What follows belongs to an exercise in optimizing a design on an open flow for a short achievable clock period and few clock cycles; a production flow would make more cautious choices. Only simulation tests tie the RTL to the original design; equivalence was not proved. Not every run is shown, and edits may drop behaviour that the tests do not exercise.

`flow/run.sh`:
```
#!/bin/bash
# synth_recipe.tcl (not shown) runs the flow's synth.tcl, then flattens the netlist and writes it again
# the make line also repeats each setting of config.mk as NAME=value (left out here)
make -C /OpenROAD-flow-scripts/flow DESIGN_CONFIG=/design/flow/config.mk WORK_HOME=/design/flow/orfs CLKGATE_MAP_FILE= SYNTH_SCRIPT=/design/flow/synth_recipe.tcl finish
```
`flow/config.mk`:
```
export PLATFORM = sky130hd
export DESIGN_NAME = RISC
export DESIGN_NICKNAME = RISC
export VERILOG_FILES = /design/flow/design.v
export SDC_FILE = /design/flow/constraint.sdc
export NUM_CORES = 4
export LEC_CHECK = 0
export CAP_MARGIN = 20
export CORE_MARGIN = 2
export CORE_UTILIZATION = 35
export PLACE_DENSITY = 0.55
export SETUP_SLACK_MARGIN = 1.0
export SLEW_MARGIN = 20
```
`flow/constraint.sdc`:
```
create_clock -name core_clock -period 20.0 [get_ports {clk}]
set_input_delay 4.0000 -clock core_clock [delete_from_list [all_inputs] [get_ports {clk}]]
set_output_delay 4.0000 -clock core_clock [all_outputs]
set_load 0.01 [all_outputs]
```
`flow/design.v`:
```
module ALU #(parameter WIDTH = 32) (
    input logic [3:0] control,
    input logic signed [WIDTH - 1: 0] src_a, src_b,
    output logic zero,
    output logic signed [WIDTH - 1: 0] out
);
    always_comb begin
        case (control)
            4'b0000:out = src_a & src_b;             
            4'b0001:out = src_a | src_b;             
            4'b0011:out = src_a ^ src_b;             
            4'b0010:out = src_a + src_b;             
            4'b0110:out = src_a - src_b;             
            4'b1000:out = src_a << src_b[4:0];       
            4'b1001:out = src_a >> src_b[4:0];       
            4'b1011:out = src_a >>> src_b[4:0];      
            4'b1111:out = (src_a < src_b) ? 32'd1 : 32'd0;            
            4'b1110:out = ($unsigned(src_a) < $unsigned(src_b)) ? 32'd1 : 32'd0;  
            4'b1010:out = $unsigned(src_a) * $unsigned(src_b);        
            default: begin
                out = 32'd0;
            end
        endcase
    end
    assign zero = (out == 32'd0) ? 1'b1 : 1'b0;
endmodule
module PC #(parameter WIDTH = 32) (
    input logic clk, rst,en,
    input logic [WIDTH - 1: 0] in,
    output logic [WIDTH - 1: 0] out
);
    always_ff @(posedge clk ) begin
        if (rst) begin
            out <= 'd0;
        end else if (en) begin
            out <= in;
        end
    end
endmodule
module Registry #(parameter WIDTH = 32, DEPTH = 32) (
    input logic clk, write_en,
    input logic [$clog2(DEPTH) -1:0] rs1,
    input logic [$clog2(DEPTH) -1:0] rs2,
    input logic [$clog2(DEPTH) -1:0] rd,
    input logic [WIDTH - 1 : 0]  write_data,
    output logic [WIDTH - 1 : 0] data_1, data_2
);
    logic [WIDTH - 1 : 0] registry [1: DEPTH - 1];
    always_comb begin
        data_1 = (rs1 == 0) ? {WIDTH{1'b0}} : registry[rs1];
        data_2 = (rs2 == 0) ? {WIDTH{1'b0}} : registry[rs2];
    end
    always_ff @(posedge clk ) begin
        if (write_en && rd != 0) begin
            registry[rd] <= write_data;
        end
    end
endmodule
module Extender #(parameter WIDTH = 32) (
    input logic [2 : 0] selector,
    input logic [WIDTH - 1 : 7] in,
    output logic [WIDTH - 1 : 0] out
);
    always_comb begin
        case (selector)
            3'd0 : out = {{21{in[31]}}, in[30:20]};                                  
            3'd1 : out = {{21{in[31]}},in[30:25],in[11:7]};                          
            3'd2 : out = {{20{in[31]}},in[7],in[30:25],in[11:8],1'b0};               
            3'd3 : out = {in[31:12],12'b0};                                          
            3'd4 : out = {{12{in[31]}},in[19:12],in[20],in[30:21],1'b0};             
            default: begin
                out = 32'd0;
            end
        endcase
    end
endmodule
module LS_extender #(parameter WIDTH = 32) (
    input logic [2:0] selector,
    input logic [WIDTH - 1 : 0] load_in, store_in,
    output logic [WIDTH - 1 : 0] load_out, store_out
);
    always_comb begin
        case (selector)
            3'd0 :begin
                load_out  = load_in;
                store_out = store_in;
            end
            3'd1 :begin
                load_out  = {{16{load_in[15]}},load_in[15:0]};
                store_out = {load_in[31:16],store_in[15:0]};
            end
            3'd2 :begin
                load_out  = {{24{load_in[7]}},load_in[7:0]};
                store_out = {load_in[31:8],store_in[7:0]};
            end
            3'd3 :begin
                load_out  = {{16{1'b0}},load_in[15:0]};
                store_out = store_in;
            end
            3'd4 :begin
                load_out = {{24{1'b0}},load_in[7:0]};
                store_out = store_in;
            end
            default: begin
                load_out = load_in;
                store_out = store_in;
            end
        endcase
    end
endmodule
module Adder_PC #(parameter WIDTH = 32) (
    input logic [WIDTH - 1 : 0] in,
    output logic [WIDTH - 1 : 0] out
);
    always_comb begin
        out = in + 32'd4;
    end
endmodule
module Adder_Branch #(parameter WIDTH = 32) (
    input logic [WIDTH - 1 : 0] pc_in,
    input logic [WIDTH - 1 : 0] branch,
    output logic [WIDTH - 1 : 0] out
);
    always_comb begin
        out = pc_in + branch;
    end
endmodule
module Controller #(parameter WIDTH = 32) (
    input logic zero, last,
    input logic [1:0] state,
    input logic [WIDTH - 1 : 0] instr,
    output logic alu_src_2, alu_src_1, data_write_en, reg_write_en, multi_cy, pc_en, data_en,
    output logic [1:0] pc_src, result_src,
    output logic [2:0] ls_src, imm_src,
    output logic [3:0] alu_control
);
    localparam FETCH   = 2'd0;
    localparam EXEC    = 2'd1;
    localparam LOAD_W  = 2'd2;
    localparam STORE_W = 2'd3;
    logic [6:0] opcode;
    logic [2:0] funct3;
    logic       taken;
    assign opcode = instr[6:0];
    assign funct3 = instr[14:12];
    always_comb begin
        case (funct3)
            3'b000 : taken =  zero;                  
            3'b001 : taken = ~zero;                  
            3'b100 : taken = ~zero;                  
            3'b101 : taken =  zero;                  
            3'b110 : taken = ~zero;                  
            3'b111 : taken =  zero;                  
            default: taken = 1'b0;
        endcase
    end
    always_comb begin
        multi_cy      = 1'b0;
        data_en       = 1'b0;
        ls_src        = 3'd0;
        reg_write_en  = 1'b0;
        alu_src_1     = 1'b0;
        alu_src_2     = 1'b0;
        alu_control   = 4'b0010;
        data_write_en = 1'b0;
        result_src    = 2'b00;
        pc_src        = 2'b00;
        pc_en         = 1'b0;
        imm_src       = 3'd0;
        case (state)
            FETCH : begin
            end
            EXEC : begin
                pc_en = 1'b1;
                case (opcode)
                    7'b0110111 : begin                           
                        reg_write_en = 1'b1; result_src = 2'b11; imm_src = 3'd3;
                    end
                    7'b0010111 : begin                           
                        reg_write_en = 1'b1; alu_src_1 = 1'b1; alu_src_2 = 1'b1; imm_src = 3'd3;
                    end
                    7'b1101111 : begin                           
                        reg_write_en = 1'b1; result_src = 2'b10; pc_src = 2'b01; imm_src = 3'd4;
                    end
                    7'b1100111 : begin                           
                        reg_write_en = 1'b1; result_src = 2'b10; pc_src = 2'b10;
                        alu_src_2 = 1'b1; imm_src = 3'd0;
                    end
                    7'b1100011 : begin                           
                        imm_src = 3'd2;
                        case (funct3[2:1])
                            2'b00  : alu_control = 4'b0110;      
                            2'b10  : alu_control = 4'b1111;      
                            default: alu_control = 4'b1110;      
                        endcase
                        pc_src = taken ? 2'b01 : 2'b00;
                    end
                    7'b0000011 : begin                           
                        reg_write_en = 1'b1; result_src = 2'b01; alu_src_2 = 1'b1; imm_src = 3'd0;
                        data_en = 1'b1;
                        case (funct3)
                            3'b000 : ls_src = 3'd2;              
                            3'b001 : ls_src = 3'd1;              
                            3'b100 : ls_src = 3'd4;              
                            3'b101 : ls_src = 3'd3;              
                            default: ls_src = 3'd0;              
                        endcase
                    end
                    7'b0100011 : begin                           
                        data_write_en = 1'b1; result_src = 2'b01; alu_src_2 = 1'b1; imm_src = 3'd1;
                        data_en = 1'b1;
                        case (funct3)
                            3'b000 : ls_src = 3'd2;              
                            3'b001 : ls_src = 3'd1;              
                            default: ls_src = 3'd0;              
                        endcase
                    end
                    7'b0010011 : begin                           
                        reg_write_en = 1'b1; alu_src_2 = 1'b1; imm_src = 3'd0;
                        case (funct3)
                            3'b000 : alu_control = 4'b0010;      
                            3'b001 : alu_control = 4'b1000;      
                            3'b010 : alu_control = 4'b1111;      
                            3'b011 : alu_control = 4'b1110;      
                            3'b100 : alu_control = 4'b0011;      
                            3'b101 : alu_control = instr[30] ? 4'b1011 : 4'b1001;  
                            3'b110 : alu_control = 4'b0001;      
                            default: alu_control = 4'b0000;      
                        endcase
                    end
                    7'b0110011 : begin                           
                        reg_write_en = 1'b1;
                        case (funct3)
                            3'b000 : alu_control = instr[30] ? 4'b0110 : 4'b0010;  
                            3'b001 : alu_control = 4'b1000;      
                            3'b010 : alu_control = 4'b1111;      
                            3'b011 : alu_control = 4'b1110;      
                            3'b100 : alu_control = 4'b0011;      
                            3'b101 : alu_control = instr[30] ? 4'b1011 : 4'b1001;  
                            3'b110 : alu_control = 4'b0001;      
                            default: alu_control = 4'b0000;      
                        endcase
                    end
                    7'b0110000 : begin                           
                        reg_write_en = 1'b1; alu_control = 4'b1010;
                    end
                    7'b0000000 : begin                           
                        multi_cy = 1'b1; pc_en = 1'b0;
                    end
                    default : begin                              
                    end
                endcase
            end
            LOAD_W : begin
                reg_write_en = 1'b1; result_src = 2'b01; data_en = 1'b1;
            end
            default : begin
                data_write_en = 1'b1; result_src = 2'b01; data_en = 1'b1;
                pc_en = last;
            end
        endcase
    end
endmodule
module MI_dec #(parameter WIDTH = 32) (
    input logic clk, rst, en,
    input logic [WIDTH - 1 : 0] instr_in,
    output logic last,
    output logic [11:0] count,
    output logic [WIDTH - 1 : 0] instr_out,
    output logic [1:0] state
);
    localparam FETCH   = 2'd0;
    localparam EXEC    = 2'd1;
    localparam LOAD_W  = 2'd2;
    localparam STORE_W = 2'd3;
    assign last = (count == instr_out[31:20]);
    always_ff @(posedge clk) begin
        if (rst) begin
            state <= FETCH;
        end else begin
            case (state)
                FETCH : begin
                    instr_out <= instr_in;
                    count     <= 12'd0;
                    state     <= EXEC;
                end
                EXEC : begin
                    state <= (en) ? LOAD_W : FETCH;
                end
                LOAD_W : begin
                    state <= STORE_W;
                end
                default : begin
                    state <= (last) ? FETCH : LOAD_W;
                    count <= count + 12'd1;
                end
            endcase
        end
    end
endmodule
module Datapath #(parameter WIDTH = 32) (
    input logic clk, rst,
    input logic alu_src_2, alu_src_1,reg_write_en,pc_en,
    input logic [1:0] result_src, pc_src, state,
    input logic [2:0] ls_src, imm_src,
    input logic [3:0] alu_control,
    input logic [11:0] count,
    output logic zero,
    input logic [WIDTH - 1 : 7] instr,
    input logic [WIDTH - 1 : 0] data_in,
    output logic [WIDTH - 1: 0] pc_out, alu_out, write_data_mod
    );
    logic [WIDTH - 1 : 0] pc_target_out, branch_pc_out, adder_pc_out;
    logic [WIDTH - 1 : 0] reg_1_out, alu_mux_out_2, alu_mux_out_1, result_out, ext_out;
    logic [WIDTH - 1 : 0] reg_2_out, result_out_mod;
    logic [4:0] rs1, rs2, rd;
    logic memc;
    assign memc = state[1];
    assign rs1  = (state == 2'd3) ? instr[11:7] : instr[19:15];
    assign rs2  = (state == 2'd3) ? 5'd9        : instr[24:20];
    assign rd   = memc            ? 5'd9        : instr[11:7];
    assign alu_mux_out_1 = (alu_src_1)  ? pc_out   : reg_1_out;
    assign alu_mux_out_2 = memc ? {18'd0, count, 2'b00} :
                           (alu_src_2)  ? ext_out  : reg_2_out;
    always_comb begin
        case (pc_src)
            2'b00 : pc_target_out = adder_pc_out;
            2'b01 : pc_target_out = branch_pc_out;
            2'b10 : pc_target_out = {alu_out[WIDTH - 1 : 1], 1'b0};
            default:pc_target_out = adder_pc_out;
        endcase
    end
    always_comb begin
        case (result_src)
            2'b00 : result_out = alu_out;
            2'b01 : result_out = data_in;
            2'b10 : result_out = adder_pc_out;
            default:result_out = ext_out;
        endcase
    end
    PC              pc(.clk(clk), .rst(rst), .en(pc_en), .in(pc_target_out), .out(pc_out));
    Adder_PC        pcplus_4(.in(pc_out),    .out(adder_pc_out));
    Adder_Branch    pcbranch(.pc_in(pc_out), .branch(ext_out),
                            .out(branch_pc_out));
    Extender extender(.in(instr), .selector(imm_src), .out(ext_out));
    LS_extender ls_extender(.selector(ls_src), .load_in(result_out), .store_in(reg_2_out),
                            .load_out(result_out_mod), .store_out(write_data_mod));
    Registry registry (.clk(clk), .write_en(reg_write_en), .rs1(rs1),
                        .rs2(rs2), .rd(rd),
                       .write_data(result_out_mod), .data_1(reg_1_out), .data_2(reg_2_out));
    ALU alu (.control(alu_control), .src_a(alu_mux_out_1), .src_b(alu_mux_out_2), .zero(zero),
             .out(alu_out));
endmodule
module RISC #(parameter WIDTH = 32) (
    input logic clk, rst,
    input logic [WIDTH - 1 : 0] instr_in, data_in,
    output logic data_write_en,
    output logic [WIDTH - 1 : 0] instr_addr, data_addr, data_out
);
    logic multi_cy, last, zero, pc_en, data_en;
    logic alu_src_1, alu_src_2, reg_write_en;
    logic [1:0] pc_src, result_src, state;
    logic [2:0] ls_src, imm_src;
    logic [3:0] alu_control;
    logic [11:0] count;
    logic [WIDTH - 1 : 0] instr_mod, alu_out;
    Datapath Datapath_1 (.clk(clk), .rst(rst), .pc_en(pc_en), .instr(instr_mod[31:7]), .data_in(data_in),
     .pc_out(instr_addr), .alu_out(alu_out), .write_data_mod(data_out), .pc_src(pc_src),
     .alu_src_1(alu_src_1), .alu_src_2(alu_src_2), .result_src(result_src), .ls_src(ls_src) , .reg_write_en(reg_write_en),
     .imm_src(imm_src), .alu_control(alu_control), .zero(zero), .state(state), .count(count));
    Controller CPU (.zero(zero), .last(last), .state(state), .instr(instr_mod), .alu_src_1(alu_src_1), .alu_src_2(alu_src_2),
     .pc_src(pc_src), .pc_en(pc_en),
     .result_src(result_src), .ls_src(ls_src), .data_write_en(data_write_en), .reg_write_en(reg_write_en),
      .imm_src(imm_src), .alu_control(alu_control), .multi_cy(multi_cy), .data_en(data_en));
    assign data_addr = data_en ? alu_out : {WIDTH{1'b0}};
    MI_dec mi_decorder (.clk(clk) , .rst(rst), .en(multi_cy), .instr_in(instr_in), .instr_out(instr_mod),
     .last(last), .count(count), .state(state));
endmodule
```
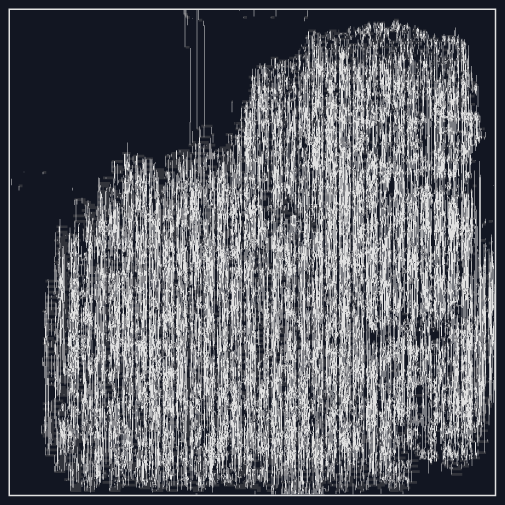
**Above:** run 1 (signal wires on met2).
Scale: 1 px per µm.
The longest straight run is 121 µm. The layer carries 171 mm of wire. The layer holds 41% of the routed length. 7331 nets have wire on it. The wires run mostly vertical.
Via Count: 73312
Routed WL: 417.4 mm
met2 usage: 48.94%

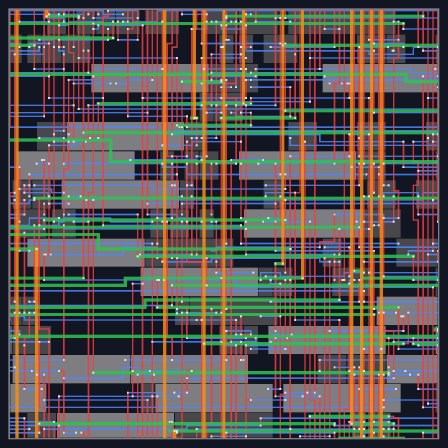
**Above:** run 1 (a small window of the routed layout).
Window x 101 to 141, y 101 to 141 µm. Cells in grey, sequential cells in the stronger grey; small squares are vias.
Key: orange = M4; green = M3; blue = M1; red = M2
Netlist names of flops here include Datapath_1.registry.registry (16). Most frequent: nand2_1 (17), edfxtp_1 (16). Sequential cells in the window: 16. 78 logic cells have their middle in the window.

==> summary.txt, run 1 <==
* Status: complete, no violations
* Pre-Repair DR Iteration Count at 9
* #FFs+latches synth at 1070
* Mux contribution to synthesized area at 9.755%
* Layout clock buffers at approximately 130
* Minimum clock period at 19.03 ns
* Worst Path Arrival at around 15 ns
* Largest class: multi-input combinational cells
* CP max-delay cell: clkdlybuf4s50_1
* CP Depth at 37
* GRT Overall Usage at 34.34%
* CP max stage delay at about 0.71 ns
* Clock Sinks at 1070
* WS Path Type: reg -> out
* Slew @ Worst Pin at 1.335 ns
* Crit Path Max Fanout at 27
* Number of tapcells at 3026
* Fin. max-slew vios at 0
* Post-CTS setup buffer count at 4
* First-pass GRT wire length at 568.6 mm
* Reg2reg end: Datapath_1.pc.out[31]
* Layout cells sized above 1 at between 10% and 20%
* Main combinational cell family by area after synthesis: compound AO/OA/AOI/OAI gates
* Hold_sp: Datapath_1.pc.out[21]
* Adder-cell share of the synthesized area at 14.18%
* Initial Utilization at 35.18%
* Post-CTS sizing at 5
* Worst Setup EP: data_out[31]
* Clock transition at the registers of the reported paths at around 0.060 ns
* Setup total negative slack at 0 ns
* Non-Filler Cell Area, Final at between 90000 and 100000 µm²
* Synth Warn # at 10
* DRT iter0 DRCs at 12152
* Mean area per synthesized cell at between 10 and 15 µm²
* Hold Path Depth at 3
* Clock tree buffer depth at 3
* Xor/xnor cell area share of the yosys netlist at under 10%
* Top_reg_cell synth: edfxtp_1
* Relative slew margins at 10.61%
* Diode count at 15
* WP buf/inv at 7
* Max Freq at between 50 and 60 MHz
* R2r startpoint: mi_decorder.instr_out[22]
* Worst hold path type: reg -> reg
* Asr flop ratio synth at 0%
* Clock skew at 0.08853 ns
* Commonest non-fill, non-tap cell in the layout: nand2_1
* Fraction of area in registers at 34.78%
* Layout area overhead at 13.04%
* RSZ-0062 raised after global routing: no
* Startpoint Class: flop
* Fin. Hold Viols at 0
* Post-synthesis simple-gate area fraction at 13.48%
* Mapped cell area at between 80000 and 90000 µm²
* Largest cells by area after synthesis: edfxtp_1 (38%), fa_1 (10%), nand2_1 (5.1%), mux4_2 (4.7%), mux2i_1 (4.4%)
* Worst Reg-to-Reg Cells at 45
* Signal buffers at between 500 and 600
* Multi-input logic area at 45150 µm²
* Largest area contributor in the netlist: edfxtp_1
* Critical Path Start: mi_decorder.state[0]
* Num CTS Buffers at 112
* Hold WS at 0.6540 ns
* Die height at 484.7 µm
Testbench counts for the RTL of run 1, summed over its fixed seeds: cycles 33,786.
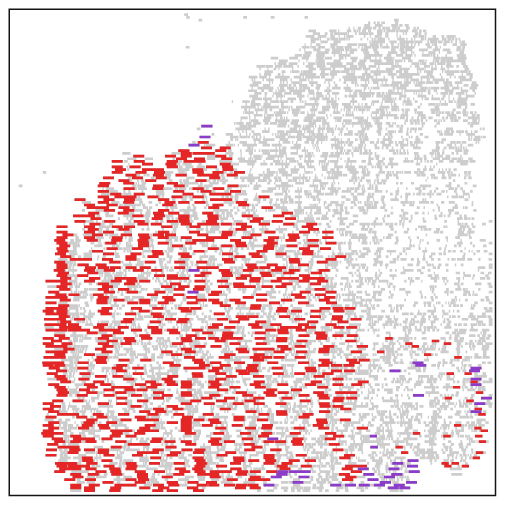
**Above:** run 1 (hierarchy map of the flops).
Scale: 1 px per µm. Other cells in grey.
Key: red = Datapath_1 [sequential cells 1024]; purple = mi_decorder [sequential cells 46]
Non-Filler Instances: 11129
Die Area: 234900 µm²
Util after Layout: 39.76%

==> run 1: state kept, by name (all words and copies together), names as in the netlist <==
name	flops
mi_decorder.count	12
Datapath_1.registry.registry	992
Datapath_1.pc.out	32
mi_decorder.state	2
mi_decorder.instr_out	32
==> run 1: per-layer routing <==
metal / wire length (µm) / track usage, %
met5: 199 / 0.2041
met3: 58020 / 11.00
met4: 38220 / 24.97
met2: 170900 / 48.94
met1: 150000 / 43.63
==> run 1: Yosys cell counts (29+ instances only) <==
library cell	instances
a221oi_1	70
a22oi_1	66
nand3_1	275
nor3_1	114
a32oi_1	42
fa_1	411
xor2_1	42
nand4_1	40
and2_1	29
a21o_1	39
mux4_2	169
inv_1	560
clkbuf_1	284
buf_6	32
o221ai_1	57
a31oi_1	84
xnor2_1	109
and3_1	34
a21oi_1	419
edfxtp_1	1036
buf_2	153
or3_1	36
dfxtp_1	34
o22ai_1	80
o31ai_1	51
nand2_1	1106
buf_4	40
nand2b_1	31
a211oi_1	86
o21ai_0	311
o211ai_1	96
or2_2	51
buf_1	63
mux2_2	39
a221o_1	39
mux2i_1	356
ha_1	259
nor2b_1	54
o21a_1	35
nor2_1	618
**Run 1: routing congestion**

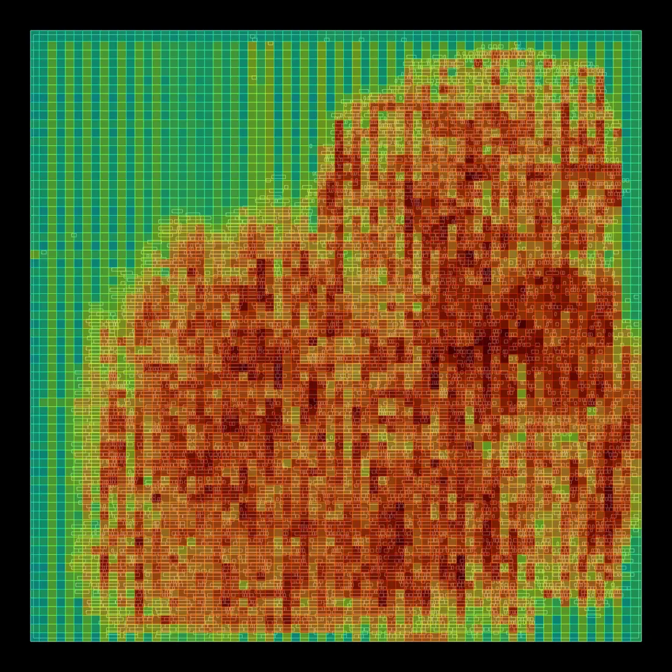

==> run 2: a larger rewrite; changed files in full <==
==> flow/design.v <==
module ALU #(parameter WIDTH = 32) (
    input  logic [2:0] funct3,
    input  logic       alt,         
    input  logic [WIDTH - 1 : 0] src_a, src_b,
    output logic [WIDTH - 1 : 0] out
);
    logic [WIDTH - 1 : 0] sum, sh_r, sh_l;
    logic [2 * WIDTH - 1 : 0] sh_w;
    logic lt, ltu;
    assign sum  = alt ? (src_a - src_b) : (src_a + src_b);
    assign ltu  = src_a < src_b;
    assign lt   = (src_a[WIDTH - 1] ^ src_b[WIDTH - 1]) ? src_a[WIDTH - 1] : ltu;
    assign sh_l = src_a << src_b[4:0];
    assign sh_w = {{WIDTH{alt & src_a[WIDTH - 1]}}, src_a} >> src_b[4:0];
    assign sh_r = sh_w[WIDTH - 1 : 0];
    always_comb begin
        case (funct3)
            3'b000 : out = sum;
            3'b001 : out = sh_l;
            3'b010 : out = {31'd0, lt};
            3'b011 : out = {31'd0, ltu};
            3'b100 : out = src_a ^ src_b;
            3'b101 : out = sh_r;
            3'b110 : out = src_a | src_b;
            default: out = src_a & src_b;
        endcase
    end
endmodule
module Mul_sum (
    input  logic [31:0] p0,
    input  logic [23:0] p1,
    input  logic [15:0] p2,
    input  logic [7:0]  p3,
    output logic [31:0] out
);
    assign out = p0 + {p1, 8'd0} + {p2, 16'd0} + {p3, 24'd0};
endmodule
module Registry #(parameter WIDTH = 32) (
    input  logic clk,
    input  logic [31:0] we1_dec,             
    input  logic [WIDTH - 1 : 0] wd1,
    input  logic [31:0] we2_dec,             
    input  logic [WIDTH - 1 : 0] wd2,
    input  logic [4:0] ra1, ra2,
    output logic [WIDTH - 1 : 0] rd1, rd2
);
    logic [WIDTH - 1 : 0] rv [0:31];
    assign rv[0] = {WIDTH{1'b0}};
    genvar g;
    generate
        for (g = 1; g < 32; g = g + 1) begin : r
            logic [WIDTH - 1 : 0] q;
            always_ff @(posedge clk) begin
                if (we1_dec[g])
                    q <= wd1;
                else if (we2_dec[g])
                    q <= wd2;
            end
            assign rv[g] = q;
        end
    endgenerate
    assign rd1 = rv[ra1];
    assign rd2 = rv[ra2];
endmodule
module Extender #(parameter WIDTH = 32) (
    input  logic [WIDTH - 1 : 7] in,
    output logic [WIDTH - 1 : 0] imm_i, imm_s, imm_b, imm_u, imm_j
);
    assign imm_i = {{21{in[31]}}, in[30:20]};
    assign imm_s = {{21{in[31]}}, in[30:25], in[11:7]};
    assign imm_b = {{20{in[31]}}, in[7], in[30:25], in[11:8], 1'b0};
    assign imm_u = {in[31:12], 12'b0};
    assign imm_j = {{12{in[31]}}, in[19:12], in[20], in[30:21], 1'b0};
endmodule
module LS_extender #(parameter WIDTH = 32) (
    input  logic [2:0] selector,
    input  logic [WIDTH - 1 : 0] load_in, store_in,
    output logic [WIDTH - 1 : 0] load_out, store_out
);
    always_comb begin
        case (selector)
            3'b000 : load_out = {{24{load_in[7]}}, load_in[7:0]};     
            3'b001 : load_out = {{16{load_in[15]}}, load_in[15:0]};   
            3'b100 : load_out = {24'd0, load_in[7:0]};                
            3'b101 : load_out = {16'd0, load_in[15:0]};               
            default: load_out = load_in;                              
        endcase
    end
    assign store_out = selector[0] ? {load_in[31:16], store_in[15:0]}
                                   : {load_in[31:8],  store_in[7:0]};
endmodule
module Adder_PC #(parameter WIDTH = 32) (
    input  logic [WIDTH - 1 : 0] in,
    output logic [WIDTH - 1 : 0] out
);
    assign out = in + 32'd4;
endmodule
module Adder_Branch #(parameter WIDTH = 32) (
    input  logic [WIDTH - 1 : 0] pc_in,
    input  logic [WIDTH - 1 : 0] branch,
    output logic [WIDTH - 1 : 0] out
);
    assign out = pc_in + branch;
endmodule
module Controller #(parameter WIDTH = 32) (
    input  logic [WIDTH - 1 : 0] instr,
    output logic is_lui, is_auipc, is_jal, is_jalr, is_br, is_ld, is_st,
    output logic is_opi, is_op, is_mul, is_memc,
    output logic uses_rs1, uses_rs2, writes_rd, mem_op
);
    logic [6:0] opcode;
    assign opcode = instr[6:0];
    assign is_lui   = opcode == 7'b0110111;
    assign is_auipc = opcode == 7'b0010111;
    assign is_jal   = opcode == 7'b1101111;
    assign is_jalr  = opcode == 7'b1100111;
    assign is_br    = opcode == 7'b1100011;
    assign is_ld    = opcode == 7'b0000011;
    assign is_st    = opcode == 7'b0100011;
    assign is_opi   = opcode == 7'b0010011;
    assign is_op    = opcode == 7'b0110011;
    assign is_mul   = opcode == 7'b0110000;
    assign is_memc  = opcode == 7'b0000000;
    assign uses_rs1  = is_jalr | is_br | is_ld | is_st | is_opi | is_op | is_mul | is_memc;
    assign uses_rs2  = is_br | is_st | is_op | is_mul | is_memc;
    assign writes_rd = (is_lui | is_auipc | is_jal | is_jalr | is_opi | is_op) & (instr[11:7] != 5'd0);
    assign mem_op    = is_ld | is_st | is_mul | is_memc;
endmodule
module MI_dec #(parameter WIDTH = 32) (
    input  logic clk, rst,
    input  logic issue, is_ld, is_st, is_mul, is_memc,
    input  logic [2:0] funct3,
    input  logic [4:0] rd, rs1,
    input  logic [11:0] size,
    input  logic [WIDTH - 1 : 0] addr, reg_1, reg_2,
    input  logic [31:0] p0,
    input  logic [23:0] p1,
    input  logic [15:0] p2,
    input  logic [7:0]  p3,
    output logic busy_next,        
    output logic pend,             
    output logic [4:0] pend_rd,
    output logic x9_busy,          
    output logic [31:0] we2_dec,
    output logic [WIDTH - 1 : 0] wd2,
    input  logic [WIDTH - 1 : 0] data_in,
    output logic [WIDTH - 1 : 0] data_addr, data_out,
    output logic data_write_en
);
    localparam M_IDLE = 3'd0;
    localparam M_LD   = 3'd1;    
    localparam M_MUL  = 3'd2;    
    localparam M_RD   = 3'd3;    
    localparam M_WR   = 3'd4;    
    localparam M_CL   = 3'd5;    
    localparam M_CC   = 3'd6;    
    localparam M_CS   = 3'd7;    
    logic [2:0]  st;
    logic [2:0]  mf3;
    logic [4:0]  mrd;
    logic [WIDTH - 1 : 0] maddr, dout, sdata, word, lbase, sbase, off, offn;
    logic [11:0] cnt, msize;
    logic rs1_9, rd_9, dwe, last;
    logic [31:0] q0;
    logic [23:0] q1;
    logic [15:0] q2;
    logic [7:0]  q3;
    logic [WIDTH - 1 : 0] ld_val, merged, mul_val;
    assign data_addr     = maddr;
    assign data_out      = dout;
    assign data_write_en = dwe;
    assign last      = (cnt == msize);
    assign busy_next = (st == M_RD) | (st == M_CL) | (st == M_CC) | ((st == M_CS) & ~last);
    assign pend      = (st == M_LD) | (st == M_MUL);
    assign pend_rd   = mrd;
    assign x9_busy   = (st == M_CL) | (((st == M_CC) | (st == M_CS)) & ~last);
    LS_extender ls_ext (.selector(mf3), .load_in(data_in), .store_in(sdata),
                        .load_out(ld_val), .store_out(merged));
    Mul_sum mul_sum (.p0(q0), .p1(q1), .p2(q2), .p3(q3), .out(mul_val));
    logic we2;
    assign we2 = (st == M_LD) | (st == M_MUL) | (st == M_CL);
    assign wd2 = (st == M_MUL) ? mul_val : ld_val;
    always_comb begin
        we2_dec = 32'd0;
        for (int i = 1; i < 32; i++)
            we2_dec[i] = we2 & (mrd == i[4:0]);
    end
    always_ff @(posedge clk) begin
        if (rst) begin
            st  <= M_IDLE;
            dwe <= 1'b0;
        end else begin
            dwe <= 1'b0;
            if (issue) begin
                mf3 <= funct3;
                mrd <= rd;
                if (is_ld) begin
                    st    <= M_LD;
                    maddr <= addr;
                end else if (is_st) begin
                    maddr <= addr;
                    sdata <= reg_2;
                    dout  <= reg_2;
                    if (funct3[1]) begin         
                        st  <= M_WR;
                        dwe <= 1'b1;
                    end else begin               
                        st  <= M_RD;
                    end
                end else if (is_mul) begin
                    st <= M_MUL;
                    q0 <= p0;
                    q1 <= p1;
                    q2 <= p2;
                    q3 <= p3;
                end else begin                   
                    st    <= M_CL;
                    mf3   <= 3'b010;
                    mrd   <= 5'd9;
                    maddr <= reg_1;
                    lbase <= reg_1;
                    sbase <= reg_2;
                    off   <= 32'd0;
                    offn  <= 32'd4;
                    cnt   <= 12'd0;
                    msize <= size;
                    rs1_9 <= (rs1 == 5'd9);
                    rd_9  <= (rd == 5'd9);
                end
            end else begin
                case (st)
                    M_RD : begin
                        dout <= merged;
                        st   <= M_WR;
                        dwe  <= 1'b1;
                    end
                    M_CL : begin
                        word <= data_in;
                        dout <= data_in;
                        if (rd_9) begin
                            st <= M_CC;
                        end else begin
                            st    <= M_CS;
                            dwe   <= 1'b1;
                            maddr <= sbase + off;
                        end
                    end
                    M_CC : begin
                        st    <= M_CS;
                        dwe   <= 1'b1;
                        maddr <= word + off;
                    end
                    M_CS : begin
                        if (last) begin
                            st <= M_IDLE;
                        end else begin
                            st    <= M_CL;
                            cnt   <= cnt + 12'd1;
                            off   <= offn;
                            offn  <= offn + 32'd4;
                            maddr <= (rs1_9 ? word : lbase) + offn;
                        end
                    end
                    default : st <= M_IDLE;
                endcase
            end
        end
    end
endmodule
module Mul_part #(parameter WIDTH = 32) (
    input  logic [WIDTH - 1 : 0] a, b,
    output logic [31:0] p0,
    output logic [23:0] p1,
    output logic [15:0] p2,
    output logic [7:0]  p3
);
    assign p0 = a * {24'd0, b[7:0]};
    assign p1 = a[23:0] * {16'd0, b[15:8]};
    assign p2 = a[15:0] * {8'd0, b[23:16]};
    assign p3 = a[7:0] * b[31:24];
endmodule
module RISC #(parameter WIDTH = 32) (
    input logic clk, rst,
    input logic [WIDTH - 1 : 0] instr_in, data_in,
    output logic data_write_en,
    output logic [WIDTH - 1 : 0] instr_addr, data_addr, data_out
);
    logic [WIDTH - 1 : 0] pcf, pcf_4;       
    logic [WIDTH - 1 : 0] ir, pcx;          
    logic vx;                               
    logic [4:0] ra2x;                       
    assign instr_addr = pcf;
    Adder_PC pc_inc (.in(pcf), .out(pcf_4));
    logic is_lui, is_auipc, is_jal, is_jalr, is_br, is_ld, is_st;
    logic is_opi, is_op, is_mul, is_memc, uses_rs1, uses_rs2, writes_rd, mem_op;
    logic [2:0] f3;
    logic [4:0] rdx, rs1x;
    assign f3   = ir[14:12];
    assign rdx  = ir[11:7];
    assign rs1x = ir[19:15];
    Controller ctrl (.instr(ir), .is_lui(is_lui), .is_auipc(is_auipc), .is_jal(is_jal),
        .is_jalr(is_jalr), .is_br(is_br), .is_ld(is_ld), .is_st(is_st), .is_opi(is_opi),
        .is_op(is_op), .is_mul(is_mul), .is_memc(is_memc), .uses_rs1(uses_rs1),
        .uses_rs2(uses_rs2), .writes_rd(writes_rd), .mem_op(mem_op));
    logic [WIDTH - 1 : 0] imm_i, imm_s, imm_b, imm_u, imm_j;
    Extender ext (.in(ir[31:7]), .imm_i(imm_i), .imm_s(imm_s), .imm_b(imm_b),
                  .imm_u(imm_u), .imm_j(imm_j));
    logic [31:0] we1_dec, we2_dec;
    logic [WIDTH - 1 : 0] r1, r2, wd1, wd2;
    logic we1;
    Registry registry (.clk(clk), .we1_dec(we1_dec), .wd1(wd1), .we2_dec(we2_dec), .wd2(wd2),
                       .ra1(rs1x), .ra2(ra2x), .rd1(r1), .rd2(r2));
    logic [WIDTH - 1 : 0] alu_b, alu_out, agen, link, auipc, brt;
    logic alt, eq, lt, ltu, cond;
    assign alu_b = is_op ? r2 : imm_i;
    assign alt   = ir[30] & (is_op | (f3 == 3'b101));
    ALU alu (.funct3(f3), .alt(alt), .src_a(r1), .src_b(alu_b), .out(alu_out));
    assign agen  = r1 + (is_st ? imm_s : imm_i);       
    assign link  = pcx + 32'd4;
    assign auipc = pcx + imm_u;
    Adder_Branch br_add (.pc_in(pcx), .branch(is_jal ? imm_j : imm_b), .out(brt));
    assign eq  = (r1 == r2);
    assign ltu = r1 < r2;
    assign lt  = (r1[WIDTH - 1] ^ r2[WIDTH - 1]) ? r1[WIDTH - 1] : ltu;
    always_comb begin
        case (f3)
            3'b000 : cond =  eq;
            3'b001 : cond = ~eq;
            3'b100 : cond =  lt;
            3'b101 : cond = ~lt;
            3'b110 : cond =  ltu;
            3'b111 : cond = ~ltu;
            default: cond = 1'b0;
        endcase
    end
    always_comb begin
        if (is_lui)                 wd1 = imm_u;
        else if (is_auipc)          wd1 = auipc;
        else if (is_jal | is_jalr)  wd1 = link;
        else                        wd1 = alu_out;
    end
    logic [31:0] p0;
    logic [23:0] p1;
    logic [15:0] p2;
    logic [7:0]  p3;
    Mul_part mul_part (.a(r1), .b(r2), .p0(p0), .p1(p1), .p2(p2), .p3(p3));
    logic m_busy_next, m_pend, x9_busy, hazard, stall, issue, take;
    logic [4:0] m_pend_rd;
    logic rs1_nz, rs2_nz;
    assign rs1_nz = (rs1x != 5'd0);
    assign rs2_nz = (ra2x != 5'd0);
    assign hazard = (uses_rs1 & rs1_nz & ((m_pend & (rs1x == m_pend_rd)) | (x9_busy & (rs1x == 5'd9))))
                  | (uses_rs2 & rs2_nz & ((m_pend & (ra2x == m_pend_rd)) | (x9_busy & (ra2x == 5'd9))))
                  | (x9_busy & writes_rd & (rdx == 5'd9));
    assign stall  = vx & (hazard | (mem_op & m_busy_next));
    assign issue  = vx & ~stall & mem_op;
    assign take   = vx & ~stall & (is_jal | is_jalr | (is_br & cond));
    assign we1 = vx & ~stall & writes_rd;
    always_comb begin
        we1_dec = 32'd0;
        for (int i = 1; i < 32; i++)
            we1_dec[i] = we1 & (rdx == i[4:0]);
    end
    always_ff @(posedge clk) begin
        if (rst) begin
            pcf <= {WIDTH{1'b0}};
            vx  <= 1'b0;
        end else if (take) begin
            pcf <= is_jalr ? {agen[WIDTH - 1 : 1], 1'b0} : brt;
            vx  <= 1'b0;
        end else if (~stall) begin
            pcf  <= pcf_4;
            ir   <= instr_in;
            pcx  <= pcf;
            ra2x <= (instr_in[6:0] == 7'b0000000) ? instr_in[11:7] : instr_in[24:20];
            vx   <= 1'b1;
        end
    end
    MI_dec mem_unit (.clk(clk), .rst(rst), .issue(issue), .is_ld(is_ld), .is_st(is_st),
        .is_mul(is_mul), .is_memc(is_memc), .funct3(f3), .rd(rdx), .rs1(rs1x), .size(ir[31:20]),
        .addr(agen), .reg_1(r1), .reg_2(r2), .p0(p0), .p1(p1), .p2(p2), .p3(p3),
        .busy_next(m_busy_next), .pend(m_pend), .pend_rd(m_pend_rd), .x9_busy(x9_busy),
        .we2_dec(we2_dec), .wd2(wd2), .data_in(data_in), .data_addr(data_addr),
        .data_out(data_out), .data_write_en(data_write_en));
endmodule
==> flow/config.mk <==
export PLATFORM = sky130hd
export DESIGN_NAME = RISC
export DESIGN_NICKNAME = RISC
export VERILOG_FILES = /design/flow/design.v
export SDC_FILE = /design/flow/constraint.sdc
export NUM_CORES = 4
export LEC_CHECK = 0
export ABC_CLOCK_PERIOD_IN_PS = 4000
export CAP_MARGIN = 20
export CORE_MARGIN = 2
export CORE_UTILIZATION = 35
export PLACE_DENSITY = 0.55
export SETUP_SLACK_MARGIN = 1.0
export SLEW_MARGIN = 20
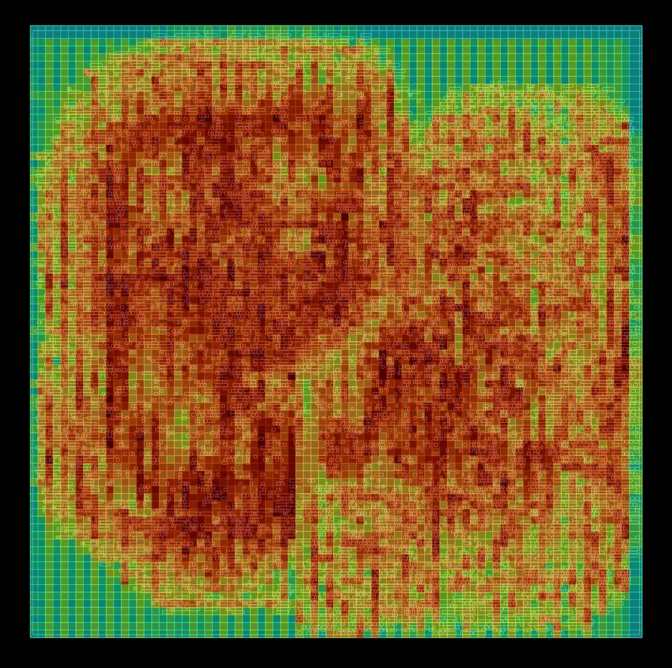
**Above:** run 2 (routing congestion).
Util after Layout: 39.74%
DR WL/cell: 42.29 µm

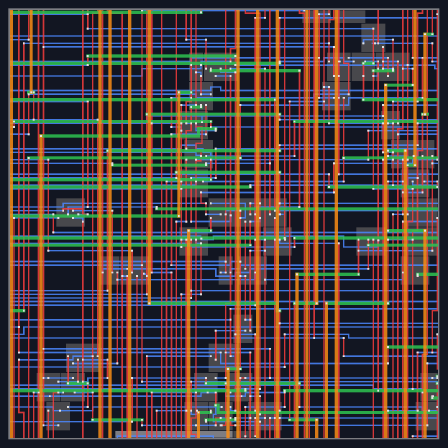
**Above:** run 2 (a small window of the routed layout).
Window x 119 to 159, y 119 to 159 µm. Cells in grey, sequential cells in the stronger grey; small squares are vias.
Key: green = M3; orange = M4; blue = M1; red = M2
Sequential cells in the window: 0. 41 logic cells have their middle in the window. Most frequent: a22oi_1 (14), and3_1 (12).

==> run 2 against run 1 <==
Compared with the run above:
- global-route usage up 7.3 points
- worst setup slack gained 7.7 ns
- wire length is 59% higher
- via count rose by 45%
- area after synthesis is 32% higher
- worst hold slack worse by 0.15 ns
- cell area up 32%
- die area up 32%
- core utilization about the same
- critical endpoint is now mem_unit.q0[31]
- largest cell class unchanged
==> summary.txt, run 2 <==
* Status: complete, no violations
* Mux contribution to synthesized area at 1.625%
* Relative slew margins at about a tenth
* Num CTS Buffers at 177
* Layout clock buffers at between 200 and 250
* Mapped cell area at 106900 µm²
* Layout cells sized above 1 at under 10%
* Hold Path Depth at 0
* CP max stage delay at 0.84 ns
* Clock skew at 0.1635 ns
* Commonest non-fill, non-tap cell in the layout: nand2_1
* Largest register FFs at 992
* First-pass GRT wire length at 882.9 mm
* Commonest cells post-synth: nand2_1 (1465), edfxtp_1 (1411), nor2_1 (1088)
* Non-Filler Cell Area, Final at approximately 120000 µm²
* Main combinational cell family by area after synthesis: compound AO/OA/AOI/OAI gates
* Layout area overhead at 12.72%
* Fin. Hold Viols at 0
* GRT Overall Usage at between 40% and 50%
* #FFs+latches synth at about 1400
* Diode count at 32
* Signal buffers at 599
* Top_reg_cell synth: edfxtp_1
* WP buf/inv at 5
* Startpoint Class: flop
* Post-CTS setup buffer count at 0
* Asr flop ratio synth at 0%
* CP Depth at 27
* Number of tapcells at about 4000
* WS Path Type: reg -> reg
* Worst Path Arrival at 11.92 ns
* Worst hold path type: reg -> reg
* Fin. max-slew vios at 0
* Clock Sinks at roughly 1400
* Slew @ Worst Pin at 1.353 ns
* Xor/xnor cell area share of the yosys netlist at 2.752%
* Initial Utilization at 35.25%
* Multi-input logic area at 59080 µm²
Testbench counts for the RTL of run 2, summed over its fixed seeds: cycles 19,509.
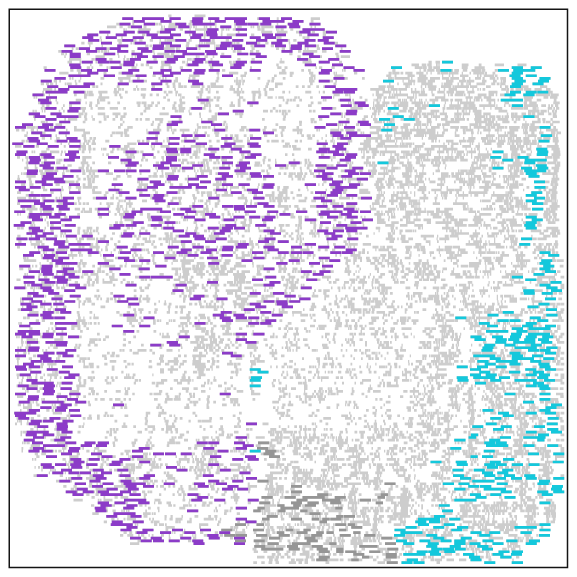
**Above:** run 2 (hierarchy map of the flops).
Scale: 1 px per µm. Other sequential cells in the stronger grey, the rest of the logic in the fainter grey.
Die Area: 309900 µm²
Non-Filler Instances: 15719

## run 2: cell types whose count changed in the layout (fill, tap and decap cells not counted), sizes merged, moves of 166 or more
cell    change
edfxtp    +375
o21ai     +664
mux4      -166
and3      +205
nor2      +471
mux2i     -299
ha        +186
nand2     +358
a22oi     +663
a21oi     +411
## run 2: metal layers
metal / vias to the layer above / track usage, % / wire (µm) / part of all wire (%)
li1: 42367 / - / - / -
met1: 52394 / 51.77 / 245600 / 37
met2: 8962 / 61.28 / 277000 / 42
met3: 2536 / 13.51 / 85630 / 13
met4: 46 / 28.12 / 56020 / 8.4
met5: - / 0.6947 / 560 / 0.084
## run 2: path summary, 6_finish.rpt
path,start,endpoint,slack (ns)
worst max-delay path,ra2x[4],mem_unit.q0[31],8.64
worst min-delay path,pcf[0],pcx[0],0.50
worst max register to register,ra2x[4],mem_unit.q0[31],8.64
worst min register to register,pcf[0],pcx[0],0.50
**Run 2: signal wires on met2**

Scale: 1 px per µm.
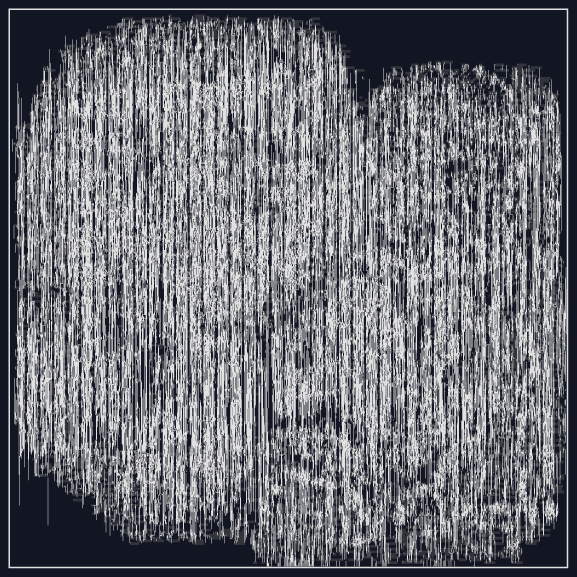

## Run 3: files that changed since run 2, shown whole
removed: flow/run.sh
==> flow/design.v <==
module ALU #(parameter WIDTH = 32) (
    input  logic [2:0] funct3,
    input  logic       alt,         
    input  logic [WIDTH - 1 : 0] src_a, src_b,
    output logic [WIDTH - 1 : 0] out
);
    logic [WIDTH - 1 : 0] sum, sh_r, sh_l;
    logic [2 * WIDTH - 1 : 0] sh_w;
    logic lt, ltu;
    assign sum  = alt ? (src_a - src_b) : (src_a + src_b);
    assign ltu  = src_a < src_b;
    assign lt   = (src_a[WIDTH - 1] ^ src_b[WIDTH - 1]) ? src_a[WIDTH - 1] : ltu;
    assign sh_l = src_a << src_b[4:0];
    assign sh_w = {{WIDTH{alt & src_a[WIDTH - 1]}}, src_a} >> src_b[4:0];
    assign sh_r = sh_w[WIDTH - 1 : 0];
    always_comb begin
        case (funct3)
            3'b000 : out = sum;
            3'b001 : out = sh_l;
            3'b010 : out = {31'd0, lt};
            3'b011 : out = {31'd0, ltu};
            3'b100 : out = src_a ^ src_b;
            3'b101 : out = sh_r;
            3'b110 : out = src_a | src_b;
            default: out = src_a & src_b;
        endcase
    end
endmodule
module Mul_sum #(parameter WIDTH = 32) (
    input  logic [WIDTH - 1 : 0] i0, i1, i2, i3,
    output logic [WIDTH - 1 : 0] out
);
    logic [31:0] tc0_0;
    logic [31:0] tc1_0;
    logic [31:0] ts0_0;
    logic [31:0] ts1_0;
    logic [31:0] c_tc0_0;
    logic [31:0] c_tc1_0;
    assign ts0_0 = i0 ^ i1 ^ i2;
    assign c_tc0_0 = ((i0 & i1) | (i0 & i2) | (i1 & i2));
    assign tc0_0 = {c_tc0_0[30:0], 1'b0};
    assign ts1_0 = ts0_0 ^ tc0_0 ^ i3;
    assign c_tc1_0 = ((ts0_0 & tc0_0) | (ts0_0 & i3) | (tc0_0 & i3));
    assign tc1_0 = {c_tc1_0[30:0], 1'b0};
    assign out = ts1_0 + tc1_0;
endmodule
module Registry #(parameter WIDTH = 32) (
    input  logic clk,
    input  logic [31:0] we1_dec,             
    input  logic [WIDTH - 1 : 0] wd1,
    input  logic [31:0] we2_dec,             
    input  logic [WIDTH - 1 : 0] wd2,
    input  logic [31:0] sel1, sel2,          
    output logic [WIDTH - 1 : 0] rd1, rd2
);
    logic [WIDTH - 1 : 0] rv [0:31];
    assign rv[0] = {WIDTH{1'b0}};
    genvar g;
    generate
        for (g = 1; g < 32; g = g + 1) begin : r
            logic [WIDTH - 1 : 0] q;
            always_ff @(posedge clk) begin
                if (we1_dec[g])
                    q <= wd1;
                else if (we2_dec[g])
                    q <= wd2;
            end
            assign rv[g] = q;
        end
    endgenerate
    always_comb begin
        rd1 = {WIDTH{1'b0}};
        rd2 = {WIDTH{1'b0}};
        for (int i = 1; i < 32; i++) begin
            rd1 = rd1 | ({WIDTH{sel1[i]}} & rv[i]);
            rd2 = rd2 | ({WIDTH{sel2[i]}} & rv[i]);
        end
    end
endmodule
module Extender #(parameter WIDTH = 32) (
    input  logic [WIDTH - 1 : 7] in,
    output logic [WIDTH - 1 : 0] imm_i, imm_s, imm_b, imm_u, imm_j
);
    assign imm_i = {{21{in[31]}}, in[30:20]};
    assign imm_s = {{21{in[31]}}, in[30:25], in[11:7]};
    assign imm_b = {{20{in[31]}}, in[7], in[30:25], in[11:8], 1'b0};
    assign imm_u = {in[31:12], 12'b0};
    assign imm_j = {{12{in[31]}}, in[19:12], in[20], in[30:21], 1'b0};
endmodule
module LS_extender #(parameter WIDTH = 32) (
    input  logic [2:0] selector,
    input  logic [WIDTH - 1 : 0] load_in, store_in,
    output logic [WIDTH - 1 : 0] load_out, store_out
);
    always_comb begin
        case (selector)
            3'b000 : load_out = {{24{load_in[7]}}, load_in[7:0]};     
            3'b001 : load_out = {{16{load_in[15]}}, load_in[15:0]};   
            3'b100 : load_out = {24'd0, load_in[7:0]};                
            3'b101 : load_out = {16'd0, load_in[15:0]};               
            default: load_out = load_in;                              
        endcase
    end
    assign store_out = selector[0] ? {load_in[31:16], store_in[15:0]}
                                   : {load_in[31:8],  store_in[7:0]};
endmodule
module Adder_PC #(parameter WIDTH = 32) (
    input  logic [WIDTH - 1 : 0] in,
    output logic [WIDTH - 1 : 0] out
);
    assign out = in + 32'd4;
endmodule
module Adder_Branch #(parameter WIDTH = 32) (
    input  logic [WIDTH - 1 : 0] pc_in,
    input  logic [WIDTH - 1 : 0] branch,
    output logic [WIDTH - 1 : 0] out
);
    assign out = pc_in + branch;
endmodule
module Controller #(parameter WIDTH = 32) (
    input  logic [WIDTH - 1 : 0] instr,
    output logic is_lui, is_auipc, is_jal, is_jalr, is_br, is_ld, is_st,
    output logic is_opi, is_op, is_mul, is_memc,
    output logic uses_rs1, uses_rs2, writes_rd, mem_op
);
    logic [6:0] opcode;
    assign opcode = instr[6:0];
    assign is_lui   = opcode == 7'b0110111;
    assign is_auipc = opcode == 7'b0010111;
    assign is_jal   = opcode == 7'b1101111;
    assign is_jalr  = opcode == 7'b1100111;
    assign is_br    = opcode == 7'b1100011;
    assign is_ld    = opcode == 7'b0000011;
    assign is_st    = opcode == 7'b0100011;
    assign is_opi   = opcode == 7'b0010011;
    assign is_op    = opcode == 7'b0110011;
    assign is_mul   = opcode == 7'b0110000;
    assign is_memc  = opcode == 7'b0000000;
    assign uses_rs1  = is_jalr | is_br | is_ld | is_st | is_opi | is_op | is_mul | is_memc;
    assign uses_rs2  = is_br | is_st | is_op | is_mul | is_memc;
    assign writes_rd = (is_lui | is_auipc | is_jal | is_jalr | is_opi | is_op) & (instr[11:7] != 5'd0);
    assign mem_op    = is_ld | is_st | is_mul | is_memc;
endmodule
module MI_dec #(parameter WIDTH = 32) (
    input  logic clk, rst,
    input  logic issue, is_ld, is_st, is_mul, is_memc,
    input  logic [2:0] funct3,
    input  logic [4:0] rd, rs1,
    input  logic [11:0] size,
    input  logic [WIDTH - 1 : 0] addr, reg_1, reg_2,
    output logic busy_next,        
    output logic now_wr,           
    output logic mul1,             
    output logic [4:0] pend_rd,
    output logic x9_later,         
    output logic [31:0] we2_dec,
    output logic [WIDTH - 1 : 0] wd2,
    input  logic [WIDTH - 1 : 0] data_in,
    output logic [WIDTH - 1 : 0] data_addr, data_out,
    output logic data_write_en
);
    localparam M_IDLE = 4'd0;
    localparam M_LD   = 4'd1;    
    localparam M_MUL1 = 4'd2;    
    localparam M_MUL2 = 4'd3;    
    localparam M_RD   = 4'd4;    
    localparam M_WR   = 4'd5;    
    localparam M_CL   = 4'd6;    
    localparam M_CC   = 4'd7;    
    localparam M_CS   = 4'd8;    
    logic [3:0]  st;
    logic [2:0]  mf3;
    logic [4:0]  mrd;
    logic [WIDTH - 1 : 0] maddr, dout, sdata, word, lbase, sbase, off, offn;
    logic [WIDTH - 1 : 0] ma, mb, o0, o1, o2, o3, q0, q1, q2, q3;
    logic [11:0] cnt, msize;
    logic rs1_9, rd_9, dwe, last;
    logic [WIDTH - 1 : 0] ld_val, merged, mul_val;
    assign data_addr     = maddr;
    assign data_out      = dout;
    assign data_write_en = dwe;
    assign last      = (cnt == msize);
    assign busy_next = (st == M_MUL1) | (st == M_RD) | (st == M_CL) | (st == M_CC)
                     | ((st == M_CS) & ~last);
    assign now_wr    = (st == M_LD) | (st == M_MUL2) | (st == M_CL);
    assign mul1      = (st == M_MUL1);
    assign pend_rd   = mrd;
    assign x9_later  = ((st == M_CL) | (st == M_CC) | (st == M_CS)) & ~last;
    LS_extender ls_ext (.selector(mf3), .load_in(data_in), .store_in(sdata),
                        .load_out(ld_val), .store_out(merged));
    Mul_part mul_part (.a(ma), .b(mb), .o0(o0), .o1(o1), .o2(o2), .o3(o3));
    Mul_sum mul_sum (.i0(q0), .i1(q1), .i2(q2), .i3(q3), .out(mul_val));
    logic we2;
    assign we2 = now_wr;
    assign wd2 = (st == M_MUL2) ? mul_val : ld_val;
    always_comb begin
        we2_dec = 32'd0;
        for (int i = 1; i < 32; i++)
            we2_dec[i] = we2 & (mrd == i[4:0]);
    end
    always_ff @(posedge clk) begin
        if (rst) begin
            st  <= M_IDLE;
            dwe <= 1'b0;
        end else if (issue) begin
            if (is_ld)
                st <= M_LD;
            else if (is_st)
                st <= funct3[1] ? M_WR : M_RD;
            else if (is_mul)
                st <= M_MUL1;
            else
                st <= M_CL;
            dwe <= is_st & funct3[1];
        end else begin
            case (st)
                M_MUL1 : st <= M_MUL2;
                M_RD   : st <= M_WR;
                M_CL   : st <= rd_9 ? M_CC : M_CS;
                M_CC   : st <= M_CS;
                M_CS   : st <= last ? M_IDLE : M_CL;
                default: st <= M_IDLE;
            endcase
            dwe <= (st == M_RD) | ((st == M_CL) & ~rd_9) | (st == M_CC);
        end
    end
    always_ff @(posedge clk) begin
        if (issue) begin
            mf3   <= is_memc ? 3'b010 : funct3;
            mrd   <= is_memc ? 5'd9 : rd;
            maddr <= is_memc ? reg_1 : addr;
            sdata <= reg_2;
            dout  <= reg_2;
            ma    <= reg_1;
            mb    <= reg_2;
            lbase <= reg_1;
            sbase <= reg_2;
            off   <= 32'd0;
            offn  <= 32'd4;
            cnt   <= 12'd0;
            msize <= size;
            rs1_9 <= (rs1 == 5'd9);
            rd_9  <= (rd == 5'd9);
        end else begin
            case (st)
                M_MUL1 : begin
                    q0 <= o0;
                    q1 <= o1;
                    q2 <= o2;
                    q3 <= o3;
                end
                M_RD : dout <= merged;
                M_CL : begin
                    word <= data_in;
                    dout <= data_in;
                    maddr <= sbase + off;
                end
                M_CC : maddr <= word + off;
                M_CS : begin
                    cnt   <= cnt + 12'd1;
                    off   <= offn;
                    offn  <= offn + 32'd4;
                    maddr <= (rs1_9 ? word : lbase) + offn;
                end
                default : ;
            endcase
        end
    end
endmodule
module Mul_part #(parameter WIDTH = 32) (
    input  logic [WIDTH - 1 : 0] a, b,
    output logic [WIDTH - 1 : 0] o0, o1, o2, o3
);
    logic [WIDTH - 1 : 0] pp [0:WIDTH - 1];
    genvar g;
    generate
        for (g = 0; g < WIDTH; g = g + 1) begin : row
            assign pp[g] = (a << g) & {WIDTH{b[g]}};
        end
    endgenerate
    logic [31:0] c0_0;
    logic [31:0] c0_1;
    logic [31:0] c0_2;
    logic [31:0] c0_3;
    logic [31:0] c0_4;
    logic [31:0] c0_5;
    logic [31:0] c0_6;
    logic [31:0] c0_7;
    logic [31:0] c0_8;
    logic [31:0] c0_9;
    logic [31:0] c1_0;
    logic [31:0] c1_1;
    logic [31:0] c1_2;
    logic [31:0] c1_3;
    logic [31:0] c1_4;
    logic [31:0] c1_5;
    logic [31:0] c1_6;
    logic [31:0] c2_0;
    logic [31:0] c2_1;
    logic [31:0] c2_2;
    logic [31:0] c2_3;
    logic [31:0] c2_4;
    logic [31:0] c3_0;
    logic [31:0] c3_1;
    logic [31:0] c3_2;
    logic [31:0] c4_0;
    logic [31:0] c4_1;
    logic [31:0] c5_0;
    logic [31:0] s0_0;
    logic [31:0] s0_1;
    logic [31:0] s0_2;
    logic [31:0] s0_3;
    logic [31:0] s0_4;
    logic [31:0] s0_5;
    logic [31:0] s0_6;
    logic [31:0] s0_7;
    logic [31:0] s0_8;
    logic [31:0] s0_9;
    logic [31:0] s1_0;
    logic [31:0] s1_1;
    logic [31:0] s1_2;
    logic [31:0] s1_3;
    logic [31:0] s1_4;
    logic [31:0] s1_5;
    logic [31:0] s1_6;
    logic [31:0] s2_0;
    logic [31:0] s2_1;
    logic [31:0] s2_2;
    logic [31:0] s2_3;
    logic [31:0] s2_4;
    logic [31:0] s3_0;
    logic [31:0] s3_1;
    logic [31:0] s3_2;
    logic [31:0] s4_0;
    logic [31:0] s4_1;
    logic [31:0] s5_0;
    logic [31:0] c_c0_0;
    logic [31:0] c_c0_1;
    logic [31:0] c_c0_2;
    logic [31:0] c_c0_3;
    logic [31:0] c_c0_4;
    logic [31:0] c_c0_5;
    logic [31:0] c_c0_6;
    logic [31:0] c_c0_7;
    logic [31:0] c_c0_8;
    logic [31:0] c_c0_9;
    logic [31:0] c_c1_0;
    logic [31:0] c_c1_1;
    logic [31:0] c_c1_2;
    logic [31:0] c_c1_3;
    logic [31:0] c_c1_4;
    logic [31:0] c_c1_5;
    logic [31:0] c_c1_6;
    logic [31:0] c_c2_0;
    logic [31:0] c_c2_1;
    logic [31:0] c_c2_2;
    logic [31:0] c_c2_3;
    logic [31:0] c_c2_4;
    logic [31:0] c_c3_0;
    logic [31:0] c_c3_1;
    logic [31:0] c_c3_2;
    logic [31:0] c_c4_0;
    logic [31:0] c_c4_1;
    logic [31:0] c_c5_0;
    assign s0_0 = pp[0] ^ pp[1] ^ pp[2];
    assign c_c0_0 = ((pp[0] & pp[1]) | (pp[0] & pp[2]) | (pp[1] & pp[2]));
    assign c0_0 = {c_c0_0[30:0], 1'b0};
    assign s0_1 = pp[3] ^ pp[4] ^ pp[5];
    assign c_c0_1 = ((pp[3] & pp[4]) | (pp[3] & pp[5]) | (pp[4] & pp[5]));
    assign c0_1 = {c_c0_1[30:0], 1'b0};
    assign s0_2 = pp[6] ^ pp[7] ^ pp[8];
    assign c_c0_2 = ((pp[6] & pp[7]) | (pp[6] & pp[8]) | (pp[7] & pp[8]));
    assign c0_2 = {c_c0_2[30:0], 1'b0};
    assign s0_3 = pp[9] ^ pp[10] ^ pp[11];
    assign c_c0_3 = ((pp[9] & pp[10]) | (pp[9] & pp[11]) | (pp[10] & pp[11]));
    assign c0_3 = {c_c0_3[30:0], 1'b0};
    assign s0_4 = pp[12] ^ pp[13] ^ pp[14];
    assign c_c0_4 = ((pp[12] & pp[13]) | (pp[12] & pp[14]) | (pp[13] & pp[14]));
    assign c0_4 = {c_c0_4[30:0], 1'b0};
    assign s0_5 = pp[15] ^ pp[16] ^ pp[17];
    assign c_c0_5 = ((pp[15] & pp[16]) | (pp[15] & pp[17]) | (pp[16] & pp[17]));
    assign c0_5 = {c_c0_5[30:0], 1'b0};
    assign s0_6 = pp[18] ^ pp[19] ^ pp[20];
    assign c_c0_6 = ((pp[18] & pp[19]) | (pp[18] & pp[20]) | (pp[19] & pp[20]));
    assign c0_6 = {c_c0_6[30:0], 1'b0};
    assign s0_7 = pp[21] ^ pp[22] ^ pp[23];
    assign c_c0_7 = ((pp[21] & pp[22]) | (pp[21] & pp[23]) | (pp[22] & pp[23]));
    assign c0_7 = {c_c0_7[30:0], 1'b0};
    assign s0_8 = pp[24] ^ pp[25] ^ pp[26];
    assign c_c0_8 = ((pp[24] & pp[25]) | (pp[24] & pp[26]) | (pp[25] & pp[26]));
    assign c0_8 = {c_c0_8[30:0], 1'b0};
    assign s0_9 = pp[27] ^ pp[28] ^ pp[29];
    assign c_c0_9 = ((pp[27] & pp[28]) | (pp[27] & pp[29]) | (pp[28] & pp[29]));
    assign c0_9 = {c_c0_9[30:0], 1'b0};
    assign s1_0 = s0_0 ^ c0_0 ^ s0_1;
    assign c_c1_0 = ((s0_0 & c0_0) | (s0_0 & s0_1) | (c0_0 & s0_1));
    assign c1_0 = {c_c1_0[30:0], 1'b0};
    assign s1_1 = c0_1 ^ s0_2 ^ c0_2;
    assign c_c1_1 = ((c0_1 & s0_2) | (c0_1 & c0_2) | (s0_2 & c0_2));
    assign c1_1 = {c_c1_1[30:0], 1'b0};
    assign s1_2 = s0_3 ^ c0_3 ^ s0_4;
    assign c_c1_2 = ((s0_3 & c0_3) | (s0_3 & s0_4) | (c0_3 & s0_4));
    assign c1_2 = {c_c1_2[30:0], 1'b0};
    assign s1_3 = c0_4 ^ s0_5 ^ c0_5;
    assign c_c1_3 = ((c0_4 & s0_5) | (c0_4 & c0_5) | (s0_5 & c0_5));
    assign c1_3 = {c_c1_3[30:0], 1'b0};
    assign s1_4 = s0_6 ^ c0_6 ^ s0_7;
    assign c_c1_4 = ((s0_6 & c0_6) | (s0_6 & s0_7) | (c0_6 & s0_7));
    assign c1_4 = {c_c1_4[30:0], 1'b0};
    assign s1_5 = c0_7 ^ s0_8 ^ c0_8;
    assign c_c1_5 = ((c0_7 & s0_8) | (c0_7 & c0_8) | (s0_8 & c0_8));
    assign c1_5 = {c_c1_5[30:0], 1'b0};
    assign s1_6 = s0_9 ^ c0_9 ^ pp[30];
    assign c_c1_6 = ((s0_9 & c0_9) | (s0_9 & pp[30]) | (c0_9 & pp[30]));
    assign c1_6 = {c_c1_6[30:0], 1'b0};
    assign s2_0 = s1_0 ^ c1_0 ^ s1_1;
    assign c_c2_0 = ((s1_0 & c1_0) | (s1_0 & s1_1) | (c1_0 & s1_1));
    assign c2_0 = {c_c2_0[30:0], 1'b0};
    assign s2_1 = c1_1 ^ s1_2 ^ c1_2;
    assign c_c2_1 = ((c1_1 & s1_2) | (c1_1 & c1_2) | (s1_2 & c1_2));
    assign c2_1 = {c_c2_1[30:0], 1'b0};
    assign s2_2 = s1_3 ^ c1_3 ^ s1_4;
    assign c_c2_2 = ((s1_3 & c1_3) | (s1_3 & s1_4) | (c1_3 & s1_4));
    assign c2_2 = {c_c2_2[30:0], 1'b0};
    assign s2_3 = c1_4 ^ s1_5 ^ c1_5;
    assign c_c2_3 = ((c1_4 & s1_5) | (c1_4 & c1_5) | (s1_5 & c1_5));
    assign c2_3 = {c_c2_3[30:0], 1'b0};
    assign s2_4 = s1_6 ^ c1_6 ^ pp[31];
    assign c_c2_4 = ((s1_6 & c1_6) | (s1_6 & pp[31]) | (c1_6 & pp[31]));
    assign c2_4 = {c_c2_4[30:0], 1'b0};
    assign s3_0 = s2_0 ^ c2_0 ^ s2_1;
    assign c_c3_0 = ((s2_0 & c2_0) | (s2_0 & s2_1) | (c2_0 & s2_1));
    assign c3_0 = {c_c3_0[30:0], 1'b0};
    assign s3_1 = c2_1 ^ s2_2 ^ c2_2;
    assign c_c3_1 = ((c2_1 & s2_2) | (c2_1 & c2_2) | (s2_2 & c2_2));
    assign c3_1 = {c_c3_1[30:0], 1'b0};
    assign s3_2 = s2_3 ^ c2_3 ^ s2_4;
    assign c_c3_2 = ((s2_3 & c2_3) | (s2_3 & s2_4) | (c2_3 & s2_4));
    assign c3_2 = {c_c3_2[30:0], 1'b0};
    assign s4_0 = s3_0 ^ c3_0 ^ s3_1;
    assign c_c4_0 = ((s3_0 & c3_0) | (s3_0 & s3_1) | (c3_0 & s3_1));
    assign c4_0 = {c_c4_0[30:0], 1'b0};
    assign s4_1 = c3_1 ^ s3_2 ^ c3_2;
    assign c_c4_1 = ((c3_1 & s3_2) | (c3_1 & c3_2) | (s3_2 & c3_2));
    assign c4_1 = {c_c4_1[30:0], 1'b0};
    assign s5_0 = s4_0 ^ c4_0 ^ s4_1;
    assign c_c5_0 = ((s4_0 & c4_0) | (s4_0 & s4_1) | (c4_0 & s4_1));
    assign c5_0 = {c_c5_0[30:0], 1'b0};
    assign o0 = s5_0;
    assign o1 = c5_0;
    assign o2 = c4_1;
    assign o3 = c2_4;
endmodule
module RISC #(parameter WIDTH = 32) (
    input logic clk, rst,
    input logic [WIDTH - 1 : 0] instr_in, data_in,
    output logic data_write_en,
    output logic [WIDTH - 1 : 0] instr_addr, data_addr, data_out
);
    logic [WIDTH - 1 : 0] pcf, pcf_4;
    logic [WIDTH - 1 : 0] ird, pcd;         
    logic vd;                               
    logic [4:0] ra2d;                       
    logic [31:0] sel1, sel2;                
    logic [4:0] ra2f;
    assign instr_addr = pcf;
    Adder_PC pc_inc (.in(pcf), .out(pcf_4));
    logic is_lui, is_auipc, is_jal, is_jalr, is_br, is_ld, is_st;
    logic is_opi, is_op, is_mul, is_memc, uses_rs1, uses_rs2, writes_rd, mem_op;
    logic [2:0] f3;
    logic [4:0] rdd, rs1d;
    assign f3   = ird[14:12];
    assign rdd  = ird[11:7];
    assign rs1d = ird[19:15];
    Controller ctrl (.instr(ird), .is_lui(is_lui), .is_auipc(is_auipc), .is_jal(is_jal),
        .is_jalr(is_jalr), .is_br(is_br), .is_ld(is_ld), .is_st(is_st), .is_opi(is_opi),
        .is_op(is_op), .is_mul(is_mul), .is_memc(is_memc), .uses_rs1(uses_rs1),
        .uses_rs2(uses_rs2), .writes_rd(writes_rd), .mem_op(mem_op));
    logic [WIDTH - 1 : 0] imm_i, imm_s, imm_b, imm_u, imm_j;
    Extender ext (.in(ird[31:7]), .imm_i(imm_i), .imm_s(imm_s), .imm_b(imm_b),
                  .imm_u(imm_u), .imm_j(imm_j));
    logic [31:0] we1_dec, we2_dec;
    logic [WIDTH - 1 : 0] rf1, rf2, wd1, wd2;
    Registry registry (.clk(clk), .we1_dec(we1_dec), .wd1(wd1), .we2_dec(we2_dec), .wd2(wd2),
                       .sel1(sel1), .sel2(sel2), .rd1(rf1), .rd2(rf2));
    logic vx, x_wr, x_ldmul, x_memc;
    logic [4:0] x_rd;
    logic m_now, m_mul1, m_x9_later, m_busy_next;
    logic [4:0] m_rd;
    logic s1_nz, s2_nz, s1_x, s2_x, s1_m, s2_m, s1_wait, s2_wait;
    assign s1_nz = uses_rs1 & (rs1d != 5'd0);
    assign s2_nz = uses_rs2 & (ra2d != 5'd0);
    assign s1_x  = s1_nz & vx & x_wr & (x_rd == rs1d);
    assign s2_x  = s2_nz & vx & x_wr & (x_rd == ra2d);
    assign s1_m  = s1_nz & m_now & (m_rd == rs1d);
    assign s2_m  = s2_nz & m_now & (m_rd == ra2d);
    localparam QD = 2;
    logic q_v [0:QD-1];
    logic q_ld [0:QD-1];
    logic q_st [0:QD-1];
    logic q_mul [0:QD-1];
    logic q_memc [0:QD-1];
    logic [2:0] q_f3 [0:QD-1];
    logic [4:0] q_rd [0:QD-1];
    logic [4:0] q_rs1 [0:QD-1];
    logic [11:0] q_size [0:QD-1];
    logic [WIDTH - 1 : 0] q_addr [0:QD-1];
    logic [WIDTH - 1 : 0] q_a [0:QD-1];
    logic [WIDTH - 1 : 0] q_d [0:QD-1];
    logic q_hit1, q_hit2, q_hitd, q_x9;
    always_comb begin
        q_hit1 = 1'b0;
        q_hit2 = 1'b0;
        q_hitd = 1'b0;
        q_x9   = 1'b0;
        for (int k = 0; k < QD; k++) begin
            q_hit1 = q_hit1 | (q_v[k] & (q_ld[k] | q_mul[k]) & (q_rd[k] == rs1d));
            q_hit2 = q_hit2 | (q_v[k] & (q_ld[k] | q_mul[k]) & (q_rd[k] == ra2d));
            q_hitd = q_hitd | (q_v[k] & (q_ld[k] | q_mul[k]) & (q_rd[k] == rdd));
            q_x9   = q_x9   | (q_v[k] & q_memc[k]);
        end
    end
    assign s1_wait = s1_nz & ((vx & x_ldmul & (x_rd == rs1d)) | ((vx & x_memc) | q_x9 | m_x9_later) & (rs1d == 5'd9)
                            | (m_mul1 & (m_rd == rs1d)) | q_hit1);
    assign s2_wait = s2_nz & ((vx & x_ldmul & (x_rd == ra2d)) | ((vx & x_memc) | q_x9 | m_x9_later) & (ra2d == 5'd9)
                            | (m_mul1 & (m_rd == ra2d)) | q_hit2);
    logic [WIDTH - 1 : 0] x_res, a_d, b_d;
    assign a_d = s1_x ? x_res : (s1_m ? wd2 : rf1);
    assign b_d = s2_x ? x_res : (s2_m ? wd2 : rf2);
    logic waw, hazard, hold_x, stall_d, go_d, take_d, x_redirect;
    assign waw = writes_rd & ((vx & x_ldmul & (x_rd == rdd)) | q_hitd
                              | (((vx & x_memc) | q_x9 | m_x9_later) & (rdd == 5'd9)));
    assign hazard = s1_wait | s2_wait | waw;
    assign stall_d = vd & hazard;
    logic [WIDTH - 1 : 0] brt_b, brt_j, target_d;
    logic pred_d;
    Adder_Branch br_add (.pc_in(pcd), .branch(imm_b), .out(brt_b));
    Adder_Branch jal_add (.pc_in(pcd), .branch(imm_j), .out(brt_j));
    assign target_d = is_jal ? brt_j : brt_b;
    localparam BHN = 64;
    logic [1:0] bh_cnt [0:BHN-1];
    logic       bh_v   [0:BHN-1];
    logic [5:0] bh_idx, x_bidx;
    assign bh_idx = pcd[7:2];
    assign pred_d = is_br & (bh_v[bh_idx] ? bh_cnt[bh_idx][1] : imm_b[WIDTH - 1]);
    assign go_d   = vd & ~stall_d & ~hold_x & ~x_redirect;
    assign take_d = go_d & (is_jal | pred_d);
    logic [WIDTH - 1 : 0] opa_d, opb_d;
    always_comb begin
        if (is_lui)
            opa_d = {WIDTH{1'b0}};
        else if (is_auipc)
            opa_d = pcd;
        else
            opa_d = a_d;
        if (is_op | is_mul | is_br)
            opb_d = b_d;
        else if (is_st)
            opb_d = imm_s;
        else if (is_lui | is_auipc)
            opb_d = imm_u;
        else if (is_memc)
            opb_d = {WIDTH{1'b0}};
        else
            opb_d = imm_i;
    end
    logic [WIDTH - 1 : 0] opa, opb, sdat, link, alu_out;
    logic [2:0] x_f3, x_mf3;
    logic x_alt, x_link, x_ld, x_st, x_mul;
    logic [4:0] x_rs1;
    logic [11:0] x_size;
    logic [31:0] x_rd_dec;
    logic issue;
    ALU alu (.funct3(x_f3), .alt(x_alt), .src_a(opa), .src_b(opb), .out(alu_out));
    logic [WIDTH - 1 : 0] x_bpc, x_target;
    logic [2:0] x_bf3;
    logic x_br, x_jalr, x_pred, eq, lt, ltu, cond;
    assign eq  = (opa == opb);
    assign ltu = opa < opb;
    assign lt  = (opa[WIDTH - 1] ^ opb[WIDTH - 1]) ? opa[WIDTH - 1] : ltu;
    always_comb begin
        case (x_bf3)
            3'b000 : cond =  eq;
            3'b001 : cond = ~eq;
            3'b100 : cond =  lt;
            3'b101 : cond = ~lt;
            3'b110 : cond =  ltu;
            3'b111 : cond = ~ltu;
            default: cond = 1'b0;
        endcase
    end
    assign x_redirect = vx & (x_jalr | (x_br & (cond ^ x_pred)));
    assign x_target   = x_jalr ? {alu_out[WIDTH - 1 : 1], 1'b0} : x_bpc;
    always_ff @(posedge clk) begin
        if (rst) begin
            for (int k = 0; k < BHN; k++)
                bh_v[k] <= 1'b0;
        end else if (vx & x_br) begin
            bh_v[x_bidx] <= 1'b1;
        end
    end
    always_ff @(posedge clk) begin
        if (vx & x_br) begin
            if (~bh_v[x_bidx])
                bh_cnt[x_bidx] <= cond ? 2'b10 : 2'b01;
            else if (cond & (bh_cnt[x_bidx] != 2'b11))
                bh_cnt[x_bidx] <= bh_cnt[x_bidx] + 2'b01;
            else if (~cond & (bh_cnt[x_bidx] != 2'b00))
                bh_cnt[x_bidx] <= bh_cnt[x_bidx] - 2'b01;
        end
    end
    assign x_res = x_link ? link : alu_out;
    logic x_mem, m_free, from_q, from_x, enq;
    logic [2:0] q_cnt, q_left;
    assign x_mem  = vx & (x_ld | x_st | x_mul | x_memc);
    assign m_free = ~m_busy_next;
    assign from_q = m_free & q_v[0];
    assign from_x = m_free & ~q_v[0] & x_mem;
    always_comb begin
        q_cnt = 3'd0;
        for (int k = 0; k < QD; k++)
            q_cnt = q_cnt + {2'b00, q_v[k]};
    end
    assign q_left = q_cnt - {2'b00, from_q};
    assign enq    = x_mem & ~from_x & (q_left < QD);
    assign hold_x = x_mem & ~from_x & ~enq;
    assign issue  = from_q | from_x;
    logic i_ld, i_st, i_mul, i_memc;
    logic [2:0] i_f3;
    logic [4:0] i_rd, i_rs1;
    logic [11:0] i_size;
    logic [WIDTH - 1 : 0] i_addr, i_a, i_d;
    assign i_ld   = q_v[0] ? q_ld[0]   : x_ld;
    assign i_st   = q_v[0] ? q_st[0]   : x_st;
    assign i_mul  = q_v[0] ? q_mul[0]  : x_mul;
    assign i_memc = q_v[0] ? q_memc[0] : x_memc;
    assign i_f3   = q_v[0] ? q_f3[0]   : x_mf3;
    assign i_rd   = q_v[0] ? q_rd[0]   : x_rd;
    assign i_rs1  = q_v[0] ? q_rs1[0]  : x_rs1;
    assign i_size = q_v[0] ? q_size[0] : x_size;
    assign i_addr = q_v[0] ? q_addr[0] : alu_out;
    assign i_a    = q_v[0] ? q_a[0]    : opa;
    assign i_d    = q_v[0] ? q_d[0]    : sdat;
    always_ff @(posedge clk) begin
        if (rst) begin
            for (int k = 0; k < QD; k++)
                q_v[k] <= 1'b0;
        end else begin
            for (int k = 0; k < QD; k++) begin
                if (from_q)
                    q_v[k] <= (k + 1 < QD) ? q_v[k + 1] : 1'b0;
                if (enq && (q_left == k))
                    q_v[k] <= 1'b1;
            end
        end
    end
    always_ff @(posedge clk) begin
        for (int k = 0; k < QD; k++) begin
            if (enq && (q_left == k)) begin
                q_ld[k]   <= x_ld;
                q_st[k]   <= x_st;
                q_mul[k]  <= x_mul;
                q_memc[k] <= x_memc;
                q_f3[k]   <= x_mf3;
                q_rd[k]   <= x_rd;
                q_rs1[k]  <= x_rs1;
                q_size[k] <= x_size;
                q_addr[k] <= alu_out;
                q_a[k]    <= opa;
                q_d[k]    <= sdat;
            end else if (from_q && (k + 1 < QD)) begin
                q_ld[k]   <= q_ld[k + 1];
                q_st[k]   <= q_st[k + 1];
                q_mul[k]  <= q_mul[k + 1];
                q_memc[k] <= q_memc[k + 1];
                q_f3[k]   <= q_f3[k + 1];
                q_rd[k]   <= q_rd[k + 1];
                q_rs1[k]  <= q_rs1[k + 1];
                q_size[k] <= q_size[k + 1];
                q_addr[k] <= q_addr[k + 1];
                q_a[k]    <= q_a[k + 1];
                q_d[k]    <= q_d[k + 1];
            end
        end
    end
    assign we1_dec = (vx & x_wr) ? x_rd_dec : 32'd0;
    assign wd1     = x_res;
    assign ra2f = (instr_in[6:0] == 7'b0000000) ? instr_in[11:7] : instr_in[24:20];
    always_ff @(posedge clk) begin
        if (rst) begin
            pcf <= {WIDTH{1'b0}};
            vd  <= 1'b0;
            vx  <= 1'b0;
        end else if (x_redirect) begin
            pcf <= x_target;
            vd  <= 1'b0;
            vx  <= 1'b0;
        end else if (~hold_x) begin
            if (take_d) begin
                pcf <= target_d;
                vd  <= 1'b0;
            end else if (~stall_d) begin
                pcf <= pcf_4;
                vd  <= 1'b1;
            end
            vx <= go_d;
        end
    end
    always_ff @(posedge clk) begin
        if (~hold_x & ~stall_d) begin
            ird  <= instr_in;
            pcd  <= pcf;
            ra2d <= ra2f;
            for (int i = 0; i < 32; i++) begin
                sel1[i] <= (instr_in[19:15] == i[4:0]);
                sel2[i] <= (ra2f == i[4:0]);
            end
        end
    end
    always_ff @(posedge clk) begin
        if (~hold_x) begin
            opa     <= opa_d;
            opb     <= opb_d;
            sdat    <= b_d;
            link    <= pcd + 32'd4;
            x_f3    <= (is_op | is_opi) ? f3 : 3'b000;
            x_alt   <= ird[30] & (is_op | (is_opi & (f3 == 3'b101)));
            x_link  <= is_jal | is_jalr;
            x_br    <= is_br;
            x_jalr  <= is_jalr;
            x_pred  <= pred_d;
            x_bidx  <= bh_idx;
            x_bf3   <= f3;
            x_bpc   <= pred_d ? pcd + 32'd4 : brt_b;
            x_wr    <= writes_rd;
            x_ldmul <= is_ld | is_mul;
            x_ld    <= is_ld;
            x_st    <= is_st;
            x_mul   <= is_mul;
            x_memc  <= is_memc;
            x_rd    <= rdd;
            x_rs1   <= rs1d;
            x_mf3   <= f3;
            x_size  <= ird[31:20];
            for (int i = 0; i < 32; i++)
                x_rd_dec[i] <= (rdd == i[4:0]) & (i != 0);
        end
    end
    MI_dec mem_unit (.clk(clk), .rst(rst), .issue(issue), .is_ld(i_ld), .is_st(i_st),
        .is_mul(i_mul), .is_memc(i_memc), .funct3(i_f3), .rd(i_rd), .rs1(i_rs1), .size(i_size),
        .addr(i_addr), .reg_1(i_a), .reg_2(i_d),
        .busy_next(m_busy_next), .now_wr(m_now), .mul1(m_mul1), .x9_later(m_x9_later),
        .pend_rd(m_rd),
        .we2_dec(we2_dec), .wd2(wd2), .data_in(data_in), .data_addr(data_addr),
        .data_out(data_out), .data_write_en(data_write_en));
endmodule
==> flow/flow/run.sh <==
#!/bin/bash
# Own layout flow: the standard layout (standard synthesis, floorplan,
# placement, CTS, routing), with ORFS's timing repair aiming at a setup
# margin below the design's clock period. The clock period and the
# constraints are the design's; only the repair target differs.
set -euo pipefail
MARGIN=${REPAIR_MARGIN:-14}
bash standard.sh SETUP_SLACK_MARGIN=$MARGIN finish > standard_flow.log 2>&1
==> flow/standard.sh <==
#!/bin/bash
# synth_recipe.tcl (not shown) runs the flow's synth.tcl, then flattens the netlist and writes it again
# the make line also repeats each setting of config.mk as NAME=value (left out here)
make -C /OpenROAD-flow-scripts/flow DESIGN_CONFIG=/design/flow/config.mk WORK_HOME=/design/flow/orfs CLKGATE_MAP_FILE= SYNTH_SCRIPT=/design/flow/synth_recipe.tcl "${@:-finish}"
==> flow/config.mk <==
export PLATFORM = sky130hd
export DESIGN_NAME = RISC
export DESIGN_NICKNAME = RISC
export VERILOG_FILES = /design/flow/design.v
export SDC_FILE = /design/flow/constraint.sdc
export NUM_CORES = 4
export LEC_CHECK = 0
export ABC_CLOCK_PERIOD_IN_PS = 4000
export CAP_MARGIN = 20
export CORE_MARGIN = 2
export CORE_UTILIZATION = 35
export PLACE_DENSITY = 0.55
export SLEW_MARGIN = 20
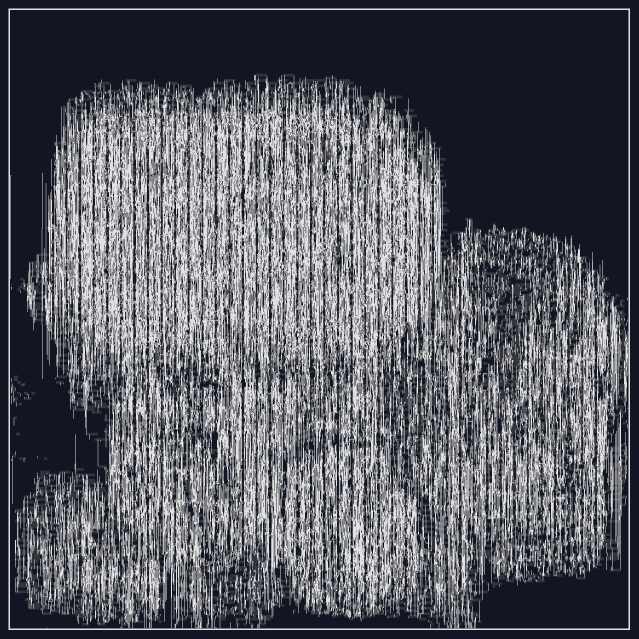
**Above:** run 3 (signal wires on met2).
Scale: 1 px per µm.
Via Count: 115729
met2 usage: 45.58%
Routed WL: 645.4 mm

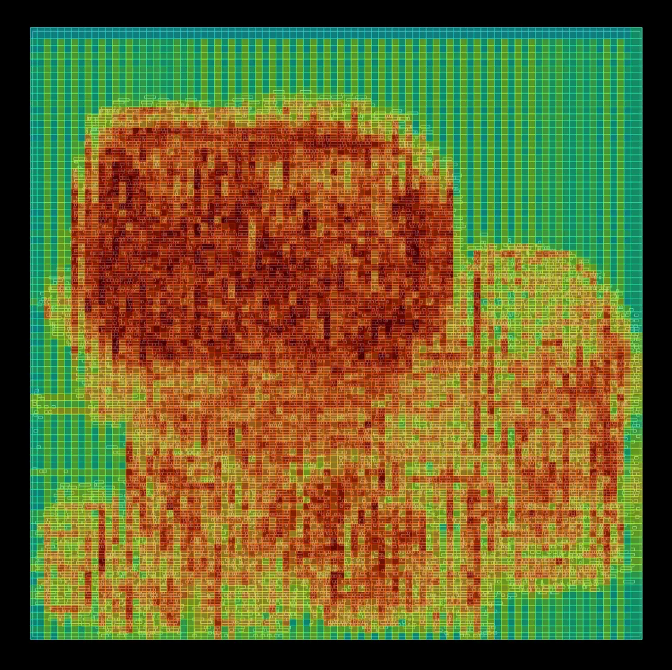
**Above:** run 3 (routing congestion).
met1 usage: 42.13%
DR WL/cell: 36.25 µm
met3 global-route usage: 12.68%

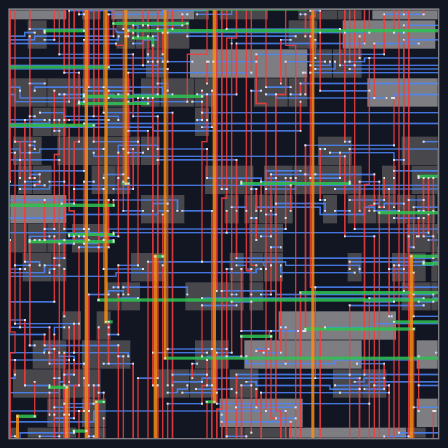
**Above:** run 3 (a small window of the routed layout).
Window x 135 to 175, y 135 to 175 µm. Cells in grey, sequential cells in the stronger grey; small squares are vias.
Key: orange = M4; red = M2; green = M3; blue = M1
Sequential cells in the window: 6. 89 logic cells have their middle in the window. Netlist names of flops here include pcd (2), pcf (2), x_bpc (2). Most frequent: nand2_1 (11), o21ai_0 (10).

==> run 3 against run 2 <==
Compared with the run above:
- sequential cell count up 727
- cell count is 13% higher
- area after synthesis rose by 24%
- highest routed layer unchanged
==> summary.txt, run 3 <==
* Post-synthesis simple-gate area fraction at 13.61%
* #FFs+latches synth at 2175
* Hold WS at 0.4675 ns
* Hold Path Sink: mem_unit.off[27]
* Fin. max-slew vios at 0
* Main combinational cell family by area after synthesis: compound AO/OA/AOI/OAI gates
* Die Area at 382600 µm²
* Relative slew margins at 7.537%
* DRT iter0 DRCs at between 20000 and 25000
* Largest area contributor in the netlist: edfxtp_1
* Clock tree buffer depth at 4
* Worst Path Arrival at between 1.5 and 2 ns
* Clock transition at the registers of the reported paths at 0.06 ns
* Num CTS Buffers at about 240
* Status: complete, no violations
* Layout area overhead at 12.65%
* Layout cells sized above 1 at a little over a tenth
* Fin. Hold Viols at 0
* Minimum clock period at 5.961 ns
* Clock skew at 0.1728 ns
* M1 WL at 237.1 mm
* Util after Layout at 39.62%
* Most used routing layer: met2
* Met3 wire length at between 90 and 100 mm
* Die height at about 600 µm
* Mapped cell area at 132200 µm²
* Hold_sp: mem_unit.off[27]
* Worst Reg-to-Reg Cells at 16
* Pre-Repair DR Iteration Count at 10
* Startpoint Class: flop
* Crit Path Max Fanout at 1
* Synth Warn # at 20
* GRT Overall Usage at 32.67%
* Xor/xnor cell area share of the yosys netlist at 2.180%
* Commonest cells post-synth: edfxtp_1 (1986), nand2_1 (1774), o21ai_0 (1084)
* Max Freq at between 150 and 200 MHz
* Worst hold path type: reg -> reg
* Initial Utilization at 35.17%
* Worst reg-to-reg setup slack at 14.14 ns
* Non-Filler Instances at 17804
* Largest class: multi-input combinational cells
* Layout clock buffers at about 320
* Most flops, register: registry.r.q
* First-pass GRT wire length at slightly below 900 mm
* Multi-input logic area at ~64000 µm²
* Hold Path Depth at 2
* Asr flop ratio synth at 0%
* R2r startpoint: opb[1]
* Setup total negative slack at 0 ns
* Mux contribution to synthesized area at 4.811%
* Largest cells by area after synthesis: edfxtp_1 (45%), fa_1 (6.4%), nand2_1 (5.0%), o21ai_0 (4.1%), ha_1 (3.1%)
* Reg2reg end: registry.r[20].q[29]
* Number of tapcells at between 4000 and 5000
* Largest register FFs at approximately 990
* Mean area per synthesized cell at 10.33 µm²
* CP max-delay cell: clkdlybuf4s50_1
Testbench counts for the RTL of run 3, summed over its fixed seeds: cycles 19,780.
[run 3: cell families after synthesis]
logic type | Yosys count
compound gates | 3486
xor+xnor | 329
fa+ha+maj | 744
buf+inv | 1650
flops | 2175
mux | 423
simple gates | 3988
[run 3: how the worst max path moves through the flow]
| stage | from | slack, ns | end | cells after the start |
|---|---|---|---|---|
| 2_1_floorplan | data_in[15] | 14.15 | registry.r[31].q[31] | 9 |
| 3_3_place_gp | data_in[7] | 12.66 | opa[8] | 6 |
| 3_5_place_dp | data_in[7] | 12.67 | opa[8] | 6 |
| 4_1_cts | mem_unit.rs1_9 | 13.76 | mem_unit.maddr[30] | 15 |
| 5_1_grt | mem_unit.st[3] | 13.99 | pcf[9] | 18 |
| 6_report | mem_unit.maddr[24] | 14.04 | data_addr[24] | 1 |
[run 3: timing repair]
item	in CTS	in global routing
setup buffers	2	6
pin swaps	2	3
gates resized for setup	69	18
endpoints found under the setup margin	246	395
cloned	5	2
[run 3: worst reg2reg max path, delay by kind of cell, from the launching register on]
family | cells | cell delay, ns
DFF | 1 | 0.44
buffers and inverters | 4 | 1.52
adders and majority gates | 1 | 0.50
AOI/OAI and AO/OA | 10 | 2.87
and+or+nand+nor | 1 | 0.19

-- port drivers added, routing unchanged --
The results above use ideal ports. As a check the final layouts listed here were re-extracted and re-timed, cells and wires unchanged. Step 1 (the two cells are an assumption about what drives the block):
set clk [get_ports {clk}]
set_driving_cell -lib_cell sky130_fd_sc_hd__clkbuf_16 $clk
set_driving_cell -lib_cell sky130_fd_sc_hd__buf_2 [delete_from_list [all_inputs] $clk]
Step 2 adds t to the input delays and takes it off the output delays; t is the mean of the earliest and latest rising clock arrival at the registers after step 1. Input paths then give back, and output paths get back, about the clock's delay inside the block. Slacks: no drivers / after step 1 / after step 2; pairs: no drivers / after step 1.
run	t (ns)	setup slack, ns	worst setup path at the end
run 1	0.853	0.966 / 0.878 / 1.731	register to output
run 2	1.009	8.636 / 8.636 / 8.636	register to register
run 3	1.055	14.039 / 13.936 / 13.151	input to register
After both steps setup and hold are still met in every run listed. For run 3, which loses most, drivers alone change the setup slack by -0.103 ns; drivers and shift together by -0.888 ns.
